From an optimization exercise on the open Yosys and OpenROAD flow, aimed at small area and a short achievable clock period; shortcuts taken in it are not production practice.
Where RTL was checked, it was by simulation tests only, not by an equivalence proof against the original.
Not every run is shown, and edits may drop behaviour that the tests do not exercise.
Only the layout flow was run in run 8; the RTL was not checked for function there.
Power is estimated from default activity; no workload was simulated.

<file path="flow/run.sh">
#!/bin/bash
# synth_recipe.tcl (not shown) runs the flow's synth.tcl, then flattens the netlist and writes it again
# the make line also repeats each setting of config.mk as NAME=value (left out here)
make -C /OpenROAD-flow-scripts/flow DESIGN_CONFIG=/design/flow/config.mk WORK_HOME=/design/flow/orfs CLKGATE_MAP_FILE= SYNTH_SCRIPT=/design/flow/synth_recipe.tcl finish
</file>
<file path="flow/config.mk">
export PLATFORM = sky130hd
export DESIGN_NAME = ixu_sc_pipe
export DESIGN_NICKNAME = ixu_sc_pipe
export VERILOG_FILES = /design/flow/design.v
export SDC_FILE = /design/flow/constraint.sdc
export NUM_CORES = 4
export LEC_CHECK = 0
export ABC_AREA = 1
export CAP_MARGIN = 20
export CORE_MARGIN = 2
export CORE_UTILIZATION = 40
export SETUP_SLACK_MARGIN = 4.0
export SLEW_MARGIN = 20
</file>
<file path="flow/constraint.sdc">
create_clock -name core_clock -period 8.5 [get_ports {core_clock_i}]
set_input_delay 1.7000 -clock core_clock [delete_from_list [all_inputs] [get_ports {core_clock_i}]]
set_output_delay 1.7000 -clock core_clock [all_outputs]
set_load 0.01 [all_outputs]
</file>
<file path="flow/design.v">
module biriq_alu (
    input  wire [31:0] a_i,
    input  wire [31:0] b_i,
    input  wire [ 6:0] op_i,
    input  wire        en_i,      
    input  wire        mts_i,
    input  wire        mtu_i,
    input  wire        eq_i,
    output wire [31:0] result_o,
    output wire [ 9:0] cpop_o
);
  wire [1:0] cls = op_i[6:5];
  wire [3:0] op = op_i[3:0];
  wire       op4 = op_i[4];
  wire c_add = en_i & (cls == 2'b00), c_sh = en_i & (cls == 2'b01);
  wire c_br = en_i & (cls == 2'b10), c_gt = en_i & (cls == 2'b11);
  wire [31:0] sh_a = a_i << op_i[1:0];
  wire [31:0] add_res;
  biriq_addsub add_inst (
      .a_i  (sh_a),
      .b_i  (b_i),
      .sub_i(op_i[2]),
      .sum_o(add_res)
  );
  wire [31:0] ext_res = op_i[1:0] == 2'b00 ? {{24{a_i[7]}}, a_i[7:0]} :
                        op_i[1:0] == 2'b01 ? {{16{a_i[15]}}, a_i[15:0]} :
                        op_i[1:0] == 2'b10 ? {16'h0000, a_i[15:0]} : 32'h00000000;
  wire [31:0] shift_res;
  biriq_shifter shifter_inst (
      .a_i (a_i),
      .b_i (b_i),
      .op_i(op_i[4:0]),
      .c_o (shift_res)
  );
  wire mt = op[2] ? mts_i : mtu_i;
  logic k00, k01, k10, k11, hi_off;
  always_comb begin
    {k00, k01, k10, k11} = 4'b0000;
    hi_off = 1'b0;
    if (c_sh) begin
      if (!op[3]) {k01, k11} = 2'b11;
      else
        case ({op4, op[1]})
          2'b00: k10 = 1'b1;
          2'b01: begin
            {k01, k11} = 2'b11;
            hi_off = 1'b1;
          end
          2'b10: {k01, k10} = 2'b11;
          default: {k01, k10, k11} = 3'b111;
        endcase
    end else if (c_br) begin
      if (op[2:1] == 2'b11) {k10, k11} = {2{op[0]}};
      else if (op[1:0] == 2'b00) {k01, k10, k11} = {!mt, mt, 1'b1};
      else if (op[1:0] == 2'b01) {k01, k10, k11} = {mt, !mt, 1'b1};
    end else if (c_gt && !op[3])
      case (op[1:0])
        2'b00: {k10, k11} = {op[2], !op[2]};
        2'b01: {k00, k01, k10, k11} = {op[2], !op[2], 2'b11};
        2'b10: {k00, k01, k10, k11} = {op[2], !op[2], !op[2], op[2]};
        default: ;
      endcase
  end
  wire [31:0] x = op_i[6:5] == 2'b01 ? shift_res : b_i;
  wire [31:0] lut_res;
  for (genvar i = 0; i < 32; i++) begin : g_lut
    if (i == 0) begin : g0
      assign lut_res[i] = x[i] ? (a_i[i] ? k11 : k01) : (a_i[i] ? k10 : k00);
    end else begin : gn
      assign lut_res[i] = x[i] ? (a_i[i] ? k11 & !hi_off : k01 & !hi_off) : (a_i[i] ? k10 : k00);
    end
  end
  wire slt = op[0] ? !(mtu_i | eq_i) : !(mts_i | eq_i);
  wire [31:0] orc_res = {{8{|a_i[31:24]}}, {8{|a_i[23:16]}}, {8{|a_i[15:8]}}, {8{|a_i[7:0]}}};
  wire [31:0] ct_operand;
  for (genvar i = 0; i < 32; i++) begin : g_ct
    assign ct_operand[i] = op[2] ? a_i[31-i] : a_i[i];
  end
  logic [5:0] tz;
  always_comb begin
    tz = 6'd32;
    for (integer i = 31; i >= 0; i--) if (ct_operand[i]) tz = i[5:0];
  end
  wire [31:0] rev8_res = {a_i[7:0], a_i[15:8], a_i[23:16], a_i[31:24]};
  wire [4:0] cpop_lo, cpop_hi;
  biriq_cpop16 cpop_lo_inst (
      .a_i(a_i[15:0]),
      .c_o(cpop_lo)
  );
  biriq_cpop16 cpop_hi_inst (
      .a_i(a_i[31:16]),
      .c_o(cpop_hi)
  );
  assign cpop_o = {cpop_hi, cpop_lo};
  wire s_add = c_add & !op[3];
  wire s_ext = c_add & op[3];
  wire s_slt = c_br & op[1] & !op[2];
  wire s_orc = c_gt & !op[3] & (op[1:0] == 2'b11);
  wire s_tz = c_gt & op[3] & !op[1];
  wire s_rev = c_gt & op[3] & (op[1:0] == 2'b10);
  assign result_o = lut_res | ({32{s_add}} & add_res) | ({32{s_ext}} & ext_res) |
                    {31'd0, s_slt & slt} | ({32{s_orc}} & orc_res) |
                    {26'd0, {6{s_tz}} & tz} | ({32{s_rev}} & rev8_res);
endmodule
module biriq_shifter (
    input  wire [31:0] a_i,
    input  wire [31:0] b_i,
    input  wire [ 4:0] op_i,
    output wire [31:0] c_o
);
  wire [ 4:0] shamt = b_i[4:0];
  wire [31:0] operand_1 = op_i[3] & !op_i[0] ? 32'b1 : a_i;
  wire        rot = op_i[1] & !op_i[3];
  wire        fill = !op_i[3] & op_i[2] & a_i[31];
  wire [31:0] s0;
  for (genvar i = 0; i < 32; i++) begin : g_rev
    assign s0[i] = !op_i[0] ? operand_1[31-i] : operand_1[i];
  end
  wire [31:0] s1 = shamt[0] ? {rot ? s0[0] : fill, s0[31:1]} : s0;
  wire [31:0] s2 = shamt[1] ? {rot ? s1[1:0] : {2{fill}}, s1[31:2]} : s1;
  wire [31:0] s3 = shamt[2] ? {rot ? s2[3:0] : {4{fill}}, s2[31:4]} : s2;
  wire [31:0] s4 = shamt[3] ? {rot ? s3[7:0] : {8{fill}}, s3[31:8]} : s3;
  wire [31:0] s5 = shamt[4] ? {rot ? s4[15:0] : {16{fill}}, s4[31:16]} : s4;
  for (genvar i = 0; i < 32; i++) begin : g_rev_b
    assign c_o[i] = !op_i[0] ? s5[31-i] : s5[i];
  end
endmodule
module biriq_prefix_add #(
    parameter W = 32
) (
    input  wire [W-1:0] a_i,
    input  wire [W-1:0] b_i,
    input  wire         cin_i,
    output wire [W-1:0] sum_o
);
  wire [W-1:0] p0 = a_i ^ b_i;
  logic [W-1:0] g, p;
  always_comb begin
    g = a_i & b_i;
    p = p0;
    g[0] = g[0] | (p[0] & cin_i);
    for (int l = 0; (1 << l) < W; l++)
      for (int i = 0; i < W; i++)
        if ((i >> l) & 1) begin
          g[i] = g[i] | (p[i] & g[((i>>l)<<l)-1]);
          p[i] = p[i] & p[((i>>l)<<l)-1];
        end
  end
  assign sum_o = p0 ^ {g[W-2:0], cin_i};
endmodule
module biriq_addsub (
    input  wire [31:0] a_i,
    input  wire [31:0] b_i,
    input  wire        sub_i,
    output wire [31:0] sum_o
);
  wire [31:0] bx = b_i ^ {32{sub_i}};
  wire [31:0] p0 = a_i ^ bx;
  logic [31:0] g, p;
  always_comb begin
    g = a_i & bx;
    p = p0;
    g[0] = sub_i ? a_i[0] | !b_i[0] : a_i[0] & b_i[0];
    for (int l = 0; l < 5; l++)
      for (int i = 0; i < 32; i++)
        if ((i >> l) & 1) begin
          g[i] = g[i] | (p[i] & g[((i>>l)<<l)-1]);
          p[i] = p[i] & p[((i>>l)<<l)-1];
        end
  end
  assign sum_o = p0 ^ {g[30:0], sub_i};
endmodule
module biriq_compare (
    input  wire [31:0] a_i,
    input  wire [31:0] b_i,
    output wire        gt_o,
    output wire        eq_o
);
  logic [31:0] g, e;
  always_comb begin
    g = a_i & ~b_i;
    e = ~(a_i ^ b_i);
    for (int l = 0; l < 5; l++)
      for (int i = 0; i < 32; i += (2 << l)) begin
        g[i] = g[i+(1<<l)] | (e[i+(1<<l)] & g[i]);
        e[i] = e[i+(1<<l)] & e[i];
      end
  end
  assign gt_o = g[0];
  assign eq_o = e[0];
endmodule
module biriq_cpop16 (
    input  wire [15:0] a_i,
    output wire [ 4:0] c_o
);
  function automatic [2:0] cnt4(input [3:0] v);
    case (v)
      4'h0: cnt4 = 3'd0;
      4'h1, 4'h2, 4'h4, 4'h8: cnt4 = 3'd1;
      4'h3, 4'h5, 4'h6, 4'h9, 4'hA, 4'hC: cnt4 = 3'd2;
      4'hF: cnt4 = 3'd4;
      default: cnt4 = 3'd3;
    endcase
  endfunction
  function automatic [3:0] add3(input [2:0] x, input [2:0] y);
    logic [2:0] g, p;
    g = x & y;
    p = x ^ y;
    add3 = {g[2] | p[2] & g[1] | p[2] & p[1] & g[0],
            p[2] ^ (g[1] | p[1] & g[0]), p[1] ^ g[0], p[0]};
  endfunction
  function automatic [4:0] add4(input [3:0] x, input [3:0] y);
    logic [3:0] g, p;
    g = x & y;
    p = x ^ y;
    add4 = {g[3] | p[3] & g[2] | p[3] & p[2] & g[1] | p[3] & p[2] & p[1] & g[0],
            p[3] ^ (g[2] | p[2] & g[1] | p[2] & p[1] & g[0]),
            p[2] ^ (g[1] | p[1] & g[0]), p[1] ^ g[0], p[0]};
  endfunction
  wire [3:0] lo = add3(cnt4(a_i[3:0]), cnt4(a_i[7:4]));
  wire [3:0] hi = add3(cnt4(a_i[11:8]), cnt4(a_i[15:12]));
  assign c_o = add4(lo, hi);
endmodule
module ixu_branchunit (
    input  wire        mts,
    input  wire        mtu,
    input  wire        eq,           
    input  wire        lui,          
    input  wire        offset_zero,
    input  wire [31:0] operand_1,
    input  wire [31:0] offset,
    input  wire [29:0] pc,
    input  wire        auipc,
    input  wire        call,
    input  wire        ret,
    input  wire        jal,
    input  wire        jalr,
    input  wire [ 2:0] bnch_cond,
    output wire        brnch_res,
    output wire [ 1:0] branch_type,
    input  wire [29:0] btb_target,
    output wire        use_offset,
    output wire        target_ne_offset,   
    output wire        target_ne_four,     
    output wire [31:0] excp_addr,
    output wire [31:0] result_o
);
  wire mt = !bnch_cond[1] ? mts : mtu;
  wire lt = !(mt | eq);
  wire cond_res = {bnch_cond[2], bnch_cond[0]} == 2'b00 ? eq :
                  {bnch_cond[2], bnch_cond[0]} == 2'b01 ? !eq :
                  {bnch_cond[2], bnch_cond[0]} == 2'b10 ? lt : mt | eq;
  assign brnch_res = lui ? offset_zero : cond_res;
  wire [31:0] rs1 = lui ? 32'd0 : operand_1;
  wire [31:0] add_a = jalr & !auipc ? rs1 : {pc, 2'b00};
  wire [31:0] inc_a = jalr & auipc ? rs1 : {pc, 2'b00};
  wire [31:0] sum_offset;
  biriq_prefix_add #(32) add_inst (
      .a_i  (add_a),
      .b_i  (offset),
      .cin_i(1'b0),
      .sum_o(sum_offset)
  );
  wire [29:0] sum_four;
  biriq_prefix_add #(30) inc_inst (
      .a_i  (inc_a[31:2]),
      .b_i  (30'd0),
      .cin_i(1'b1),
      .sum_o(sum_four)
  );
  assign use_offset = (jal | jalr | brnch_res) && !auipc;
  assign target_ne_offset = sum_offset != {btb_target, 2'b00};
  assign target_ne_four = {sum_four, inc_a[1:0]} != {btb_target, 2'b00};
  assign excp_addr = use_offset ? sum_offset : {sum_four, inc_a[1:0]};
  assign branch_type = call ? 2'b01 : ret ? 2'b11 : jal | jalr ? 2'b10 : 2'b00;
  assign result_o = auipc ? sum_offset : {sum_four, 2'b00};
endmodule
module ixu_sc_pipe (
    input  wire         core_clock_i,
    input  wire         core_flush_i,
    input  wire  [17:0] data_i,
    input  wire         valid_i,
    output wire  [ 5:0] rs1_o,
    output wire  [ 5:0] rs2_o,
    input  wire  [31:0] rs1_data_i,
    input  wire  [31:0] rs2_data_i,
    output wire  [ 4:0] rob_o,
    input  wire  [ 6:0] opcode_i,
    input  wire  [ 6:0] ins_type,
    input  wire         imm_i,
    input  wire  [31:0] immediate_i,
    input  wire  [ 5:0] dest_i,
    input  wire  [ 1:0] hint_i,
    input  wire  [29:0] pc_i,
    input  wire  [ 1:0] bm_pred_i,
    input  wire  [ 1:0] btype_i,
    input  wire         btb_vld_i,
    input  wire  [29:0] btb_target_i,
    input  wire         btb_way_i,
    input  wire         btb_idx_i,
    output logic [ 5:0] wakeup_dest,
    output logic        wakeup_valid,
    output logic [ 5:0] ixu_sc_ex_dest,
    output logic [31:0] ixu_sc_ex_data,
    output logic        ixu_sc_ex_valid,
    output logic [ 5:0] ixu_sc_wb_dest,
    output logic [31:0] ixu_sc_wb_data,
    output logic        ixu_sc_wb_valid,
    output wire  [ 5:0] pmu_excp_rob_o,
    output wire  [ 4:0] pmu_excp_code_o,
    output wire         pmu_excp_valid_o,
    output wire  [29:0] pmu_btb_vpc_o,
    output wire  [29:0] pmu_btb_target_o,
    output wire  [ 1:0] pmu_cntr_pred_o,
    output wire         pmu_bnch_tkn_o,
    output wire  [ 1:0] pmu_bnch_type_o,
    output wire         pmu_call_affirm_o,
    output wire         pmu_ret_affirm_o,
    output wire         pmu_btb_way_o,
    output wire         pmu_btb_bm_mod_o,
    output wire  [ 4:0] pmu_ins_id_o,
    output wire         pmu_ins_valid_o
);
  assign rob_o = data_i[4:0];
  assign rs1_o = data_i[11:6];
  assign rs2_o = data_i[17:12];
  assign wakeup_dest = dest_i;
  assign wakeup_valid = valid_i & (|ins_type);
  wire        lui = ins_type[3];
  wire        alu = ins_type[0] | lui;
  wire        jal = ins_type[1];
  wire        jalr = ins_type[2];
  wire        auipc = ins_type[4];
  wire        call = hint_i[1];
  wire        ret = hint_i[0];
  wire [31:0] b = imm_i ? immediate_i : rs2_data_i;   
  wire [29:0] pc = {pc_i[29:1], pc_i[0] | data_i[0]};
  wire        btb_vld = btb_vld_i & (btb_idx_i == pc[0]);
  wire        mtu, eq;
  biriq_compare compare_inst (
      .a_i (rs1_data_i),
      .b_i (b),
      .gt_o(mtu),
      .eq_o(eq)
  );
  wire        mts = (rs1_data_i[31] ^ b[31]) ? b[31] : mtu;
  wire [31:0] alu_result;
  wire [ 9:0] cpop_halves;
  biriq_alu alu_inst (
      .a_i(rs1_data_i),
      .b_i(b),
      .op_i(opcode_i),
      .en_i(alu & !lui),
      .mts_i(mts),
      .mtu_i(mtu),
      .eq_i(eq),
      .result_o(alu_result),
      .cpop_o(cpop_halves)
  );
  wire [31:0] br_result;
  wire [31:0] excp_addr;
  wire        brnch_res;
  wire [ 1:0] branch_type;
  wire        use_offset, target_ne_offset, target_ne_four;
  ixu_branchunit branchUnit_inst (
      .mts(mts),
      .mtu(mtu),
      .eq(eq),
      .lui(lui),
      .offset_zero(immediate_i == 32'd0),
      .operand_1(rs1_data_i),
      .offset(immediate_i),
      .pc(pc),
      .auipc(auipc),
      .call(call),
      .ret(ret),
      .jal(jal),
      .jalr(jalr),
      .bnch_cond(opcode_i[2:0]),
      .brnch_res(brnch_res),
      .branch_type(branch_type),
      .btb_target(btb_target_i),
      .use_offset(use_offset),
      .target_ne_offset(target_ne_offset),
      .target_ne_four(target_ne_four),
      .excp_addr(excp_addr),
      .result_o(br_result)
  );
  wire        cpop_d = alu & !lui & (opcode_i[6:5] == 2'b11) & opcode_i[3] & (opcode_i[1:0] == 2'b11);
  wire [31:0] ex_data_d = alu_result | ({32{lui}} & immediate_i) | ({32{!alu}} & br_result) |
                          {22'd0, {10{cpop_d}} & cpop_halves};
  wire wrongful_nbranch = !btb_vld && !auipc;
  wire wrongful_target = (use_offset ? target_ne_offset : target_ne_four) && btb_vld;
  wire wrongful_type = branch_type != btype_i && btb_vld;
  wire wrongful_bm = (brnch_res ^ bm_pred_i[1]) && btb_vld && branch_type == 2'b00;
  wire tkn = brnch_res || (branch_type != 2'b00);
  wire excp_d = ((wrongful_nbranch & tkn) | wrongful_target | wrongful_type | wrongful_bm) & !alu;
  wire bm_mod_d = !(wrongful_nbranch | wrongful_target | wrongful_type | wrongful_bm) & btb_vld &
      !(call | ret) & !alu;
  reg  [31:0] ex_data, wb_data;
  reg         ex_cpop;
  reg  [ 5:0] ex_dest, wb_dest;
  reg  [ 5:0] ex_rob, wb_rob;
  reg         ex_valid, wb_valid;
  reg         ex_fwd, wb_fwd;
  reg  [29:0] ex_pc, wb_pc;
  reg  [31:1] ex_excp_addr, wb_excp_addr;
  reg  [ 1:0] ex_bm_pred, wb_bm_pred;
  reg         ex_btb_way, wb_btb_way;
  reg         ex_tkn, wb_tkn;
  reg  [ 1:0] ex_branch_type, wb_branch_type;
  reg         ex_call, wb_call;
  reg         ex_ret, wb_ret;
  reg         ex_excp, wb_excp;
  reg         ex_bm_mod, wb_bm_mod;
  always_ff @(posedge core_clock_i) begin
    ex_data <= ex_data_d;
    ex_cpop <= cpop_d;
    wb_data <= ixu_sc_ex_data;
    {wb_dest, ex_dest} <= {ex_dest, dest_i};
    {wb_rob, ex_rob} <= {ex_rob, data_i[5:0]};
    {wb_pc, ex_pc} <= {ex_pc, pc};
    {wb_excp_addr, ex_excp_addr} <= {ex_excp_addr, excp_addr[31:1]};
    {wb_bm_pred, ex_bm_pred} <= {ex_bm_pred, bm_pred_i};
    {wb_btb_way, ex_btb_way} <= {ex_btb_way, btb_way_i};
    {wb_tkn, ex_tkn} <= {ex_tkn, tkn};
    {wb_branch_type, ex_branch_type} <= {ex_branch_type, branch_type};
    {wb_call, ex_call} <= {ex_call, call & !alu};
    {wb_ret, ex_ret} <= {ex_ret, ret & !alu};
    {wb_excp, ex_excp} <= {ex_excp, excp_d};
    {wb_bm_mod, ex_bm_mod} <= {ex_bm_mod, bm_mod_d};
  end
  always_ff @(posedge core_clock_i)
    if (core_flush_i) {wb_valid, ex_valid} <= '0;
    else {wb_valid, ex_valid} <= {ex_valid, valid_i};
  always_ff @(posedge core_clock_i)
    if (core_flush_i) {wb_fwd, ex_fwd} <= '0;
    else {wb_fwd, ex_fwd} <= {ex_fwd, (|ins_type) & valid_i & (dest_i != '0)};
  assign ixu_sc_ex_dest = ex_dest;
  assign ixu_sc_ex_data = ex_cpop ? {26'd0, {1'b0, ex_data[4:0]} + {1'b0, ex_data[9:5]}} : ex_data;
  assign ixu_sc_ex_valid = ex_fwd;
  assign ixu_sc_wb_dest = wb_dest;
  assign ixu_sc_wb_data = wb_data;
  assign ixu_sc_wb_valid = wb_fwd;
  assign pmu_ins_id_o = wb_rob[4:0];
  assign pmu_ins_valid_o = wb_valid;
  assign pmu_excp_rob_o = wb_rob;
  assign pmu_excp_code_o = {!wb_excp_addr[1], 4'b0000};
  assign pmu_excp_valid_o = wb_excp & wb_valid;
  assign pmu_btb_vpc_o = wb_pc;
  assign pmu_btb_target_o = wb_excp_addr[31:2];
  assign pmu_cntr_pred_o = wb_bm_pred;
  assign pmu_bnch_tkn_o = wb_tkn;
  assign pmu_bnch_type_o = wb_branch_type;
  assign pmu_btb_way_o = wb_btb_way;
  assign pmu_btb_bm_mod_o = wb_bm_mod & wb_valid;
  assign pmu_call_affirm_o = wb_call;
  assign pmu_ret_affirm_o = wb_ret;
endmodule
</file>
Figure 1. Sequential cells grouped by signal name (run 1).
Scale: 2 px per um. Other sequential cells in the stronger grey, the rest of the logic in the fainter grey.
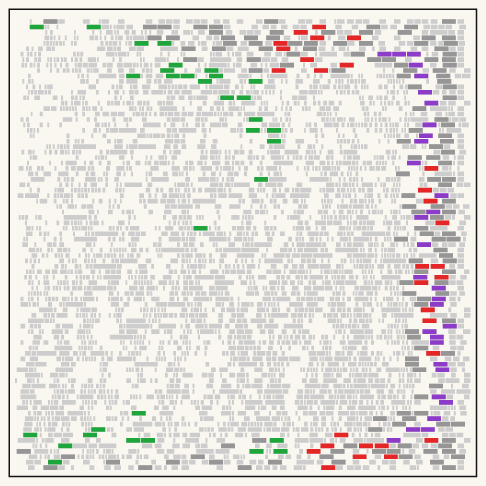
legend:
  `ex_data`:
    colour: green
    placed_flops: 32
  `ex_pc`:
    colour: red
    placed_flops: 30
  `wb_excp_addr`:
    colour: purple
    placed_flops: 31
    where: a column on the right
not coloured: 142

Figure 2. Close-up of the layout (run 1).
Region (96, 50) to (136, 90) um. Cells in grey, sequential cells in the stronger grey; small squares are vias.
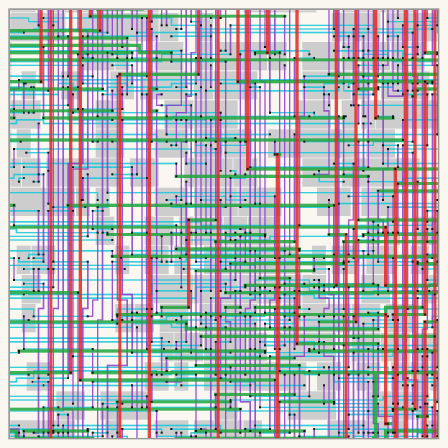
legend:
  metal 1:
    colour: cyan
  metal 3:
    colour: green
  metal 4:
    colour: red
  metal 2:
    colour: purple
sequential cells in the window: 0
most frequent: buf_4 (18), nand2_1 (14)
cells with their middle in the window: 130

Figure 3. Finished layout with every layer on (run 1).
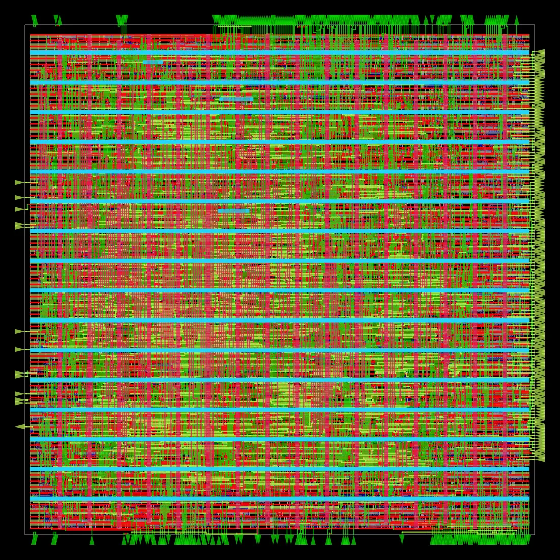
# rows: 83
non-filler cells, final: 4528
drt total wl: 118800 um
post-layout util: 59.67%
Die Span Y: 232.9 um

run 1: report_power, final:
group          internal [mW]  switching [mW]
logic                  0.962            1.39
registers               1.23          0.0385
clock network          0.600           0.467
run 1: sequential cells by signal, indices dropped and copies added (netlist names), 2 cells and up:
name,flops
ex_data,32
wb_data,32
ex_excp_addr,31
wb_excp_addr,31
ex_pc,30
wb_pc,30
ex_dest,6
ex_rob,6
wb_dest,6
wb_rob,6
ex_bm_pred,2
ex_branch_type,2
wb_bm_pred,2
wb_branch_type,2
run 1: kinds of logic (layout without fill, tap and decap cells):
family | Yosys count | in the layout | synth area share [%]
and+or+nand+nor | 1376 | 1376 | 27.37
other | 1 | 7 | 0.01789
AOI/OAI and AO/OA | 790 | 791 | 21.29
muxes | 28 | 28 | 1.337
buffers and inverters | 661 | 1158 | 13.39
adders and majority gates | 166 | 166 | 10.52
xor gates and xnor gates | 87 | 87 | 3.636
DFF | 235 | 235 | 22.45
run 1: per-layer routing:
| metal | GRT usage, % | vias up |
|---|---|---|
| li1 | - | 11929 |
| met2 | 63.50 | 1945 |
| met5 | 0 | - |
| met4 | 30.12 | 6 |
| met1 | 51.58 | 12243 |
| met3 | 9.657 | 569 |
==> metrics.md, run 1 <==
| Metric | Value |
|---|---|
| Slowest stage delay, CP | 0.32 ns |
| Worst path slowest cell | o21ai_4 |
| ANT nets after route | 0 |
| Yosys reg bits | 235 |
| Final Setup Violations | 0 |
| Final hold violations | 0 |
| Biggest Area Class | multi-input combinational cells |
| Yosys warns | 7 |
| Worst R2R Start | ex_data[5] |
| Worst Hold Class | reg -> reg |
| Routability Congestion | around 1.1 |
| Sequential-to-total area share from yosys stat | between 20% and 30% |
| Clk cell area share | 2.565% |
| Worst skew pair latency | 0.56 ns |
| Delay-heaviest family, CP | buffers and inverters |
| Initial DRC count | just over 3000 |
| Largest fanout on the critical path | 6 |
| Max Used Layer | met5 |
| Fin crit share | 57.76% |
| Most frequent cells in the layout | nand2_1 (792), inv_1 (350), o21ai_0 (290) |
| Starting Density | 40.69% |
| CTS Sinks | about 240 |
| Tmin final | 4.910 ns |
| Inverters | 443 |
| Die Area | 0.05424 mm2 |
| R2R cell count | 9 |
| Met3 routed WL | 14360 um |
| Routed length per instance | 26.24 um |
| Antenna Cells | 3 |
| Status | no timing/DRC/antenna violations |
Figure 4. The metal 2 layer (run 1).
Scale: 2 px per um. Cells faint in the background.
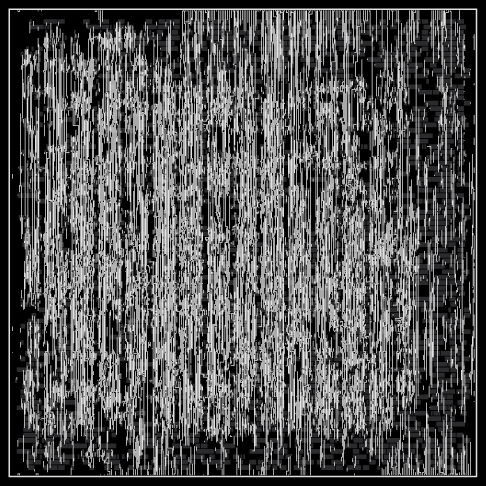

## Run 2: what changed since run 1
--- a/flow/config.mk
+++ b/flow/config.mk
@@ -10,4 +10,4 @@
 export CORE_MARGIN = 2
 export CORE_UTILIZATION = 40
-export SETUP_SLACK_MARGIN = 4.0
+export SETUP_SLACK_MARGIN = 3.5
 export SLEW_MARGIN = 20
Figure 5. The metal 2 layer (run 2).
Scale: 2 px per um. Cells faint in the background.
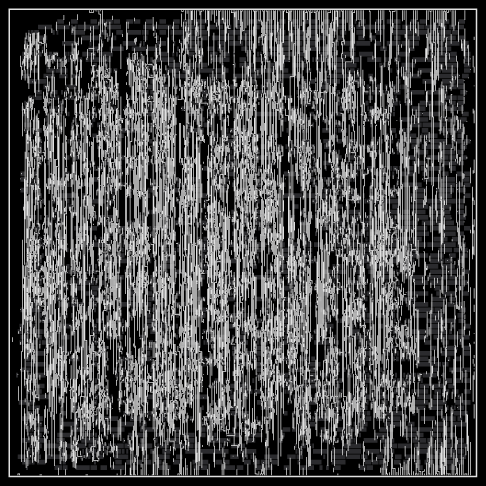
main direction: vertical
share of all routed wire: 41%
drt total wl: 113200 um
met2 usage: 59.30%

Figure 6. Close-up of the layout (run 2).
Region (96, 50) to (136, 90) um. Cells in grey, sequential cells in the stronger grey; small squares are vias.
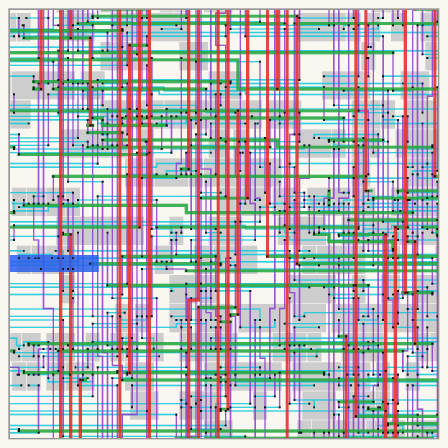
legend:
  metal 2:
    colour: purple
  metal 1:
    colour: cyan
  metal 3:
    colour: green
  metal 5:
    colour: blue
  metal 4:
    colour: red
sequential cells in the window: 0
cells with their middle in the window: 132
most frequent: inv_1 (20), nand2_1 (20), o21ai_0 (15)

==> metrics.md, run 2 <==
| Metric | Value |
|---|---|
| Cell variety after synth | 65 |
| Clock power share | 26.5% (+3.7 points) |
| Net Switching | 1.766 mW (-6.8%) |
| Biggest consumer | combinational logic |
| Clock group | 1.21 mW (+13%) |
| Final Setup Violations | 0 (unchanged) |
| Non-filler cells, final | 4403 (-2.8%) |
| ANT nets after route | 0 (unchanged) |
| Met3 usage | 9.926% (+0.27 points) |
| Max Used Layer | met5 |
| Delay-heaviest family, CP | buffers and inverters |
| Final hold violations | 0 (unchanged) |
| Die Span Y | 232.9 um (unchanged) |
| Worst Hold Class | reg -> reg |
| Tmin final | 5.039 ns (+0.1294 ns) |
| Net Sw Frac | 38.82% (-1.6 points) |
| CTS Sinks | 235 (unchanged) |
| Slowest stage delay, CP | 0.56 ns (+0.24 ns) |
| Largest fanout on the critical path | 22 (+16) |
| Die Area | 0.05424 mm2 (unchanged) |
| Initial DRC count | 3195 (+5.4%) |
| Top flop regs | ex_data x32, wb_data x32 |
| Routed length per instance | 25.70 um (-2.1%) |
| Logic pwr share | 45.7% (-4.5 points) |
| Reg power frac | 27.8% (+0.8 points) |
| Cell Int Power | 2.783 mW (-0.26%) |
| Yosys warns | 7 (unchanged) |
| Worst R2R Start | ex_data[5] |
| Status | no timing/DRC/antenna violations |
| Met3 routed WL | 14130 um (-1.6%) |
| Met1 wire length | 43230 um |
| Met1 usage | 50.60% (-0.98 points) |
| Clock Tree Buf Depth | 3 |
| Sequential-to-total area share from yosys stat | 22.45% (unchanged) |
| Layer with the highest usage | met2 |
| Worst path slowest cell | nor2_1 |
| # rows | 83 (unchanged) |
| Power Combinational | 2.08 mW (-11%) |
| Routability Congestion | 1.107 (+3.7%) |
| Most frequent cells in the layout | nand2_1 (820), inv_1 (370), o21ai_0 (313) |
| Worst skew pair latency | 0.55 ns (about the same) |
Figure 7. Sequential cells grouped by signal name (run 2).
Scale: 2 px per um. Other sequential cells in the stronger grey, the rest of the logic in the fainter grey.
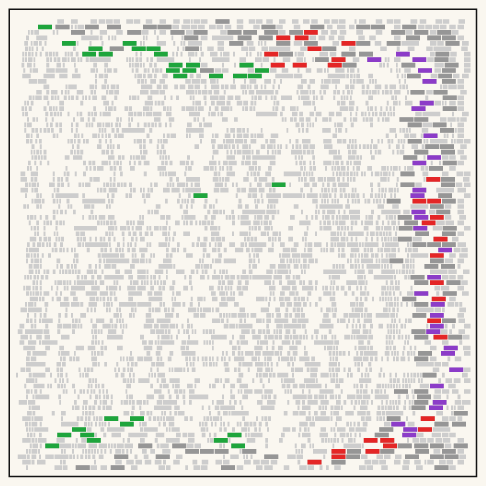
legend:
  `ex_data`:
    colour: green
    placed_flops: 32
  `ex_pc`:
    colour: red
    placed_flops: 30
  `wb_excp_addr`:
    colour: purple
    placed_flops: 31
    where: a column on the right
not coloured: 142
Seq group: 1.27 mW
post-layout util: 55.38%
sequential cell area share: 16.49%
register area: 0.004705 mm2

==> run 2: stage by stage <==
| step | hold WS [ns] | cell area (um2) | util [%] | power, mW |
|---|---|---|---|---|
| floorplan | 0.3096 | 21250 | - | 2.333 |
| global placement | 0.3096 | 24820 | 48.19 | 3.023 |
| detailed placement | 0.3121 | 24820 | 48.19 | 3.036 |
| CTS | 0.3257 | 27290 | 52.99 | 4.381 |
| global route | 0.3295 | 28520 | 55.37 | 4.761 |
| finish | 0.3239 | 28530 | 55.38 | 4.549 |
==> run 2: final cells by class <==
class,instances,area (um2),share of cell area [%]
Multi-Input combinational cell,2453,14670,51.41
Timing Repair Buffer,550,5608,19.66
Sequential cell,235,4705,16.49
Inverter,435,1753,6.145
Tap cell,680,850.8,2.983
Clock buffer,35,753.2,2.640
Clock inverter,11,172.7,0.6053
Timing Repair inverter,2,13.76,0.04825
Antenna cell,2,5.005,0.01754
==> run 2: cell families after synthesis <==
family,Yosys count,synth area share (%)
simple gates,1376,27.37
compound gates,790,21.29
buf+inv,661,13.39
flops,235,22.45
fa+ha+maj,166,10.52
xor+xnor,87,3.636
mux,28,1.337
other cells,1,0.01789
Figure 8. Wires at chosen ports, followed through buffers (run 2).
Scale: 3 px per um.
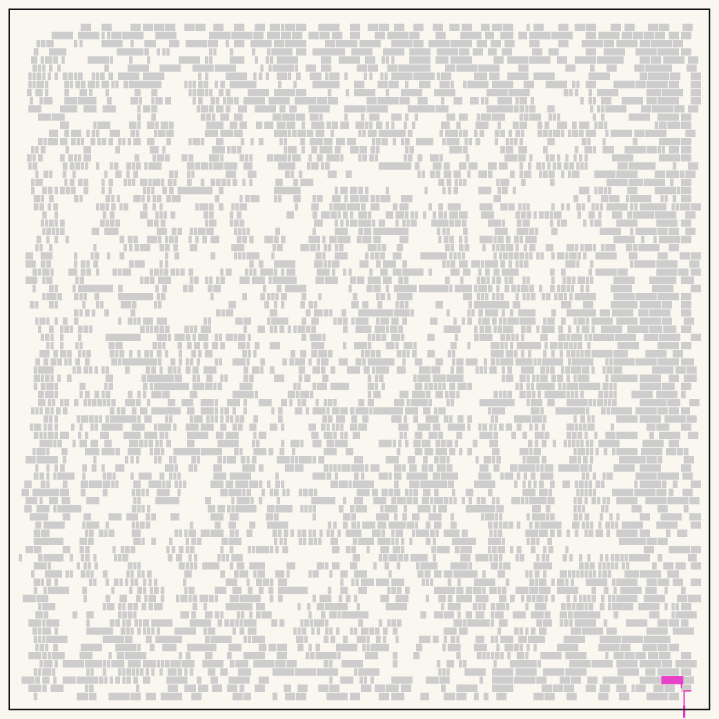

## Run 3: what changed since run 2
--- a/flow/config.mk
+++ b/flow/config.mk
@@ -10,4 +10,5 @@
 export CORE_MARGIN = 2
 export CORE_UTILIZATION = 40
+export PLACE_DENSITY = 0.75
 export SETUP_SLACK_MARGIN = 3.5
 export SLEW_MARGIN = 20
Figure 9. Wires at chosen ports, followed through buffers (run 3).
Scale: 3 px per um.
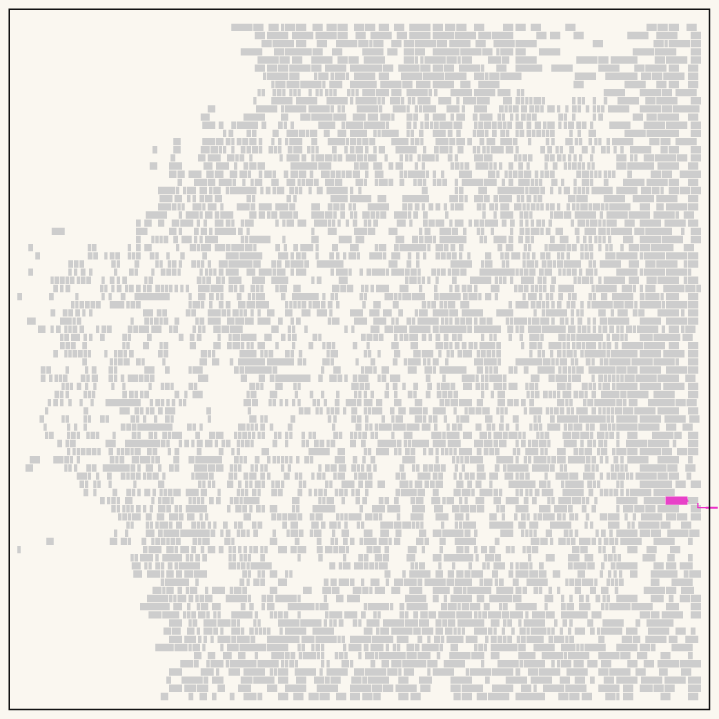
legend:
  `pmu_btb_way_o`:
    colour: magenta
    bits: 1
    direction: output
    edge: right
    end_cells: 1
    buffers: 1
    wire: 5.70 um
IO Port Bufs: 367
I/O Pins: 396

Figure 10. Finished layout with every layer on (run 3).
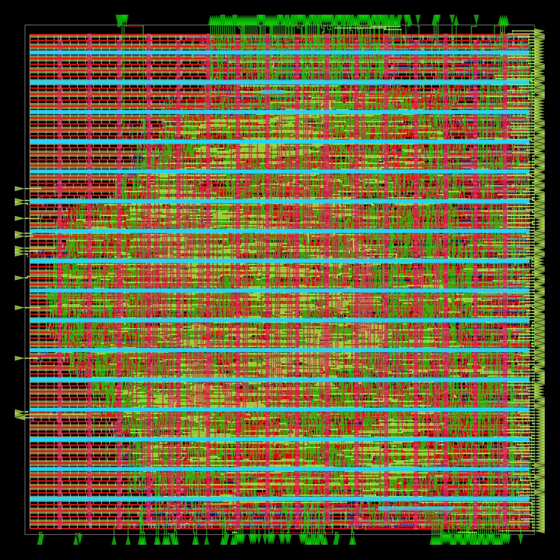
drt total wl: 101400 um
Die Area: 0.05424 mm2

Figure 11. Sequential cells grouped by signal name (run 3).
Scale: 2 px per um. Other sequential cells in the stronger grey, the rest of the logic in the fainter grey.
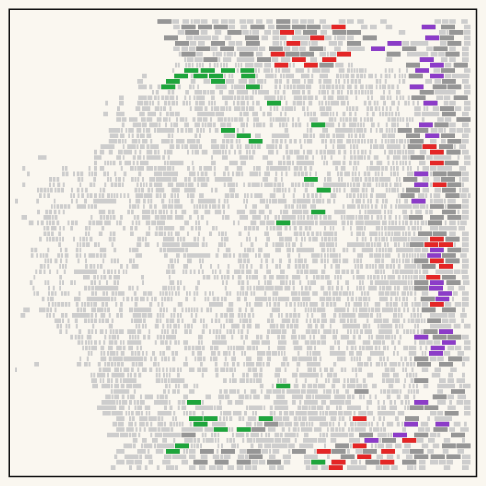
legend:
  `ex_data`:
    colour: green
    placed_flops: 32
  `ex_pc`:
    colour: red
    placed_flops: 30
  `wb_excp_addr`:
    colour: purple
    placed_flops: 31
    where: a column on the right
sequential cell area share: 16.64%
post-layout util: 54.90%

==> metrics.md, run 3 <==
| Metric | Value |
|---|---|
| Met2 usage | 52.97% (-6.3 points) |
| Starting Density | between 40% and 50% |
| CTS Sinks | 235 (unchanged) |
| Met1 wire length | 38410 um (-11%) |
| Top flop regs | ex_data x32, wb_data x32 |
| Unrepaired setup endpoints after global routing | yes |
| Tmin final | 4.926 ns (-0.1137 ns) |
| Worst Hold Class | reg -> reg |
| Most frequent cells in the layout | nand2_1 (810), inv_1 (375), o21ai_0 (334) |
| Yosys warns | 7 (unchanged) |
| Placed inst area | 0.02478 mm2 (-0.16%) |
| Post-CTS Setup Inserts | 40 |
| Met3 usage | 7.525% (-2.4 points) |
| Vias in the first global route | 22320 |
| Layer with the highest usage | met2 |
| Clock Tree Buf Depth | 3 (unchanged) |
| Met1 usage | 43.95% (-6.6 points) |
| Worst R2R Start | ex_data[0] |
| Status | no timing/DRC/antenna violations |
| Final Instance Area | 0.02828 mm2 (-0.87%) |
| Asr flop ratio synth | 0% |
| Total power | 4.438 mW (-2.4%) |
| Met3 routed WL | 12320 um (-13%) |
| Non-filler cells, final | 4396 (-0.16%) |
| Drt drc | 0 |
| Slowest stage delay, CP | 0.45 ns (-0.11 ns) |
| Hold WS | 0.3241 ns (+0.0001940 ns) |
| Largest fanout on the critical path | 8 (-64%) |
| Cell variety after synth | 65 (unchanged) |
| Initial DRC count | 3218 (+0.72%) |
| Top-count cell post-synth | nand2_1 |
| Max Used Layer | met5 |
| Pre-CTS WS | ~1.6 ns |
| Sequential-to-total area share from yosys stat | 22.45% (unchanged) |
| Leak pwr | 13.60 nW |
| Worst path slowest cell | clkdlybuf4s50_1 |
| Die Span Y | 232.9 um (unchanged) |
| DP Cell Count | 4215 |
| ANT nets after route | 0 (unchanged) |
| Routed length per instance | 23.07 um (-10%) |
| # rows | 83 (unchanged) |
| Vias per cell | 5.725 |
| Final Setup Violations | 0 (unchanged) |
| Worst skew pair latency | 0.55 ns (about the same) |
| Post-DP HPWL | 74930 um |
| R2R cell count | 9 |
| Routability Congestion | 1.063 (-4.0%) |
run 3: final cells by class:
cell class | count | area (um2) | share of cell area (%)
Antenna cell | 5 | 12.51 | 0.04425
Clock buffer | 26 | 616.8 | 2.181
Clock inverter | 16 | 251.5 | 0.8893
Inverter | 435 | 1759 | 6.221
Multi-Input combinational cell | 2452 | 14420 | 51.01
Sequential cell | 235 | 4705 | 16.64
Tap cell | 680 | 850.8 | 3.009
Timing Repair Buffer | 544 | 5638 | 19.94
Timing Repair inverter | 3 | 21.27 | 0.07522
run 3: kinds of logic after synthesis:
kind of cell	count (synthesis)	synth area share, %
muxes	28	1.337
xor gates and xnor gates	87	3.636
DFF	235	22.45
and+or+nand+nor	1376	27.37
AOI/OAI and AO/OA	790	21.29
other	1	0.01789
buffers and inverters	661	13.39
adders and majority gates	166	10.52
run 3: worst max-delay path: cells and delay by family:
family	cells	cell delay, ns
compound gates	2	0.08
simple gates	24	2.43
fa+ha+maj	1	0.27
buf+inv	5	0.89
run 3: power by group:
part	switching [mW]	internal, mW
logic	1.21	0.795
clock network	0.478	0.688
registers	0.0410	1.23
Figure 12. Close-up of the layout (run 3).
Region (96, 50) to (136, 90) um. Cells in grey, sequential cells in the stronger grey; small squares are vias.
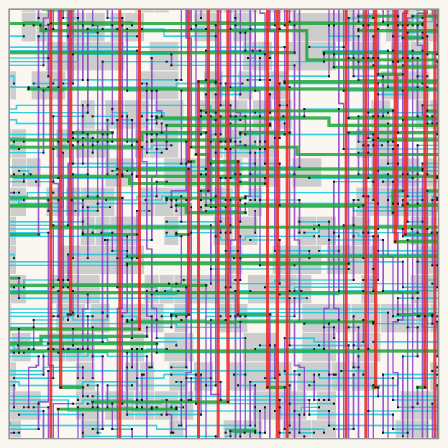

## Run 4: what changed since run 3
--- a/flow/config.mk
+++ b/flow/config.mk
@@ -10,5 +10,4 @@
 export CORE_MARGIN = 2
 export CORE_UTILIZATION = 40
-export PLACE_DENSITY = 0.75
-export SETUP_SLACK_MARGIN = 3.5
+export SETUP_SLACK_MARGIN = 3.0
 export SLEW_MARGIN = 20
Figure 13. Close-up of the layout (run 4).
Region (96, 50) to (136, 90) um. Cells in grey, sequential cells in the stronger grey; small squares are vias.
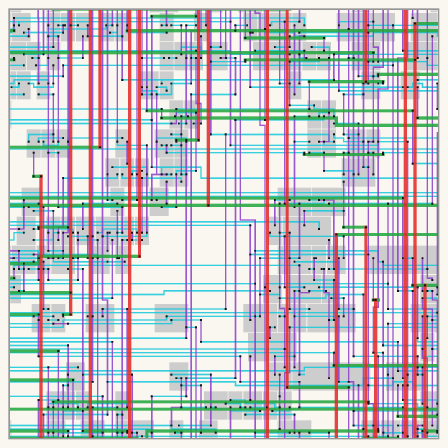
legend:
  metal 4:
    colour: red
  metal 1:
    colour: cyan
  metal 3:
    colour: green
  metal 2:
    colour: purple
sequential cells in the window: 0
most frequent: nand2_1 (36), o21ai_0 (16), inv_1 (13)
cells with their middle in the window: 117

Figure 14. Sequential cells grouped by signal name (run 4).
Scale: 2 px per um. Other sequential cells in the stronger grey, the rest of the logic in the fainter grey.
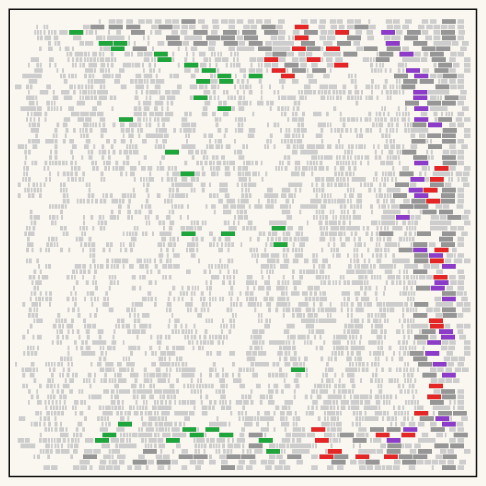
legend:
  `ex_data`:
    colour: green
    placed_flops: 32
  `ex_pc`:
    colour: red
    placed_flops: 30
  `wb_excp_addr`:
    colour: purple
    placed_flops: 31
    where: a column on the right

Figure 15. Finished layout with every layer on (run 4).
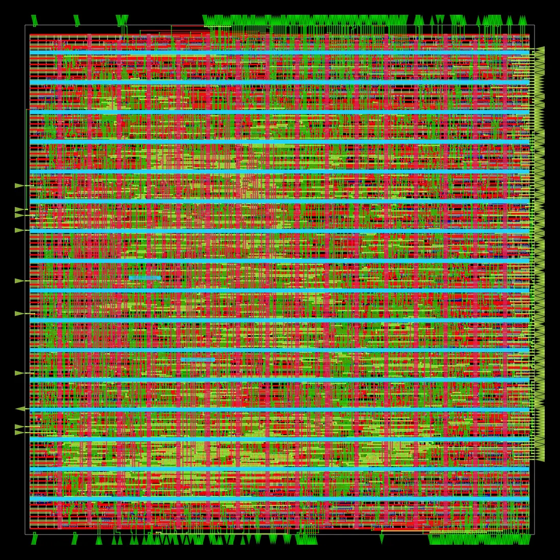
drt total wl: 107500 um
non-filler cells, final: 4323
post-layout util: 51.66%

==> metrics.md, run 4 <==
| Metric | Value |
|---|---|
| Met3 routed WL | 11420 um (-7.3%) |
| Leak pwr | 12.69 nW (-6.7%) |
| Top-count cell post-synth | nand2_1 |
| ANT nets after route | 0 (unchanged) |
| Initial DRC count | 2843 (-12%) |
| Met3 usage | 7.659% (+0.13 points) |
| Worst R2R Start | ex_data[5] |
| Met1 usage | 49.64% (+5.7 points) |
| Routed length per instance | 24.87 um (+7.8%) |
| Worst skew pair latency | 0.57 ns (+0.02 ns) |
| Max Used Layer | met5 |
| Reg power frac | 29.2% (+0.6 points) |
| Final Setup Violations | 0 (unchanged) |
| Most frequent cells in the layout | nand2_1 (845), inv_1 (393), o21ai_0 (358) |
| Area taken by multi-input logic gates | 0.01385 mm2 (-4.0%) |
| Starting Density | 40.69% (unchanged) |
| Cell variety after synth | 65 (unchanged) |
| Cell Int Power | 2.633 mW (-2.8%) |
| Power Combinational | 1.89 mW (-6%) |
| Logic pwr share | 43.5% (-1.7 points) |
| Vias in the first global route | 22940 (+2.8%) |
| Tmin final | 5.483 ns (+0.5574 ns) |
| # rows | 83 (unchanged) |
| Die Area | 0.05424 mm2 (unchanged) |
| Largest fanout on the critical path | 8 (unchanged) |
| Unrepaired setup endpoints after global routing | yes |
| Clock Tree Buf Depth | 3 (unchanged) |
| Drt drc | 0 (unchanged) |
| IO Port Bufs | 367 (unchanged) |
| Routability Congestion | 1.092 (+2.7%) |
| DP Cell Count | 4232 (+0.40%) |
| Status | no timing/DRC/antenna violations |
| Vias per cell | 5.733 (+0.14%) |
| Clock group | 1.18 mW (about the same) |
| Met1 wire length | 43410 um (+13%) |
| Yosys warns | 7 (unchanged) |
| Final Instance Area | 0.02661 mm2 (-5.9%) |
| Placed inst area | 0.02486 mm2 (+0.32%) |
| Asr flop ratio synth | 0% (unchanged) |
| Net Switching | 1.713 mW (-0.90%) |
| Net Sw Frac | 39.42% (+0.47 points) |
==> run 4: cell counts after synthesis <==
Identical to the previous run, type by type.
==> run 4: layout make-up <==
class	count	area share (%)
multi-input combinational	2452	52.05
sequential	235	17.68
timing repair buffer	468	17.20
inverter	435	6.423
tap	680	3.198
clock buffer	30	2.535
clock inverter	15	0.8041
timing repair inverter	3	0.07054
antenna	5	0.04702
==> run 4: cells by family (layout without fill, tap and decap cells) <==
family	after synthesis	after routing	synth area share (%)
simple gates	1376	1377	27.37
mux	28	28	1.337
xor+xnor	87	87	3.636
other cells	1	9	0.01789
compound gates	790	790	21.29
flops	235	235	22.45
buf+inv	661	951	13.39
fa+ha+maj	166	166	10.52
==> run 4: worst max-delay path, stage by stage <==
cell,delay (ns)
clkdlybuf4s50_1,0.47
buf_6,0.19
clkinv_4,0.16
ha_1,0.33
xnor2_1,0.20
xor2_1,0.17
inv_1,0.05
ha_1,0.23
fa_2,0.39
xor2_4,0.28
ha_1,0.33
a21o_1,0.17
a31oi_1,0.21
xor2_1,0.31
nor2_1,0.09
a2111oi_1,0.42
o2111ai_1,0.18
Figure 16. The metal 2 layer (run 4).
Scale: 2 px per um. Cells faint in the background.
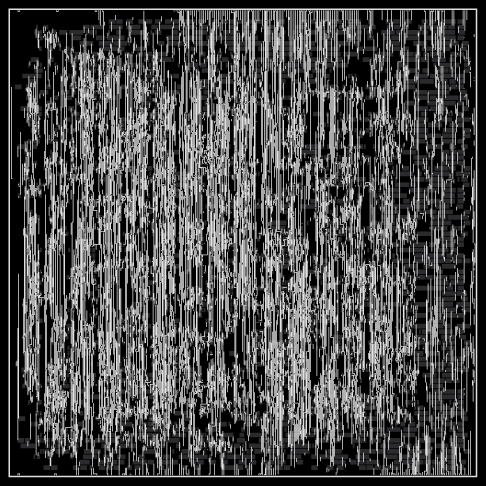

## Run 5: what changed since run 4
--- a/flow/design.v
+++ b/flow/design.v
@@ -26,7 +26,13 @@
                         op_i[1:0] == 2'b01 ? {{16{a_i[15]}}, a_i[15:0]} :
                         op_i[1:0] == 2'b10 ? {16'h0000, a_i[15:0]} : 32'h00000000;
+  wire        rev = op_i[6:5] == 2'b01 ? !op_i[0] : op_i[2];
+  wire [31:0] a_rev;
+  for (genvar i = 0; i < 32; i++) begin : g_rev
+    assign a_rev[i] = rev ? a_i[31-i] : a_i[i];
+  end
   wire [31:0] shift_res;
   biriq_shifter shifter_inst (
       .a_i (a_i),
+      .a_rev_i(a_rev),
       .b_i (b_i),
       .op_i(op_i[4:0]),
@@ -73,8 +79,5 @@
   wire slt = op[0] ? !(mtu_i | eq_i) : !(mts_i | eq_i);
   wire [31:0] orc_res = {{8{|a_i[31:24]}}, {8{|a_i[23:16]}}, {8{|a_i[15:8]}}, {8{|a_i[7:0]}}};
-  wire [31:0] ct_operand;
-  for (genvar i = 0; i < 32; i++) begin : g_ct
-    assign ct_operand[i] = op[2] ? a_i[31-i] : a_i[i];
-  end
+  wire [31:0] ct_operand = a_rev;
   logic [5:0] tz;
   always_comb begin
@@ -105,4 +108,5 @@
 module biriq_shifter (
     input  wire [31:0] a_i,
+    input  wire [31:0] a_rev_i,   
     input  wire [31:0] b_i,
     input  wire [ 4:0] op_i,
@@ -110,11 +114,7 @@
 );
   wire [ 4:0] shamt = b_i[4:0];
-  wire [31:0] operand_1 = op_i[3] & !op_i[0] ? 32'b1 : a_i;
   wire        rot = op_i[1] & !op_i[3];
   wire        fill = !op_i[3] & op_i[2] & a_i[31];
-  wire [31:0] s0;
-  for (genvar i = 0; i < 32; i++) begin : g_rev
-    assign s0[i] = !op_i[0] ? operand_1[31-i] : operand_1[i];
-  end
+  wire [31:0] s0 = op_i[3] & !op_i[0] ? 32'h80000000 : a_rev_i;
   wire [31:0] s1 = shamt[0] ? {rot ? s0[0] : fill, s0[31:1]} : s0;
   wire [31:0] s2 = shamt[1] ? {rot ? s1[1:0] : {2{fill}}, s1[31:2]} : s1;
--- a/flow/config.mk
+++ b/flow/config.mk
@@ -10,4 +10,4 @@
 export CORE_MARGIN = 2
 export CORE_UTILIZATION = 40
-export SETUP_SLACK_MARGIN = 3.0
+export SETUP_SLACK_MARGIN = 3.5
 export SLEW_MARGIN = 20
Figure 17. The metal 2 layer (run 5).
Scale: 2 px per um. Cells faint in the background.
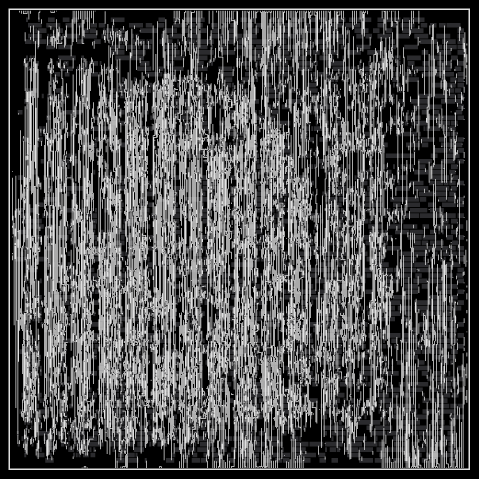
main direction: vertical
wire length on this layer: 46.9 mm
nets with wire on the layer: 3345
longest straight run: 116 um
drt total wl: 106600 um
met2 usage: 61.51%

Figure 18. Wires at chosen ports, followed through buffers (run 5).
Scale: 3 px per um.
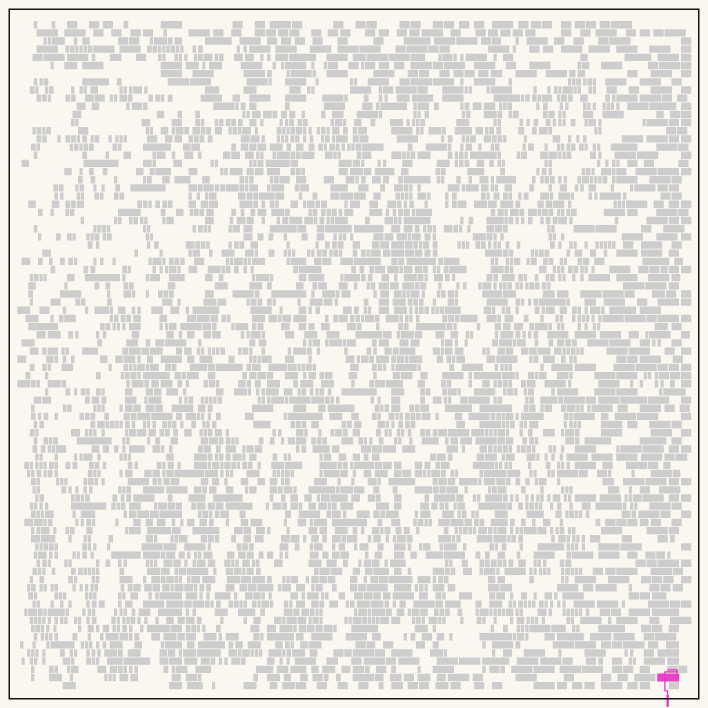
legend:
  `pmu_btb_way_o`:
    colour: magenta
    bits: 1
    direction: output
    edge: bottom
    end_cells: 1
    buffers: 1
    wire: 18.8 um

==> metrics.md, run 5 <==
| Metric | Value |
|---|---|
| Vias per cell | 5.749 (+0.28%) |
| Post-layout util | 57.84% (+6.2 points) |
| Post-synthesis simple-gate area fraction | 26.08% (-1.3 points) |
| ANT nets after route | 0 (unchanged) |
| Asr flop ratio synth | 0% (unchanged) |
| Area taken by multi-input logic gates | 0.01455 mm2 (+5.1%) |
| Worst path slowest cell | fa_1 |
| Routability Congestion | 1.015 (-7.0%) |
| Worst skew pair latency | 0.53 ns (-0.04 ns) |
| Largest fanout on the critical path | 22 (+14) |
| Leak pwr | 13.81 nW (+8.9%) |
| Net Sw Frac | 39.09% (-0.33 points) |
| Main flop type after synthesis | dfxtp_1 |
| DP Cell Count | 4096 (-3.2%) |
| Initial DRC count | 2952 (+3.8%) |
| Status | no timing/DRC/antenna violations |
| Total power | 4.523 mW |
| Post-synthesis mux area share | 1.578% (+0.24 points) |
| Top-count cell post-synth | nand2_1 |
| Synth Area in Compound Gates | 21.44% (+0.15 points) |
| Clock group | 1.06 mW (-10%) |
| IO Port Bufs | 367 (unchanged) |
| CP Depth | 25 (+8) |
| Fillers | 4807 |
| Clock Tree Buf Depth | 3 (unchanged) |
| Unrepaired setup endpoints after global routing | yes |
| Placed inst area | 0.02433 mm2 (-2.1%) |
| Vias in the first global route | 23366 (+1.9%) |
| Cell Int Power | 2.755 mW (+4.6%) |
| Yosys top cell by area | dfxtp_1 |
| Tmin final | 5.127 ns (-0.3562 ns) |
| Starting Density | 40.47% (-0.22 points) |
| Routed length per instance | 24.52 um (-1.4%) |
| Worst Path Buf+Inv | 3 (-1) |
| Delay-heaviest family, CP | compound AO/OA/AOI/OAI gates |
| CTS Buf Count | 24 |
| Post-synthesis adder-cell area fraction | 10.86% (+0.34 points) |
| XOR/XNOR Fraction of Synth Area | 3.925% (+0.29 points) |
| Worst R2R Start | ex_data[5] |
| Most frequent cells in the layout | nand2_1 (780), inv_1 (351), o21ai_0 (279) |
| Net Switching | 1.768 mW (+3.2%) |
| Drt drc | 0 (unchanged) |
| Slowest stage delay, CP | 0.50 ns (+0.03 ns) |
| Commonest cells post-synth | nand2_1 (829), o21ai_0 (399), inv_1 (398), dfxtp_1 (235), nor2_1 (215) |
| Reg power frac | 28.0% (-1.2 points) |
Figure 19. Finished layout with every layer on (run 5).
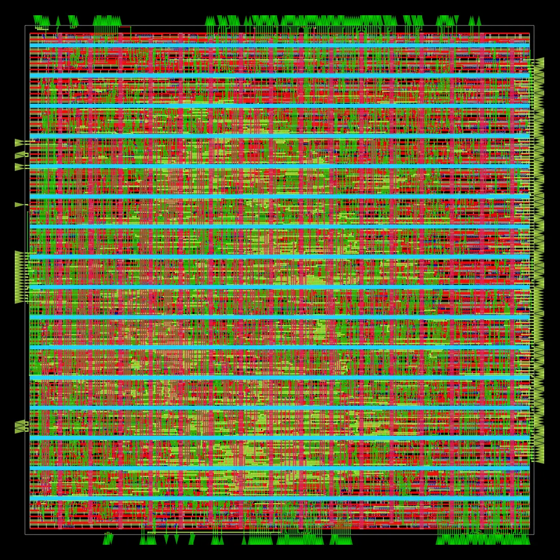
# rows: 82
Die Area: 0.05258 mm2
non-filler cells, final: 4350
Final Instance Area: 0.02902 mm2
die extent in x: 229.3 um

run 5: cell type report:
cell class                 count  area share [%]
inverter                     408           5.739
timing repair buffer         645           22.21
clock inverter                 6          0.2932
sequential                   235           16.21
multi-input combinational   2344           50.14
antenna                        3         0.02587
clock buffer                  35           2.423
timing repair inverter         2         0.06037
tap                          672           2.898
run 5: worst paths after layout:
check	endpoint
setup / recovery	ex_data[16]
hold / removal	wb_pc[13]
hold reg to reg	wb_pc[13]
setup reg to reg	wb_data[4]
run 5: layer usage:
layer,wire [um],share of wire [%],track usage (%),vias up
met1,39330,37,45.57,11491
met4,9633,9.0,27.68,0
met3,10810,10,6.985,457
met2,46880,44,61.51,1639
met5,0,0,0,-
li1,-,-,-,11421
run 5: worst register-to-register path, delay by kind of cell, from the launching register on:
family / cells / cell delay [ns]
compound gates: 2 / 0.29
buf+inv: 2 / 0.16
xor+xnor: 1 / 0.13
fa+ha+maj: 2 / 0.60
flops: 1 / 0.38
simple gates: 2 / 0.15
run 5: what timing repair did:
| action | in CTS | in global routing |
|---|---|---|
| gates cloned | 16 | 6 |
| setup buffers | 90 | 98 |
| resized for setup | 486 | 324 |
| setup endpoints to repair | 66 | 35 |
| pin swaps | 77 | 153 |
Figure 20. Close-up of the layout (run 5).
Region (95, 49) to (135, 89) um. Cells in grey, sequential cells in the stronger grey; small squares are vias.
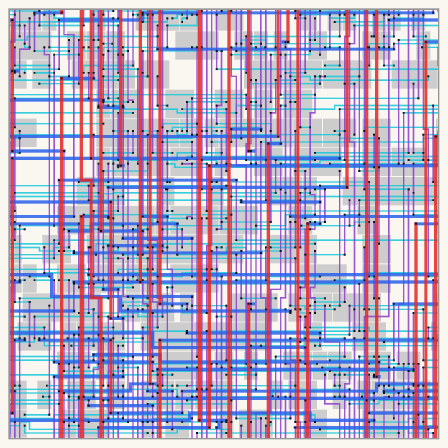

## Run 6: what changed since run 5
==> flow/flow/run.sh (new file) <==
#!/bin/bash
# The standard layout (standard.sh, all steps), with every input and output
# port buffered by a plain buf_2 instead of the delay-cell buffer that
# buffer_ports picks by default. Each tool's output goes to ORFS's own logs
# under orfs/logs/; the make output goes to standard.log here.
set -euo pipefail
echo "export BUFFER_PORTS_ARGS = -buffer_cell sky130_fd_sc_hd__buf_2" >> config.mk
bash standard.sh > standard.log 2>&1
==> flow/standard.sh (new file) <==
#!/bin/bash
# synth_recipe.tcl (not shown) runs the flow's synth.tcl, then flattens the netlist and writes it again
# the make line also repeats each setting of config.mk as NAME=value (left out here)
make -C /OpenROAD-flow-scripts/flow DESIGN_CONFIG=/design/flow/config.mk WORK_HOME=/design/flow/orfs CLKGATE_MAP_FILE= SYNTH_SCRIPT=/design/flow/synth_recipe.tcl "${@:-finish}"
--- a/flow/config.mk
+++ b/flow/config.mk
@@ -10,4 +10,6 @@
 export CORE_MARGIN = 2
 export CORE_UTILIZATION = 40
+export PLACE_DENSITY = 0.75
 export SETUP_SLACK_MARGIN = 3.5
 export SLEW_MARGIN = 20
+export BUFFER_PORTS_ARGS = -buffer_cell sky130_fd_sc_hd__buf_2
removed: flow/run.sh
Figure 21. Close-up of the layout (run 6).
Region (95, 49) to (135, 89) um. Cells in grey, sequential cells in the stronger grey; small squares are vias.
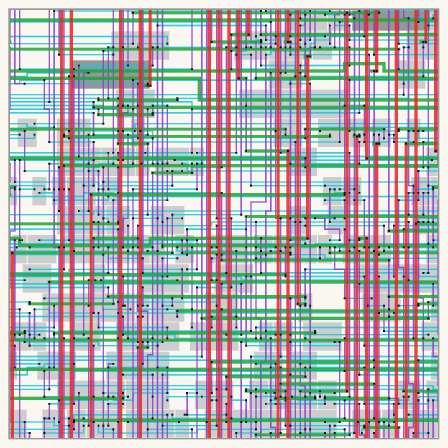
legend:
  metal 4:
    colour: red
  metal 2:
    colour: purple
  metal 3:
    colour: green
  metal 1:
    colour: cyan
sequential cells in the window: 2
netlist names of flops here include: `ex_data` (2)
most frequent: o21ai_0 (18), nand2_1 (14), buf_4 (12)
cells with their middle in the window: 108

Figure 22. The metal 2 layer (run 6).
Scale: 2 px per um. Cells faint in the background.
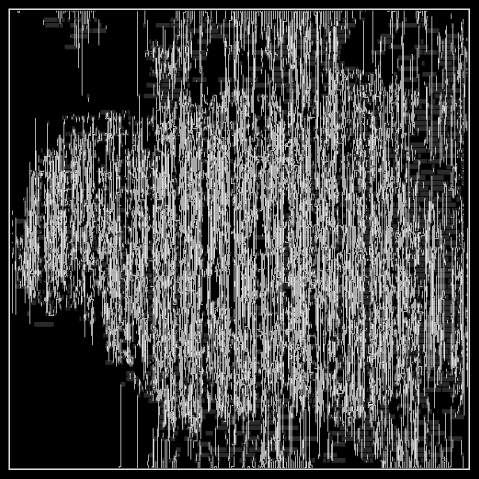
nets with wire on the layer: 3120
wire length on this layer: 40.8 mm
main direction: vertical
longest straight run: 95.5 um
share of all routed wire: 42%

Figure 23. Wires at chosen ports, followed through buffers (run 6).
Scale: 3 px per um.
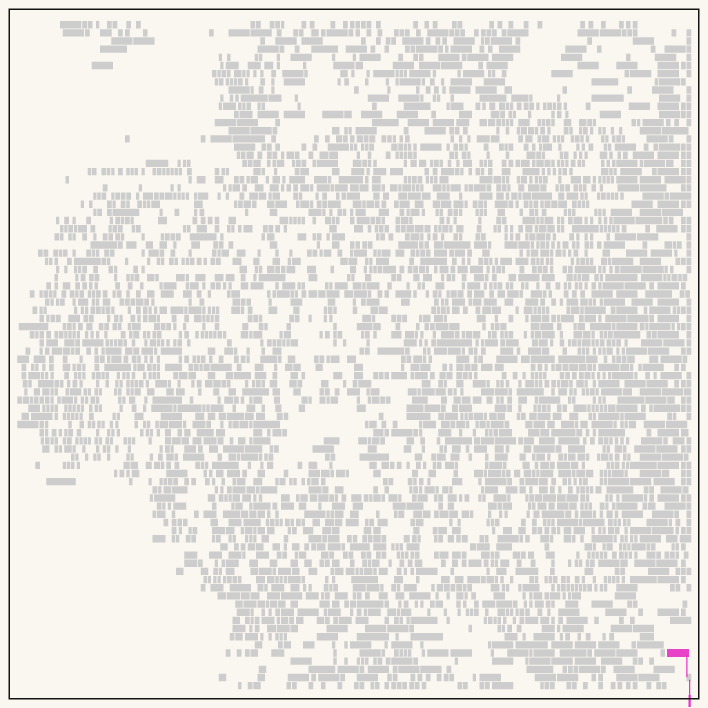
legend:
  `pmu_btb_way_o`:
    colour: magenta
    bits: 1
    direction: output
    edge: bottom
    end_cells: 1
    buffers: 1
    wire: 13.2 um

==> metrics.md, run 6 <==
| Metric | Value |
|---|---|
| Status | no timing/DRC/antenna violations |
| Worst skew pair latency | 0.55 ns (+0.02 ns) |
| ANT nets after route | 0 (unchanged) |
| DP Cell Count | 4068 (-0.68%) |
| Vias per cell | 5.694 (-0.96%) |
| Post-synthesis adder-cell area fraction | 10.86% (unchanged) |
| XOR/XNOR Fraction of Synth Area | 3.925% (unchanged) |
| Routed length per instance | 22.82 um (-6.9%) |
| Yosys top cell by area | dfxtp_1 |
| Asr flop ratio synth | 0% (unchanged) |
| Met3 routed WL | 12230 um (+13%) |
| Layer with the highest usage | met2 |
| Drt total wl | 96770 um (-9.3%) |
| Non-filler cells, final | 4240 (-2.5%) |
| Starting Density | 40.47% (unchanged) |
| Vias in the first global route | 21080 (-9.8%) |
| Main flop type after synthesis | dfxtp_1 |
| Leak pwr | 12.83 nW (-7.1%) |
| IO Port Bufs | 367 (unchanged) |
| Die Area | 0.05258 mm2 (unchanged) |
| Die extent in x | 229.3 um (unchanged) |
| Synth Area in Compound Gates | 21.44% (unchanged) |
| Met2 usage | 51.72% (-9.8 points) |
| Top-count cell post-synth | nand2_1 |
| Reg power frac | 29.5% (+1.5 points) |
| Post-synthesis mux area share | 1.578% (unchanged) |
| Tmin final | 5.061 ns (-0.06537 ns) |
| Most frequent cells in the layout | nand2_1 (804), inv_1 (366), buf_2 (339) |
| Met2 wire len | 40760 um (-13%) |
| Met1 usage | 41.82% (-3.8 points) |
| Worst path slowest cell | fa_1 |
| Met3 usage | 8.541% (+1.6 points) |
| Net Sw Frac | 38.83% (-0.26 points) |
| Area taken by multi-input logic gates | 0.01383 mm2 (-4.9%) |
| Fillers | 5000 (+4.0%) |
| Max Used Layer | met5 |
| CTS Buf Count | 25 (+4.2%) |
| Total power | 4.292 mW (-5.1%) |
| Initial DRC count | 3196 (+8.3%) |
| Largest fanout on the critical path | 7 (-68%) |
| Post-layout util | 51.24% (-6.6 points) |
| Worst Hold Class | reg -> reg |
| Slowest stage delay, CP | 0.56 ns (+0.06 ns) |
| Placed inst area | 0.02230 mm2 (-8.4%) |
| Drt drc | 0 (unchanged) |
| Delay-heaviest family, CP | adder cells |
| Commonest cells post-synth | nand2_1 (829), o21ai_0 (399), inv_1 (398), dfxtp_1 (235), nor2_1 (215) |
| Cell Int Power | 2.625 mW (-4.7%) |
## run 6: cell counts after synthesis
Identical to the previous run, type by type.
## run 6: what timing repair did
action / 4_1_cts / 5_1_grt
endpoints found under the hold margin: 0 / 0
buffers inserted: 34 / 68
pin swaps: 15 / 67
resized for setup: 131 / 268
cloned: 6 / 19
setup endpoints to repair: 65 / 34
## run 6: layout make-up
type,count,area share [%]
multi-input cells,2347,53.81
flip-flops and latches,235,18.30
repair buffers,530,14.53
inverters,408,6.492
well taps,672,3.270
clock buffers,30,2.584
clock inverters,13,0.9101
repair inverters,3,0.08760
diodes,2,0.01947
## run 6: final timing paths
check                                 startpoint                to  slack (ns)  depth (start not counted)
worst min register to register  ex_excp_addr[18]  wb_excp_addr[18]        0.32                          0
worst max register to register           ex_cpop        wb_data[1]        6.61                          3
worst min-delay path            ex_excp_addr[18]  wb_excp_addr[18]        0.32                          0
worst max-delay path              rs1_data_i[25]        ex_data[6]        3.44                         15
## run 6: power by group through the flow
stage	Combinational (mW)	Sequential (mW)	Clock [mW]
after floorplan	1.02	1.30	0
after global placement	1.54	1.29	0
after detailed placement	1.55	1.29	0
after CTS	1.61	1.27	1.20
after global routing	1.98	1.28	1.26
final	1.84	1.27	1.19
Figure 24. Finished layout with every layer on (run 6).
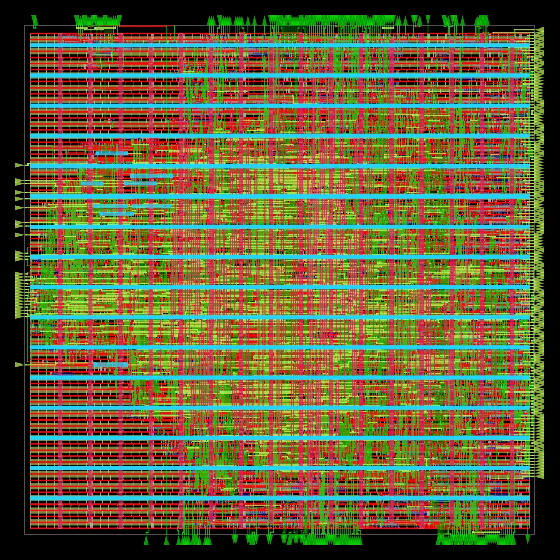

## Run 7: what changed since run 6
--- a/flow/design.v
+++ b/flow/design.v
@@ -26,13 +26,7 @@
                         op_i[1:0] == 2'b01 ? {{16{a_i[15]}}, a_i[15:0]} :
                         op_i[1:0] == 2'b10 ? {16'h0000, a_i[15:0]} : 32'h00000000;
-  wire        rev = op_i[6:5] == 2'b01 ? !op_i[0] : op_i[2];
-  wire [31:0] a_rev;
-  for (genvar i = 0; i < 32; i++) begin : g_rev
-    assign a_rev[i] = rev ? a_i[31-i] : a_i[i];
-  end
   wire [31:0] shift_res;
   biriq_shifter shifter_inst (
       .a_i (a_i),
-      .a_rev_i(a_rev),
       .b_i (b_i),
       .op_i(op_i[4:0]),
@@ -79,5 +73,8 @@
   wire slt = op[0] ? !(mtu_i | eq_i) : !(mts_i | eq_i);
   wire [31:0] orc_res = {{8{|a_i[31:24]}}, {8{|a_i[23:16]}}, {8{|a_i[15:8]}}, {8{|a_i[7:0]}}};
-  wire [31:0] ct_operand = a_rev;
+  wire [31:0] ct_operand;
+  for (genvar i = 0; i < 32; i++) begin : g_ct
+    assign ct_operand[i] = op[2] ? a_i[31-i] : a_i[i];
+  end
   logic [5:0] tz;
   always_comb begin
@@ -108,5 +105,4 @@
 module biriq_shifter (
     input  wire [31:0] a_i,
-    input  wire [31:0] a_rev_i,   
     input  wire [31:0] b_i,
     input  wire [ 4:0] op_i,
@@ -114,7 +110,11 @@
 );
   wire [ 4:0] shamt = b_i[4:0];
+  wire [31:0] operand_1 = op_i[3] & !op_i[0] ? 32'b1 : a_i;
   wire        rot = op_i[1] & !op_i[3];
   wire        fill = !op_i[3] & op_i[2] & a_i[31];
-  wire [31:0] s0 = op_i[3] & !op_i[0] ? 32'h80000000 : a_rev_i;
+  wire [31:0] s0;
+  for (genvar i = 0; i < 32; i++) begin : g_rev
+    assign s0[i] = !op_i[0] ? operand_1[31-i] : operand_1[i];
+  end
   wire [31:0] s1 = shamt[0] ? {rot ? s0[0] : fill, s0[31:1]} : s0;
   wire [31:0] s2 = shamt[1] ? {rot ? s1[1:0] : {2{fill}}, s1[31:2]} : s1;
Figure 25. Finished layout with every layer on (run 7).
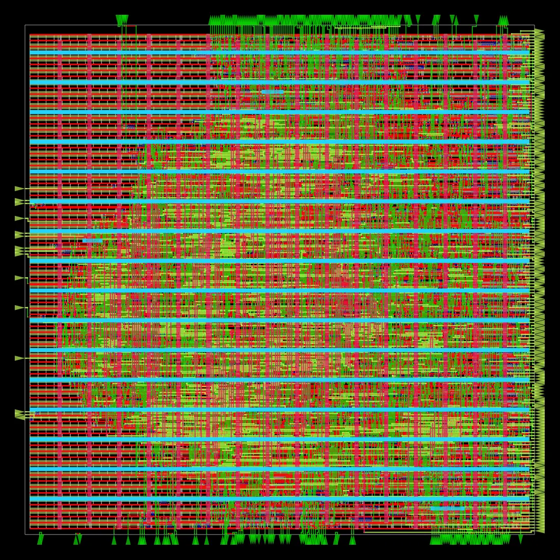
post-layout util: 49.23%
drt total wl: 97270 um

Figure 26. The metal 2 layer (run 7).
Scale: 2 px per um. Cells faint in the background.
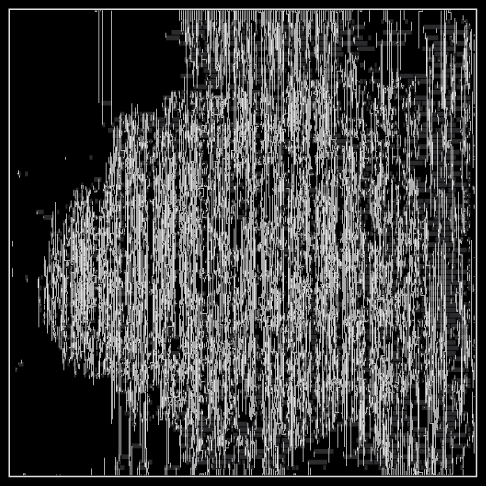
longest straight run: 105 um
wire length on this layer: 40.3 mm

==> metrics.md, run 7 <==
| Metric | Value |
|---|---|
| N_taps | 680 (+1.2%) |
| Initial DRC count | 3391 (+6.1%) |
| Worst path slowest cell | fa_2 |
| Antenna Cells | 4 (+2) |
| Clk_buf instances | 29 (-3.3%) |
| Fillers | 5298 (+6.0%) |
| ANT nets after route | 0 (unchanged) |
| Clk cell area share | 2.956% (-0.54 points) |
| Sequential cell area share | 18.55% (+0.25 points) |
| Post-synthesis mux area share | 1.337% (-0.24 points) |
| #MultiIn Comb | 2452 (+4.5%) |
| Total power | 4.086 mW (-4.8%) |
| Main flop type after synthesis | dfxtp_1 |
| Post-synthesis adder-cell area fraction | 10.52% (-0.34 points) |
| Routed length per instance | 22.58 um (-1.0%) |
| Placed inst area | 0.02286 mm2 (+2.5%) |
| Asr flop ratio synth | 0% (unchanged) |
| Inverters | 437 (+6.3%) |
| Die extent in x | 232.9 um (+1.6%) |
| Multi-input combinational area share | 55.96% (+2.2 points) |
| CTS Buf Count | 22 (-12%) |
| Post-CTS Setup Inserts | 18 (-47%) |
| Biggest Area Class | multi-input combinational cells |
| DP Cell Count | 4200 (+3.2%) |
| Final hold violations | 0 |
| Post-CTS resize count | 122 (-6.9%) |
| Pin count of the biggest net entering global routing | 69 |
| Yosys warns | 7 |
| Power Density | 161.1 mW/mm2 |
| Area taken by multi-input logic gates | 0.01419 mm2 (+2.6%) |
| Delay-heaviest family, CP | simple AND/OR/NAND/NOR gates |
| Worst skew pair latency | 0.53 ns (-0.02 ns) |
| Top-count cell post-synth | nand2_1 |
| Worst Hold Class | reg -> reg |
| Status | no timing/DRC/antenna violations |
| Signal buffers | 462 (-13%) |
| XOR/XNOR Fraction of Synth Area | 3.636% (-0.29 points) |
| Slowest stage delay, CP | 0.52 ns (-0.04 ns) |
| Drt drc | 0 (unchanged) |
| Synth Area in Compound Gates | 21.29% (-0.15 points) |
| Commonest cells post-synth | nand2_1 (849), inv_1 (411), o21ai_0 (384), nor2_1 (239), dfxtp_1 (235) |
| Vias per cell | 5.712 (+0.32%) |
| Num sequential | 235 (unchanged) |
| Vias in the first global route | 21710 (+3.0%) |
| Yosys top cell by area | dfxtp_1 |
| Cells after Synth | approximately 3300 |
| Starting Density | 40.69% (+0.22 points) |
| Most frequent cells in the layout | nand2_1 (828), inv_1 (385), buf_2 (344) |
| Non-filler cells, final | 4307 (+1.6%) |
Figure 27. Wires at chosen ports, followed through buffers (run 7).
Scale: 3 px per um.
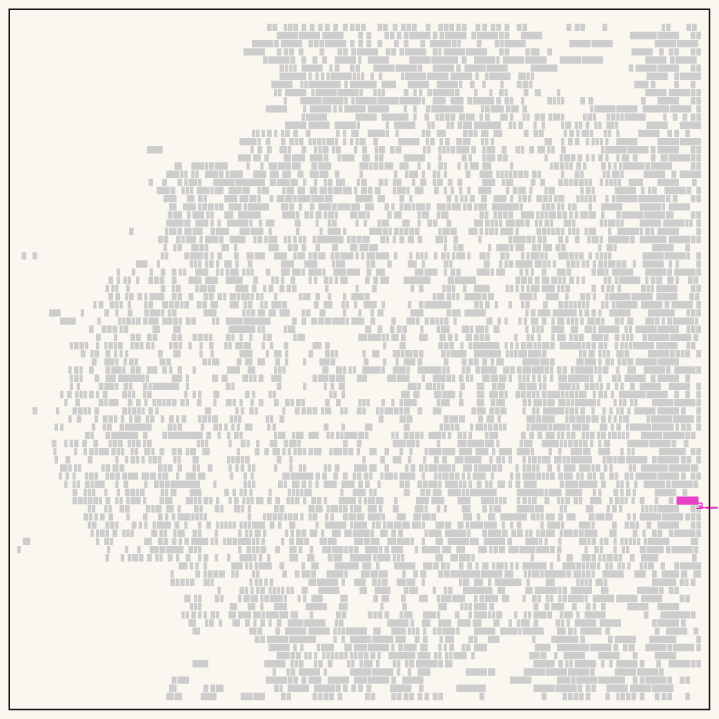
legend:
  `pmu_btb_way_o`:
    colour: magenta
    bits: 1
    direction: output
    edge: right
    end_cells: 1
    buffers: 1
    wire: 8.00 um

==> run 7: cell count changes after synthesis, moves of 9 or more <==
cell,change
a21oi_1,+15
a31oi_1,+16
nand2_1,+20
nand3_1,+33
o22ai_1,+9
buf_2,+9
nand3b_1,+12
nor2_1,+24
o21ai_0,-15
o31ai_1,+9
o221ai_1,-22
inv_1,+13
==> run 7: final timing paths <==
path	startpoint	end	slack, ns	cells after the start
worst max-delay path	immediate_i[1]	ex_data[16]	3.43	31
worst min-delay path	ex_pc[22]	wb_pc[22]	0.32	0
worst max register to register	ex_data[0]	wb_data[4]	6.78	9
worst min register to register	ex_pc[22]	wb_pc[22]	0.32	0
==> run 7: layer usage <==
metal / wire length, um / up-vias / GRT usage (%)
li1: - / 11482 / -
met1: 36600 / 11066 / 43.23
met2: 40280 / 1681 / 50.85
met3: 12660 / 366 / 7.525
met4: 7712 / 6 / 21.14
met5: 29 / - / 0
==> run 7: power breakdown <==
group          switching, mW  leakage [nW]  internal [mW]
clock network          0.418         0.365          0.603
logic                   1.18          10.3          0.621
registers             0.0356          1.98           1.23
total                   1.64          12.7           2.45
Figure 28. Close-up of the layout (run 7).
Region (96, 50) to (136, 90) um. Cells in grey, sequential cells in the stronger grey; small squares are vias.
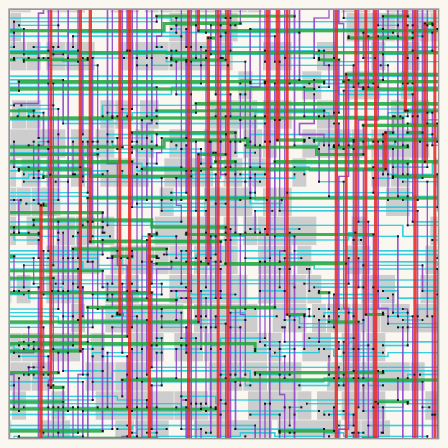

==> run 8: a larger rewrite; changed files in full <==
removed: flow/flow/run.sh
removed: flow/standard.sh
==> flow/design.v <==
module biriq_alu #(
    parameter C_HAS_ZBA_EXTENSION   = 1,
    parameter C_HAS_ZBB_EXTENSION   = 1,
    parameter C_HAS_ZBS_EXTENSION   = 1,
    parameter C_HAS_CZERO_EXTENSION = 1
) (
    input  wire logic [31:0] a_i,
    input  wire logic [31:0] b_i,
    input  wire logic [ 6:0] op_i,
    output wire logic [31:0] result_o,
    output wire logic [31:0] adder_result_o,
    output wire logic        mts_o,
    output wire logic        mtu_o,
    output wire logic        eq_o
);
  wire [31:0] adder_result;
  wire [31:0] shifter_result;
  wire [31:0] gates_result;
  wire [31:0] branch_result;
  biriq_adder #(
      .C_HAS_ZBA_EXTENSION(C_HAS_ZBA_EXTENSION),
      .C_HAS_ZBB_EXTENSION(C_HAS_ZBB_EXTENSION)
  ) adder_inst (
      .a_i (a_i),
      .b_i (b_i),
      .op_i(op_i[3:0]),
      .c_o (adder_result)
  );
  biriq_shifter #(
      .C_HAS_ZBB_EXTENSION(C_HAS_ZBB_EXTENSION),
      .C_HAS_ZBS_EXTENSION(C_HAS_ZBS_EXTENSION)
  ) shifter_inst (
      .a_i (a_i),
      .b_i (b_i),
      .op_i(op_i[4:0]),
      .c_o (shifter_result)
  );
  biriq_branch #(
      .C_HAS_ZBB_EXTENSION  (C_HAS_ZBB_EXTENSION),
      .C_HAS_CZERO_EXTENSION(C_HAS_CZERO_EXTENSION)
  ) branch_inst (
      .a_i  (a_i),
      .b_i  (b_i),
      .op_i (op_i[2:0]),
      .mts_o(mts_o),
      .mtu_o(mtu_o),
      .eq_o (eq_o),
      .c_o  (branch_result)
  );
  biriq_gates #(
      .C_HAS_ZBB_EXTENSION(C_HAS_ZBB_EXTENSION)
  ) gates_inst (
      .a_i (a_i),
      .b_i (b_i),
      .op_i(op_i[3:0]),
      .c_o (gates_result)
  );
  assign result_o = op_i[6:5] == 2'b00 ? adder_result :
                  op_i[6:5] == 2'b01 ? shifter_result :
                  op_i[6:5] == 2'b10 ? branch_result : 
                  gates_result;
  assign adder_result_o = adder_result;
endmodule
module biriq_adder #(
    parameter C_HAS_ZBA_EXTENSION = 0,
    parameter C_HAS_ZBB_EXTENSION = 0
) (
    input  wire logic [31:0] a_i,    
    input  wire logic [31:0] b_i,    
    /*verilator lint_off UNUSED*/
    input  wire logic [ 3:0] op_i,   
    /*verilator lint_on UNUSED*/
    output wire logic [31:0] c_o     
);
  wire [31:0] add_res;   
  /*verilator lint_off UNUSED*/
  wire [31:0] ext_res;   
  /*verilator lint_on UNUSED*/
  wire [31:0] sh_res;   
  generate
    if (C_HAS_ZBB_EXTENSION) begin : g_zbb
      assign ext_res = op_i[1:0] == 2'b00 ? {{24{a_i[7]}}, a_i[7:0]} : op_i[1:0] == 2'b01 ? {{16{a_i[15]}}, a_i[15:0]} : op_i[1:0] == 2'b10 ? {16'h0000, a_i[15:0]} : 32'h00000000;
    end else begin : g_nzbb
      assign ext_res = 32'd0;
    end
  endgenerate
  generate
    if (C_HAS_ZBA_EXTENSION) begin : g_zba
      assign sh_res = a_i << op_i[1:0];
    end else begin : g_nzba
      assign sh_res = a_i;
    end
  endgenerate
  assign add_res = op_i[2] ? sh_res - b_i : sh_res + b_i;
  generate
    if (C_HAS_ZBB_EXTENSION) begin : g_zbb_res
      assign c_o = op_i[3] == 1'b0 ? add_res : ext_res;
    end else begin : g_nzbb_res
      assign c_o = add_res;
    end
  endgenerate
endmodule
module biriq_branch #(
    parameter C_HAS_ZBB_EXTENSION   = 1,
    parameter C_HAS_CZERO_EXTENSION = 1
) (
    input  wire [31:0] a_i,     
    input  wire [31:0] b_i,     
    input  wire [ 2:0] op_i,    
    output wire        mts_o,
    output wire        mtu_o,
    output wire        eq_o,
    output wire [31:0] c_o      
);
  wire [31:0] operand_2;
  wire eq;
  wire gt_30;
  logic mts;
  logic mtu;
  wire mt;
  wire slt;
  generate
    if (C_HAS_CZERO_EXTENSION) begin : g_czero
      assign operand_2 = &op_i[2:1] ? 32'd0 : b_i;
    end else begin : g_nczero
      assign operand_2 = b_i;
    end
  endgenerate
  always_comb begin
    case ({
      a_i[31], b_i[31], gt_30
    })
      3'b000: begin
        mts = 0;
        mtu = 0;
      end
      3'b001: begin
        mts = 1;
        mtu = 1;
      end
      3'b010: begin
        mts = 1;
        mtu = 0;
      end
      3'b011: begin
        mts = 1;
        mtu = 0;
      end
      3'b100: begin
        mts = 0;
        mtu = 1;
      end
      3'b101: begin
        mts = 0;
        mtu = 1;
      end
      3'b110: begin
        mts = 0;
        mtu = 0;
      end
      3'b111: begin
        mts = 1;
        mtu = 1;
      end
    endcase
  end
  assign mt = op_i[2] ? mts : mtu;
  assign eq = a_i == operand_2;
  assign gt_30 = a_i[30:0] > b_i[30:0];
  assign slt = {op_i[1:0]} == 2'b10 ? {!(mts | eq)} : {!(mtu | eq)};
  generate
    if (C_HAS_ZBB_EXTENSION && C_HAS_CZERO_EXTENSION) begin : g_zbb_and_czero
      assign c_o = {op_i[2:1]}==2'b11 ? op_i[0]^eq ? a_i : 0 : {op_i[1:0]} == 2'b00 ? mt ? a_i : operand_2 : {op_i[1:0]} == 2'b01 ? !mt ? a_i : operand_2 : {31'd0, slt};
    end else if (C_HAS_ZBB_EXTENSION && !C_HAS_CZERO_EXTENSION) begin : g_zbb_and_nczero
      assign c_o = {op_i[1:0]} == 2'b00 ? mt ? a_i : operand_2 : {op_i[1:0]} == 2'b01 ? !mt ? a_i : operand_2 : {31'd0, slt};
    end else if (!C_HAS_ZBB_EXTENSION && C_HAS_CZERO_EXTENSION) begin : g_nzbb_and_czero
      assign c_o = {op_i[2:1]} == 2'b11 ? op_i[0] ^ eq ? a_i : 0 : {31'd0, slt};
    end else begin : g_nzbb_and_nczero
      assign c_o = {31'd0, slt};
    end
  endgenerate
  assign mts_o = mts;
  assign mtu_o = mtu;
  assign eq_o  = eq;
endmodule
module biriq_gates #(
    parameter C_HAS_ZBB_EXTENSION = 0
) (
    input  wire logic [31:0] a_i,    
    /*verilator lint_off UNUSEDSIGNAL*/
    input  wire logic [31:0] b_i,    
    input  wire logic [ 3:0] op_i,   
    output wire logic [31:0] c_o     
);
  logic [31:0] logic_gate_res;   
  wire  [31:0] operand_2;   
  wire  [31:0] ct_operand;   
  logic [ 5:0] res;   
  wire  [31:0] byte_rev_res;   
  logic [31:0] bitmanip_res;   
  wire [3:0] res_0, res_1, res_2, res_3;
  wire [4:0] res_0_1, res_1_1;
  logic [5:0] cpop_result;
  /*verilator lint_on UNUSEDSIGNAL*/
  assign operand_2 = op_i[2] ? ~b_i : b_i;
  generate
    if (C_HAS_ZBB_EXTENSION) begin : g_zbb
      always_comb begin
        case (op_i[1:0])
          2'b00: logic_gate_res = a_i & operand_2;
          2'b01: logic_gate_res = a_i | operand_2;
          2'b10: logic_gate_res = a_i ^ operand_2;
          2'b11:
          logic_gate_res = {
            {8{|a_i[31:24]}}, {8{|a_i[23:16]}}, {8{|a_i[15:8]}}, {8{|a_i[7:0]}}
          };   
        endcase
      end
    end else begin : g_nzbb
      always_comb begin
        case (op_i[1:0])
          2'b00: logic_gate_res = a_i & operand_2;
          2'b01: logic_gate_res = a_i | operand_2;
          2'b10: logic_gate_res = a_i ^ operand_2;
          2'b11: logic_gate_res = 'x;
        endcase
      end
    end
  endgenerate
  generate
    if (C_HAS_ZBB_EXTENSION) begin : g_zbb_logic
      for (genvar i = 0; i < 32; i++) begin : _clz
        assign ct_operand[i] = !op_i[2] ? a_i[i] : a_i[31-i];
      end
      always_comb begin
        casez (ct_operand)
          32'bzzzzzzzzzzzzzzzzzzzzzzzzzzzzzzz1: res = 0;
          32'bzzzzzzzzzzzzzzzzzzzzzzzzzzzzzz10: res = 1;
          32'bzzzzzzzzzzzzzzzzzzzzzzzzzzzzz100: res = 2;
          32'bzzzzzzzzzzzzzzzzzzzzzzzzzzzz1000: res = 3;
          32'bzzzzzzzzzzzzzzzzzzzzzzzzzzz10000: res = 4;
          32'bzzzzzzzzzzzzzzzzzzzzzzzzzz100000: res = 5;
          32'bzzzzzzzzzzzzzzzzzzzzzzzzz1000000: res = 6;
          32'bzzzzzzzzzzzzzzzzzzzzzzzz10000000: res = 7;
          32'bzzzzzzzzzzzzzzzzzzzzzzz100000000: res = 8;
          32'bzzzzzzzzzzzzzzzzzzzzzz1000000000: res = 9;
          32'bzzzzzzzzzzzzzzzzzzzzz10000000000: res = 10;
          32'bzzzzzzzzzzzzzzzzzzzz100000000000: res = 11;
          32'bzzzzzzzzzzzzzzzzzzz1000000000000: res = 12;
          32'bzzzzzzzzzzzzzzzzzz10000000000000: res = 13;
          32'bzzzzzzzzzzzzzzzzz100000000000000: res = 14;
          32'bzzzzzzzzzzzzzzzz1000000000000000: res = 15;
          32'bzzzzzzzzzzzzzzz10000000000000000: res = 16;
          32'bzzzzzzzzzzzzzz100000000000000000: res = 17;
          32'bzzzzzzzzzzzzz1000000000000000000: res = 18;
          32'bzzzzzzzzzzzz10000000000000000000: res = 19;
          32'bzzzzzzzzzzz100000000000000000000: res = 20;
          32'bzzzzzzzzzz1000000000000000000000: res = 21;
          32'bzzzzzzzzz10000000000000000000000: res = 22;
          32'bzzzzzzzz100000000000000000000000: res = 23;
          32'bzzzzzzz1000000000000000000000000: res = 24;
          32'bzzzzzz10000000000000000000000000: res = 25;
          32'bzzzzz100000000000000000000000000: res = 26;
          32'bzzzz1000000000000000000000000000: res = 27;
          32'bzzz10000000000000000000000000000: res = 28;
          32'bzz100000000000000000000000000000: res = 29;
          32'bz1000000000000000000000000000000: res = 30;
          32'b10000000000000000000000000000000: res = 31;
          default: res = 32;
        endcase
      end
      assign byte_rev_res = {a_i[7:0], a_i[15:8], a_i[23:16], a_i[31:24]};
      always_comb begin
        cpop_result = 0;
        for (integer i = 0; i < 32; i++) begin
          /*verilator lint_off WIDTHEXPAND*/
          cpop_result += a_i[i];
          /*verilator lint_on WIDTHEXPAND*/
        end
      end
      always_comb begin
        case (op_i[1:0])
          2'b00: bitmanip_res = {26'h0, res};
          2'b01: bitmanip_res = {26'h0, res};
          2'b10: bitmanip_res = byte_rev_res;
          2'b11: bitmanip_res = {26'h0, cpop_result};
        endcase
      end
      assign c_o = op_i[3] ? bitmanip_res : logic_gate_res;
    end else begin : g_nzbb_res
      assign c_o = logic_gate_res;
    end
  endgenerate
endmodule
/*verilator lint_on SELRANGE*/
module biriq_shifter #(
    parameter C_HAS_ZBB_EXTENSION = 0,
    parameter C_HAS_ZBS_EXTENSION = 0
) (
    input  wire [31:0] a_i,    
    /*verilator lint_off UNUSED*/
    input  wire [31:0] b_i,    
    input  wire [ 4:0] op_i,   
    /*verilator lint_on UNUSED*/
    output wire [31:0] c_o     
);
  wire [31:0] shift_res;
  wire [31:0] operand_1;
  wire [ 4:0] shamt;
  wire [31:0] shift_operand1, shift_stage1, shift_res_stage1, shift_stage2, shift_res_stage2, shift_stage3, shift_res_stage3, shift_stage4, shift_res_stage4, shift_stage5, shift_res_stage5;
  generate
    if (C_HAS_ZBS_EXTENSION) begin : g_one
      assign operand_1 = op_i[3] & !op_i[0] ? 32'b1 : a_i;
    end else begin : g_none
      assign operand_1 = a_i;
    end
  endgenerate
  assign shamt = b_i[4:0];
  for (genvar i = 0; i < 32; i++) begin : g_rev
    assign shift_operand1[i] = !op_i[0] ? operand_1[31-i] : operand_1[i];
  end
  generate
    if (C_HAS_ZBB_EXTENSION) begin : g_gen_shift_w_zbb
      assign shift_stage1[31] = op_i[1] & !op_i[3] ? shift_operand1[0] : (!op_i[3] & op_i[2]) ? a_i[31] : 1'b0;
      assign shift_stage1[30:0] = shift_operand1[31:1];
      assign shift_res_stage1 = shamt[0] ? shift_stage1 : shift_operand1;
      assign shift_stage2[31:30] = op_i[1] & !op_i[3] ? shift_res_stage1[1:0] :  (!op_i[3] & op_i[2]) ? {{2{a_i[31]}}} : 2'b00;
      assign shift_stage2[29:0] = shift_res_stage1[31:2];
      assign shift_res_stage2 = shamt[1] ? shift_stage2 : shift_res_stage1;
      assign shift_stage3[31:28] = op_i[1] & !op_i[3] ? shift_res_stage2[3:0] : (!op_i[3] & op_i[2]) ? {{4{a_i[31]}}} : 4'b00;
      assign shift_stage3[27:0] = shift_res_stage2[31:4];
      assign shift_res_stage3 = shamt[2] ? shift_stage3 : shift_res_stage2;
      assign shift_stage4[31:24] = op_i[1] & !op_i[3] ? shift_res_stage3[7:0] : (!op_i[3] & op_i[2]) ? {{8{a_i[31]}}} : 8'b00;
      assign shift_stage4[23:0] = shift_res_stage3[31:8];
      assign shift_res_stage4 = shamt[3] ? shift_stage4 : shift_res_stage3;
      assign shift_stage5[31:16] = op_i[1] & !op_i[3] ? shift_res_stage4[15:0] : (!op_i[3] & op_i[2]) ? {{16{a_i[31]}}} : 16'b00;
      assign shift_stage5[15:0] = shift_res_stage4[31:16];
      assign shift_res_stage5 = shamt[4] ? shift_stage5 : shift_res_stage4;
    end else begin : g_gen_shift_wo_zbb
      assign shift_stage1[31] = (!op_i[3] & op_i[2]) ? a_i[31] : 1'b0;
      assign shift_stage1[30:0] = shift_operand1[31:1];
      assign shift_res_stage1 = shamt[0] ? shift_stage1 : shift_operand1;
      assign shift_stage2[31:30] = (!op_i[3] & op_i[2]) ? {{2{a_i[31]}}} : 2'b00;
      assign shift_stage2[29:0] = shift_res_stage1[31:2];
      assign shift_res_stage2 = shamt[1] ? shift_stage2 : shift_res_stage1;
      assign shift_stage3[31:28] = (!op_i[3] & op_i[2]) ? {{4{a_i[31]}}} : 4'b00;
      assign shift_stage3[27:0] = shift_res_stage2[31:4];
      assign shift_res_stage3 = shamt[2] ? shift_stage3 : shift_res_stage2;
      assign shift_stage4[31:24] = (!op_i[3] & op_i[2]) ? {{8{a_i[31]}}} : 8'b00;
      assign shift_stage4[23:0] = shift_res_stage3[31:8];
      assign shift_res_stage4 = shamt[3] ? shift_stage4 : shift_res_stage3;
      assign shift_stage5[31:16] = (!op_i[3] & op_i[2]) ? {{16{a_i[31]}}} : 16'b00;
      assign shift_stage5[15:0] = shift_res_stage4[31:16];
      assign shift_res_stage5 = shamt[4] ? shift_stage5 : shift_res_stage4;
    end
  endgenerate
  for (genvar i = 0; i < 32; i++) begin : g_rev_b
    assign shift_res[i] = !op_i[0] ? shift_res_stage5[31-i] : shift_res_stage5[i];
  end
  generate
    if (C_HAS_ZBS_EXTENSION) begin : g_pg
      logic [31:0] postgate_res;
      always_comb begin
        case ({
          op_i[4], op_i[1]
        })
          2'b00: postgate_res = a_i & ~shift_res;
          2'b01: postgate_res = shift_res & 1;
          2'b10: postgate_res = a_i ^ shift_res;
          2'b11: postgate_res = a_i | shift_res;
        endcase
      end
      assign c_o = op_i[3] ? postgate_res : shift_res;
    end else begin : g_npg
      assign c_o = shift_res;
    end
  endgenerate
endmodule
module ixu_branchunit (
    input  wire        mts,
    input  wire        mtu,
    input  wire [31:0] operand_1,
    input  wire [31:0] operand_2,
    input  wire [31:0] offset,
    input  wire [29:0] pc,
    input  wire        auipc,
    input  wire        call,
    input  wire        ret,
    input  wire        jal,
    input  wire        jalr,
    input  wire [ 2:0] bnch_cond,
    output wire        brnch_res,
    output wire [ 1:0] branch_type,
    output wire [31:0] excp_addr,
    output wire [31:0] result_o
);
  wire mt;
  wire lt;
  wire eq;
  wire [31:0] first_operand;
  wire [31:0] second_operand;
  assign eq = operand_1 == operand_2;
  assign mt = !bnch_cond[1] ? mts : mtu;
  assign lt = !(mt | eq);
  assign brnch_res  = {bnch_cond[2], bnch_cond[0]} == 2'b00 ? eq :   {bnch_cond[2], bnch_cond[0]} == 2'b01 ? !eq :    {bnch_cond[2], bnch_cond[0]} == 2'b10 ? lt :   mt|eq;
  assign first_operand = jalr ? operand_1 : {pc, 2'b00};
  assign second_operand = (jal | jalr | brnch_res) && !(auipc) ? offset : 32'd4;
  assign excp_addr = first_operand + second_operand;
  assign branch_type = call ? 2'b01 : ret ? 2'b11 : jal | jalr ? 2'b10 : 2'b00;
  assign result_o = auipc ? offset + {pc, 2'b00} : {pc + 30'h1, 2'b00};
endmodule
module ixu_sc_pipe (
    input  wire         core_clock_i,
    input  wire         core_flush_i,
    input  wire  [17:0] data_i,
    input  wire         valid_i,
    output wire  [ 5:0] rs1_o,
    output wire  [ 5:0] rs2_o,
    input  wire  [31:0] rs1_data_i,
    input  wire  [31:0] rs2_data_i,
    output wire  [ 4:0] rob_o,
    input  wire  [ 6:0] opcode_i,
    input  wire  [ 6:0] ins_type,
    input  wire         imm_i,
    input  wire  [31:0] immediate_i,
    input  wire  [ 5:0] dest_i,
    input  wire  [ 1:0] hint_i,
    input  wire  [29:0] pc_i,
    input  wire  [ 1:0] bm_pred_i,
    input  wire  [ 1:0] btype_i,
    input  wire         btb_vld_i,
    input  wire  [29:0] btb_target_i,
    input  wire         btb_way_i,
    input  wire         btb_idx_i,
    output logic [ 5:0] wakeup_dest,
    output logic        wakeup_valid,
    output logic [ 5:0] ixu_sc_ex_dest,
    output logic [31:0] ixu_sc_ex_data,
    output logic        ixu_sc_ex_valid,
    output logic [ 5:0] ixu_sc_wb_dest,
    output logic [31:0] ixu_sc_wb_data,
    output logic        ixu_sc_wb_valid,
    output wire  [ 5:0] pmu_excp_rob_o,
    output wire  [ 4:0] pmu_excp_code_o,
    output wire         pmu_excp_valid_o,
    output wire  [29:0] pmu_btb_vpc_o,
    output wire  [29:0] pmu_btb_target_o,
    output wire  [ 1:0] pmu_cntr_pred_o,
    output wire         pmu_bnch_tkn_o,
    output wire  [ 1:0] pmu_bnch_type_o,
    output wire         pmu_call_affirm_o,
    output wire         pmu_ret_affirm_o,
    output wire         pmu_btb_way_o,
    output wire         pmu_btb_bm_mod_o,
    output wire  [ 4:0] pmu_ins_id_o,
    output wire         pmu_ins_valid_o
);
  assign rob_o = data_i[4:0];
  assign rs1_o = data_i[11:6];
  assign rs2_o = data_i[17:12];
  reg  [31:0] a;
  reg  [31:0] b;
  reg  [ 6:0] opc;
  reg  [ 5:0] ex_dest;
  reg  [ 5:0] ex_rob;
  reg         ex_valid;
  reg         ex_alu;
  reg         ex_fwd;
  wire [31:0] ex_alu_result;
  wire [31:0] ex_br_result;
  wire [31:0] ex_adder_result;
  wire        mts;
  wire        mtu;
  wire        eq;
  reg  [31:0] bnch_offset;
  reg  [29:0] bnch_pc;
  reg         bnch_auipc;
  reg         bnch_call;
  reg         bnch_ret;
  reg         bnch_jal;
  reg         bnch_jalr;
  reg  [ 1:0] bnch_bm_pred;
  reg  [ 1:0] bnch_btype;
  reg         bnch_btb_vld;
  reg  [29:0] bnch_btb_target;
  reg         bnch_btb_way;
  wire        brnch_res;
  wire [ 1:0] branch_type;
  wire [31:0] excp_addr;
  reg         wb_auipc;
  reg         wb_brnch_res;
  reg  [ 1:0] wb_branch_type;
  reg  [31:0] wb_excp_addr;
  reg  [29:0] wb_pc;
  reg         wb_call;
  reg         wb_ret;
  reg  [ 1:0] wb_bm_pred;
  reg  [ 1:0] wb_btype;
  reg         wb_btb_vld;
  reg  [29:0] wb_btb_target;
  reg         wb_btb_way;
  reg  [31:0] wb_data;
  reg  [ 5:0] wb_dest;
  reg  [ 5:0] wb_rob;
  reg         wb_fwd;
  reg         wb_valid;
  reg         wb_alu;
  wire        wrongful_nbranch;
  wire        wrongful_target;
  wire        wrongful_type;
  wire        wrongful_bm;
  always_ff @(posedge core_clock_i) begin
    a <= ins_type[3] ? 32'd0 : rs1_data_i;
    b <= imm_i | ins_type[3] ? immediate_i : rs2_data_i;
    opc <= ins_type[3] ? 7'd0 : opcode_i;
    bnch_offset <= immediate_i;
    {wb_pc, bnch_pc} <= {bnch_pc, {pc_i[29:1], pc_i[0] ? 1'b1 : data_i[0]}};
    {wb_auipc, bnch_auipc} <= {bnch_auipc, ins_type[4]};
    bnch_jal <= ins_type[1];
    bnch_jalr <= ins_type[2];
    {wb_bm_pred, bnch_bm_pred} <= {bnch_bm_pred, bm_pred_i};
    {wb_btype, bnch_btype} <= {bnch_btype, btype_i};
    {wb_btb_vld, bnch_btb_vld} <= {
      bnch_btb_vld, btb_vld_i & (btb_idx_i == (pc_i[0] ? 1'b1 : data_i[0]))
    };
    {wb_btb_target, bnch_btb_target} <= {bnch_btb_target, btb_target_i};
    {wb_btb_way, bnch_btb_way} <= {bnch_btb_way, btb_way_i};   
    {wb_call, bnch_call} <= {bnch_call, hint_i[1]};
    {wb_ret, bnch_ret} <= {bnch_ret, hint_i[0]};
    wb_brnch_res <= brnch_res;
    wb_excp_addr <= excp_addr;
    wb_branch_type <= branch_type;
  end
  always_ff @(posedge core_clock_i) {wb_dest, ex_dest} <= {ex_dest, dest_i};
  always_ff @(posedge core_clock_i) {wb_rob, ex_rob} <= {ex_rob, data_i[5:0]};
  always_ff @(posedge core_clock_i)
    if (core_flush_i) {wb_valid, ex_valid} <= '0;
    else {wb_valid, ex_valid} <= {ex_valid, valid_i};
  always_ff @(posedge core_clock_i) {wb_alu, ex_alu} <= {ex_alu, ins_type[0] | ins_type[3]};
  always_ff @(posedge core_clock_i)
    if (core_flush_i) {wb_fwd, ex_fwd} <= '0;
    else {wb_fwd, ex_fwd} <= {ex_fwd, (|ins_type) & valid_i & (dest_i != '0)};
  always_ff @(posedge core_clock_i) wb_data <= ixu_sc_ex_data;
  assign ixu_sc_ex_dest = ex_dest;
  assign ixu_sc_ex_data = ex_alu ? ex_alu_result : ex_br_result;
  assign ixu_sc_ex_valid = ex_fwd;
  assign ixu_sc_wb_dest = wb_dest;
  assign ixu_sc_wb_data = wb_data;
  assign ixu_sc_wb_valid = wb_fwd;
  assign wakeup_dest = dest_i;
  assign wakeup_valid = valid_i & (|ins_type);
  assign pmu_ins_id_o = wb_rob[4:0];
  assign pmu_ins_valid_o = wb_valid;
  assign pmu_excp_rob_o = wb_rob;
  assign pmu_excp_code_o = wb_excp_addr[1] ? 5'b00000 : 5'b10000;
  assign pmu_excp_valid_o = ((wrongful_nbranch&(wb_brnch_res|(wb_branch_type[1:0]!=2'b00)))|wrongful_target|wrongful_type|wrongful_bm)&&!wb_alu&&wb_valid;
  assign pmu_btb_vpc_o = wb_pc;
  assign pmu_btb_target_o = wb_excp_addr[31:2];
  assign pmu_cntr_pred_o = wb_bm_pred;
  assign pmu_bnch_tkn_o = wb_brnch_res || (wb_branch_type != 2'b00);
  assign pmu_bnch_type_o = wb_branch_type;
  assign pmu_btb_way_o = wb_btb_way;
  assign pmu_btb_bm_mod_o = !(wrongful_nbranch|wrongful_target|wrongful_type|wrongful_bm) && wb_btb_vld && !(wb_call || wb_ret) && !wb_alu && wb_valid;
  assign pmu_call_affirm_o = wb_call & !wb_alu;
  assign pmu_ret_affirm_o = wb_ret & !wb_alu;
  assign wrongful_nbranch = !wb_btb_vld && !wb_auipc;
  assign wrongful_target = {wb_btb_target, 2'b00} != wb_excp_addr && wb_btb_vld;
  assign wrongful_type = wb_branch_type != wb_btype && wb_btb_vld;
  assign wrongful_bm = (wb_brnch_res ^ wb_bm_pred[1]) && wb_btb_vld && wb_branch_type == 2'b00;
  biriq_alu #(
      .C_HAS_ZBA_EXTENSION  (1'b1),
      .C_HAS_ZBB_EXTENSION  (1'b1),
      .C_HAS_ZBS_EXTENSION  (1'b1),
      .C_HAS_CZERO_EXTENSION(1'b1)
  ) biriq_alu_inst (
      .a_i(a),
      .b_i(b),
      .op_i(opc),
      .result_o(ex_alu_result),
      .adder_result_o(ex_adder_result),
      .mts_o(mts),
      .mtu_o(mtu),
      .eq_o(eq)
  );
  ixu_branchunit branchUnit_inst (
      .mts(mts),
      .mtu(mtu),
      .operand_1(a),
      .operand_2(b),
      .offset(bnch_offset),
      .pc(bnch_pc),
      .auipc(bnch_auipc),
      .call(bnch_call),
      .ret(bnch_ret),
      .jal(bnch_jal),
      .jalr(bnch_jalr),
      .bnch_cond(opc[2:0]),
      .result_o(ex_br_result),
      .*
  );
  /*verilator lint_off UNUSED*/
  wire unused;
  assign unused = |ex_adder_result | eq;
  /*verilator lint_on UNUSED*/
endmodule
==> flow/run.sh <==
#!/bin/bash
# synth_recipe.tcl (not shown) runs the flow's synth.tcl, then flattens the netlist and writes it again
# the make line also repeats each setting of config.mk as NAME=value (left out here)
make -C /OpenROAD-flow-scripts/flow DESIGN_CONFIG=/design/flow/config.mk WORK_HOME=/design/flow/orfs CLKGATE_MAP_FILE= SYNTH_SCRIPT=/design/flow/synth_recipe.tcl finish
==> flow/config.mk <==
export PLATFORM = sky130hd
export DESIGN_NAME = ixu_sc_pipe
export DESIGN_NICKNAME = ixu_sc_pipe
export VERILOG_FILES = /design/flow/design.v
export SDC_FILE = /design/flow/constraint.sdc
export NUM_CORES = 4
export LEC_CHECK = 0
export CAP_MARGIN = 20
export CORE_MARGIN = 2
export CORE_UTILIZATION = 40
export SETUP_SLACK_MARGIN = 1.0
export SLEW_MARGIN = 20
Figure 29. Close-up of the layout (run 8).
Region (113, 60) to (153, 100) um. Cells in grey, sequential cells in the stronger grey; small squares are vias.
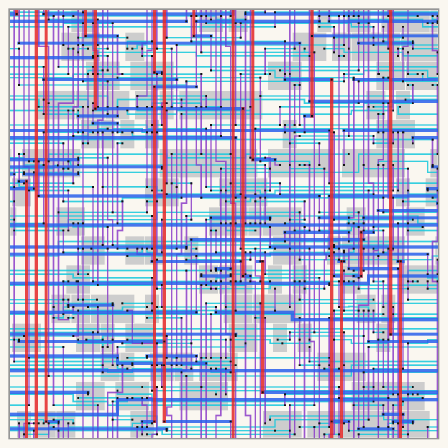
legend:
  metal 4:
    colour: red
  metal 3:
    colour: blue
  metal 2:
    colour: purple
  metal 1:
    colour: cyan
cells with their middle in the window: 100
sequential cells in the window: 0
most frequent: nor2_1 (13), a21oi_1 (10), nand2_1 (8)

Figure 30. The metal 2 layer (run 8).
Scale: 2 px per um. Cells faint in the background.
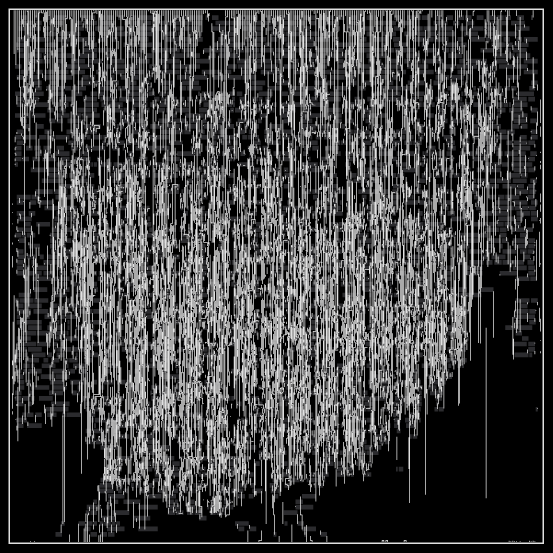
nets with wire on the layer: 3176
share of all routed wire: 42%
longest straight run: 85.0 um

Figure 31. Metal 3 (run 8).
Scale: 1.5 px per um.
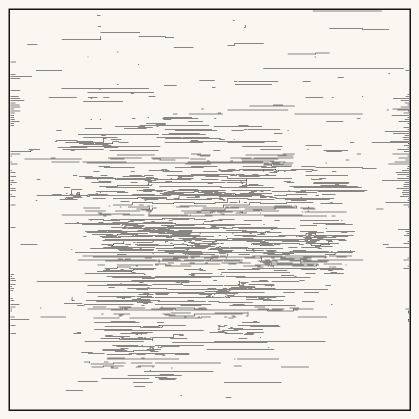
wire length on this layer: 13600 um
main direction: horizontal
share of all routed wire: 11%
nets with wire on the layer: 494
longest straight run: 145 um
Via Count: 27224
met3 usage: 8.022%
drt total wl: 121300 um

==> metrics.md, run 8 <==
| Metric | Value |
|---|---|
| Status | no timing/DRC/antenna violations |
| Post-CTS Setup Inserts | 10 (-8) |
| Sequential cell area share | 20.38% (+1.8 points) |
| Signal buffers | 483 (+4.5%) |
| Final hold violations | 0 (unchanged) |
| Worst skew pair latency | 0.60 ns (+0.07 ns) |
| Biggest consumer | combinational logic |
| Net Sw Frac | 37.79% (-2.2 points) |
| Area taken by multi-input logic gates | 0.01900 mm2 (+34%) |
| Pin count of the biggest net entering global routing | 96 (+39%) |
| Vias in the first global route | 25381 (+17%) |
| Fillers | 6568 (+24%) |
| Hold Path Sink | wb_btb_target[22] |
| CTS Buf Count | 40 (+82%) |
| Clk_buf instances | 53 (+83%) |
| Routed length per instance | 27.77 um (+23%) |
| Main flop type after synthesis | dfxtp_1 |
| Clock power share | 28.2% (+3.2 points) |
| Power Combinational | 2.63 mW (+46%) |
| Delay-heaviest family, CP | adder cells |
| CP Depth | 21 (-32%) |
| Cells after Synth | 3228 (-3.5%) |
| Top-count cell post-synth | dfxtp_1 |
| ANT nets after route | 0 (unchanged) |
| Logic pwr share | 42.0% (-2.1 points) |
| Die extent in x | 266.3 um (+14%) |
| Net Switching | 2.366 mW (+45%) |
| Post-CTS resize count | 61 (-50%) |
run 8: changes by cell type in the layout (fill, tap and decap cells not counted), sizes merged, moves of 110 or more:
| cell | previous run | this run |
|---|---|---|
| nand3 | 166 | 50 |
| o21ai | 414 | 188 |
| inv | 409 | 168 |
| buf | 443 | 121 |
| nand2 | 853 | 185 |
| ha | 149 | 259 |
| clkdlybuf4s50 | 0 | 359 |
run 8: metrics by stage:
step / area, um2 / setup WS (ns) / cells / total power, mW / util, %
floorplan: 27530 / 1.083 / 3231 / 3.415 / -
global placement: 31630 / 0.6373 / 4278 / 4.334 / 46.28
detailed placement: 31630 / 0.6210 / 4278 / 4.336 / 46.28
CTS: 33220 / 0.5944 / 4360 / 6.198 / 48.61
global route: 33500 / 0.4433 / 4367 / 6.558 / 49.01
finish: 33500 / 0.6309 / 4367 / 6.261 / 49.01
run 8: kinds of logic (layout without fill, tap and decap cells):
group	count (synthesis)	after routing	share of synthesized area, %
AOI/OAI and AO/OA	924	925	22.46
adders and majority gates	286	286	13.74
and+or+nand+nor	815	815	15.27
DFF	340	340	24.74
other	1	6	0.01363
muxes	213	213	10.20
buffers and inverters	467	718	7.672
xor gates and xnor gates	182	182	5.912

-- afterwards: timing with drivers on the ports --
In the flow no input, the clock included, has a driving cell. The finished layouts below were timed again as built, in two steps.
Step 1 (the two cells are an assumption about what drives the block):
set clk [get_ports {core_clock_i}]
set_driving_cell -lib_cell sky130_fd_sc_hd__clkbuf_16 $clk
set_driving_cell -lib_cell sky130_fd_sc_hd__buf_2 [delete_from_list [all_inputs] $clk]
Step 2 times the ports against the registers' clock, not the clock port: input delays grow and output delays shrink by t, the midpoint of the rising clock arrivals with the driver on.
a / b / c = ideal ports / drivers / drivers and shift; a / b = the first two.
| run | t (ns) | setup WS [ns] | worst setup path after step 2 |
|---|---|---|---|
| run 1 | 0.601 | 3.590 / 3.387 / 2.786 | input to register |
| run 2 | 0.603 | 3.461 / 3.339 / 2.736 | input to register |
| run 3 | 0.605 | 3.574 / 3.507 / 2.902 | input to register |
| run 4 | 0.615 | 3.017 / 3.030 / 2.415 | input to register |
| run 5 | 0.586 | 3.373 / 3.224 / 2.638 | input to register |
| run 6 | 0.603 | 3.439 / 3.387 / 2.784 | input to register |
| run 7 | 0.581 | 3.433 / 3.302 / 2.721 | input to register |
| run 8 | 0.644 | 0.631 / 0.563 / 1.207 | register to output |
After both steps setup and hold are still met in every run listed. For run 1, which loses most, drivers alone change the setup slack by -0.203 ns; drivers and shift together by -0.804 ns.
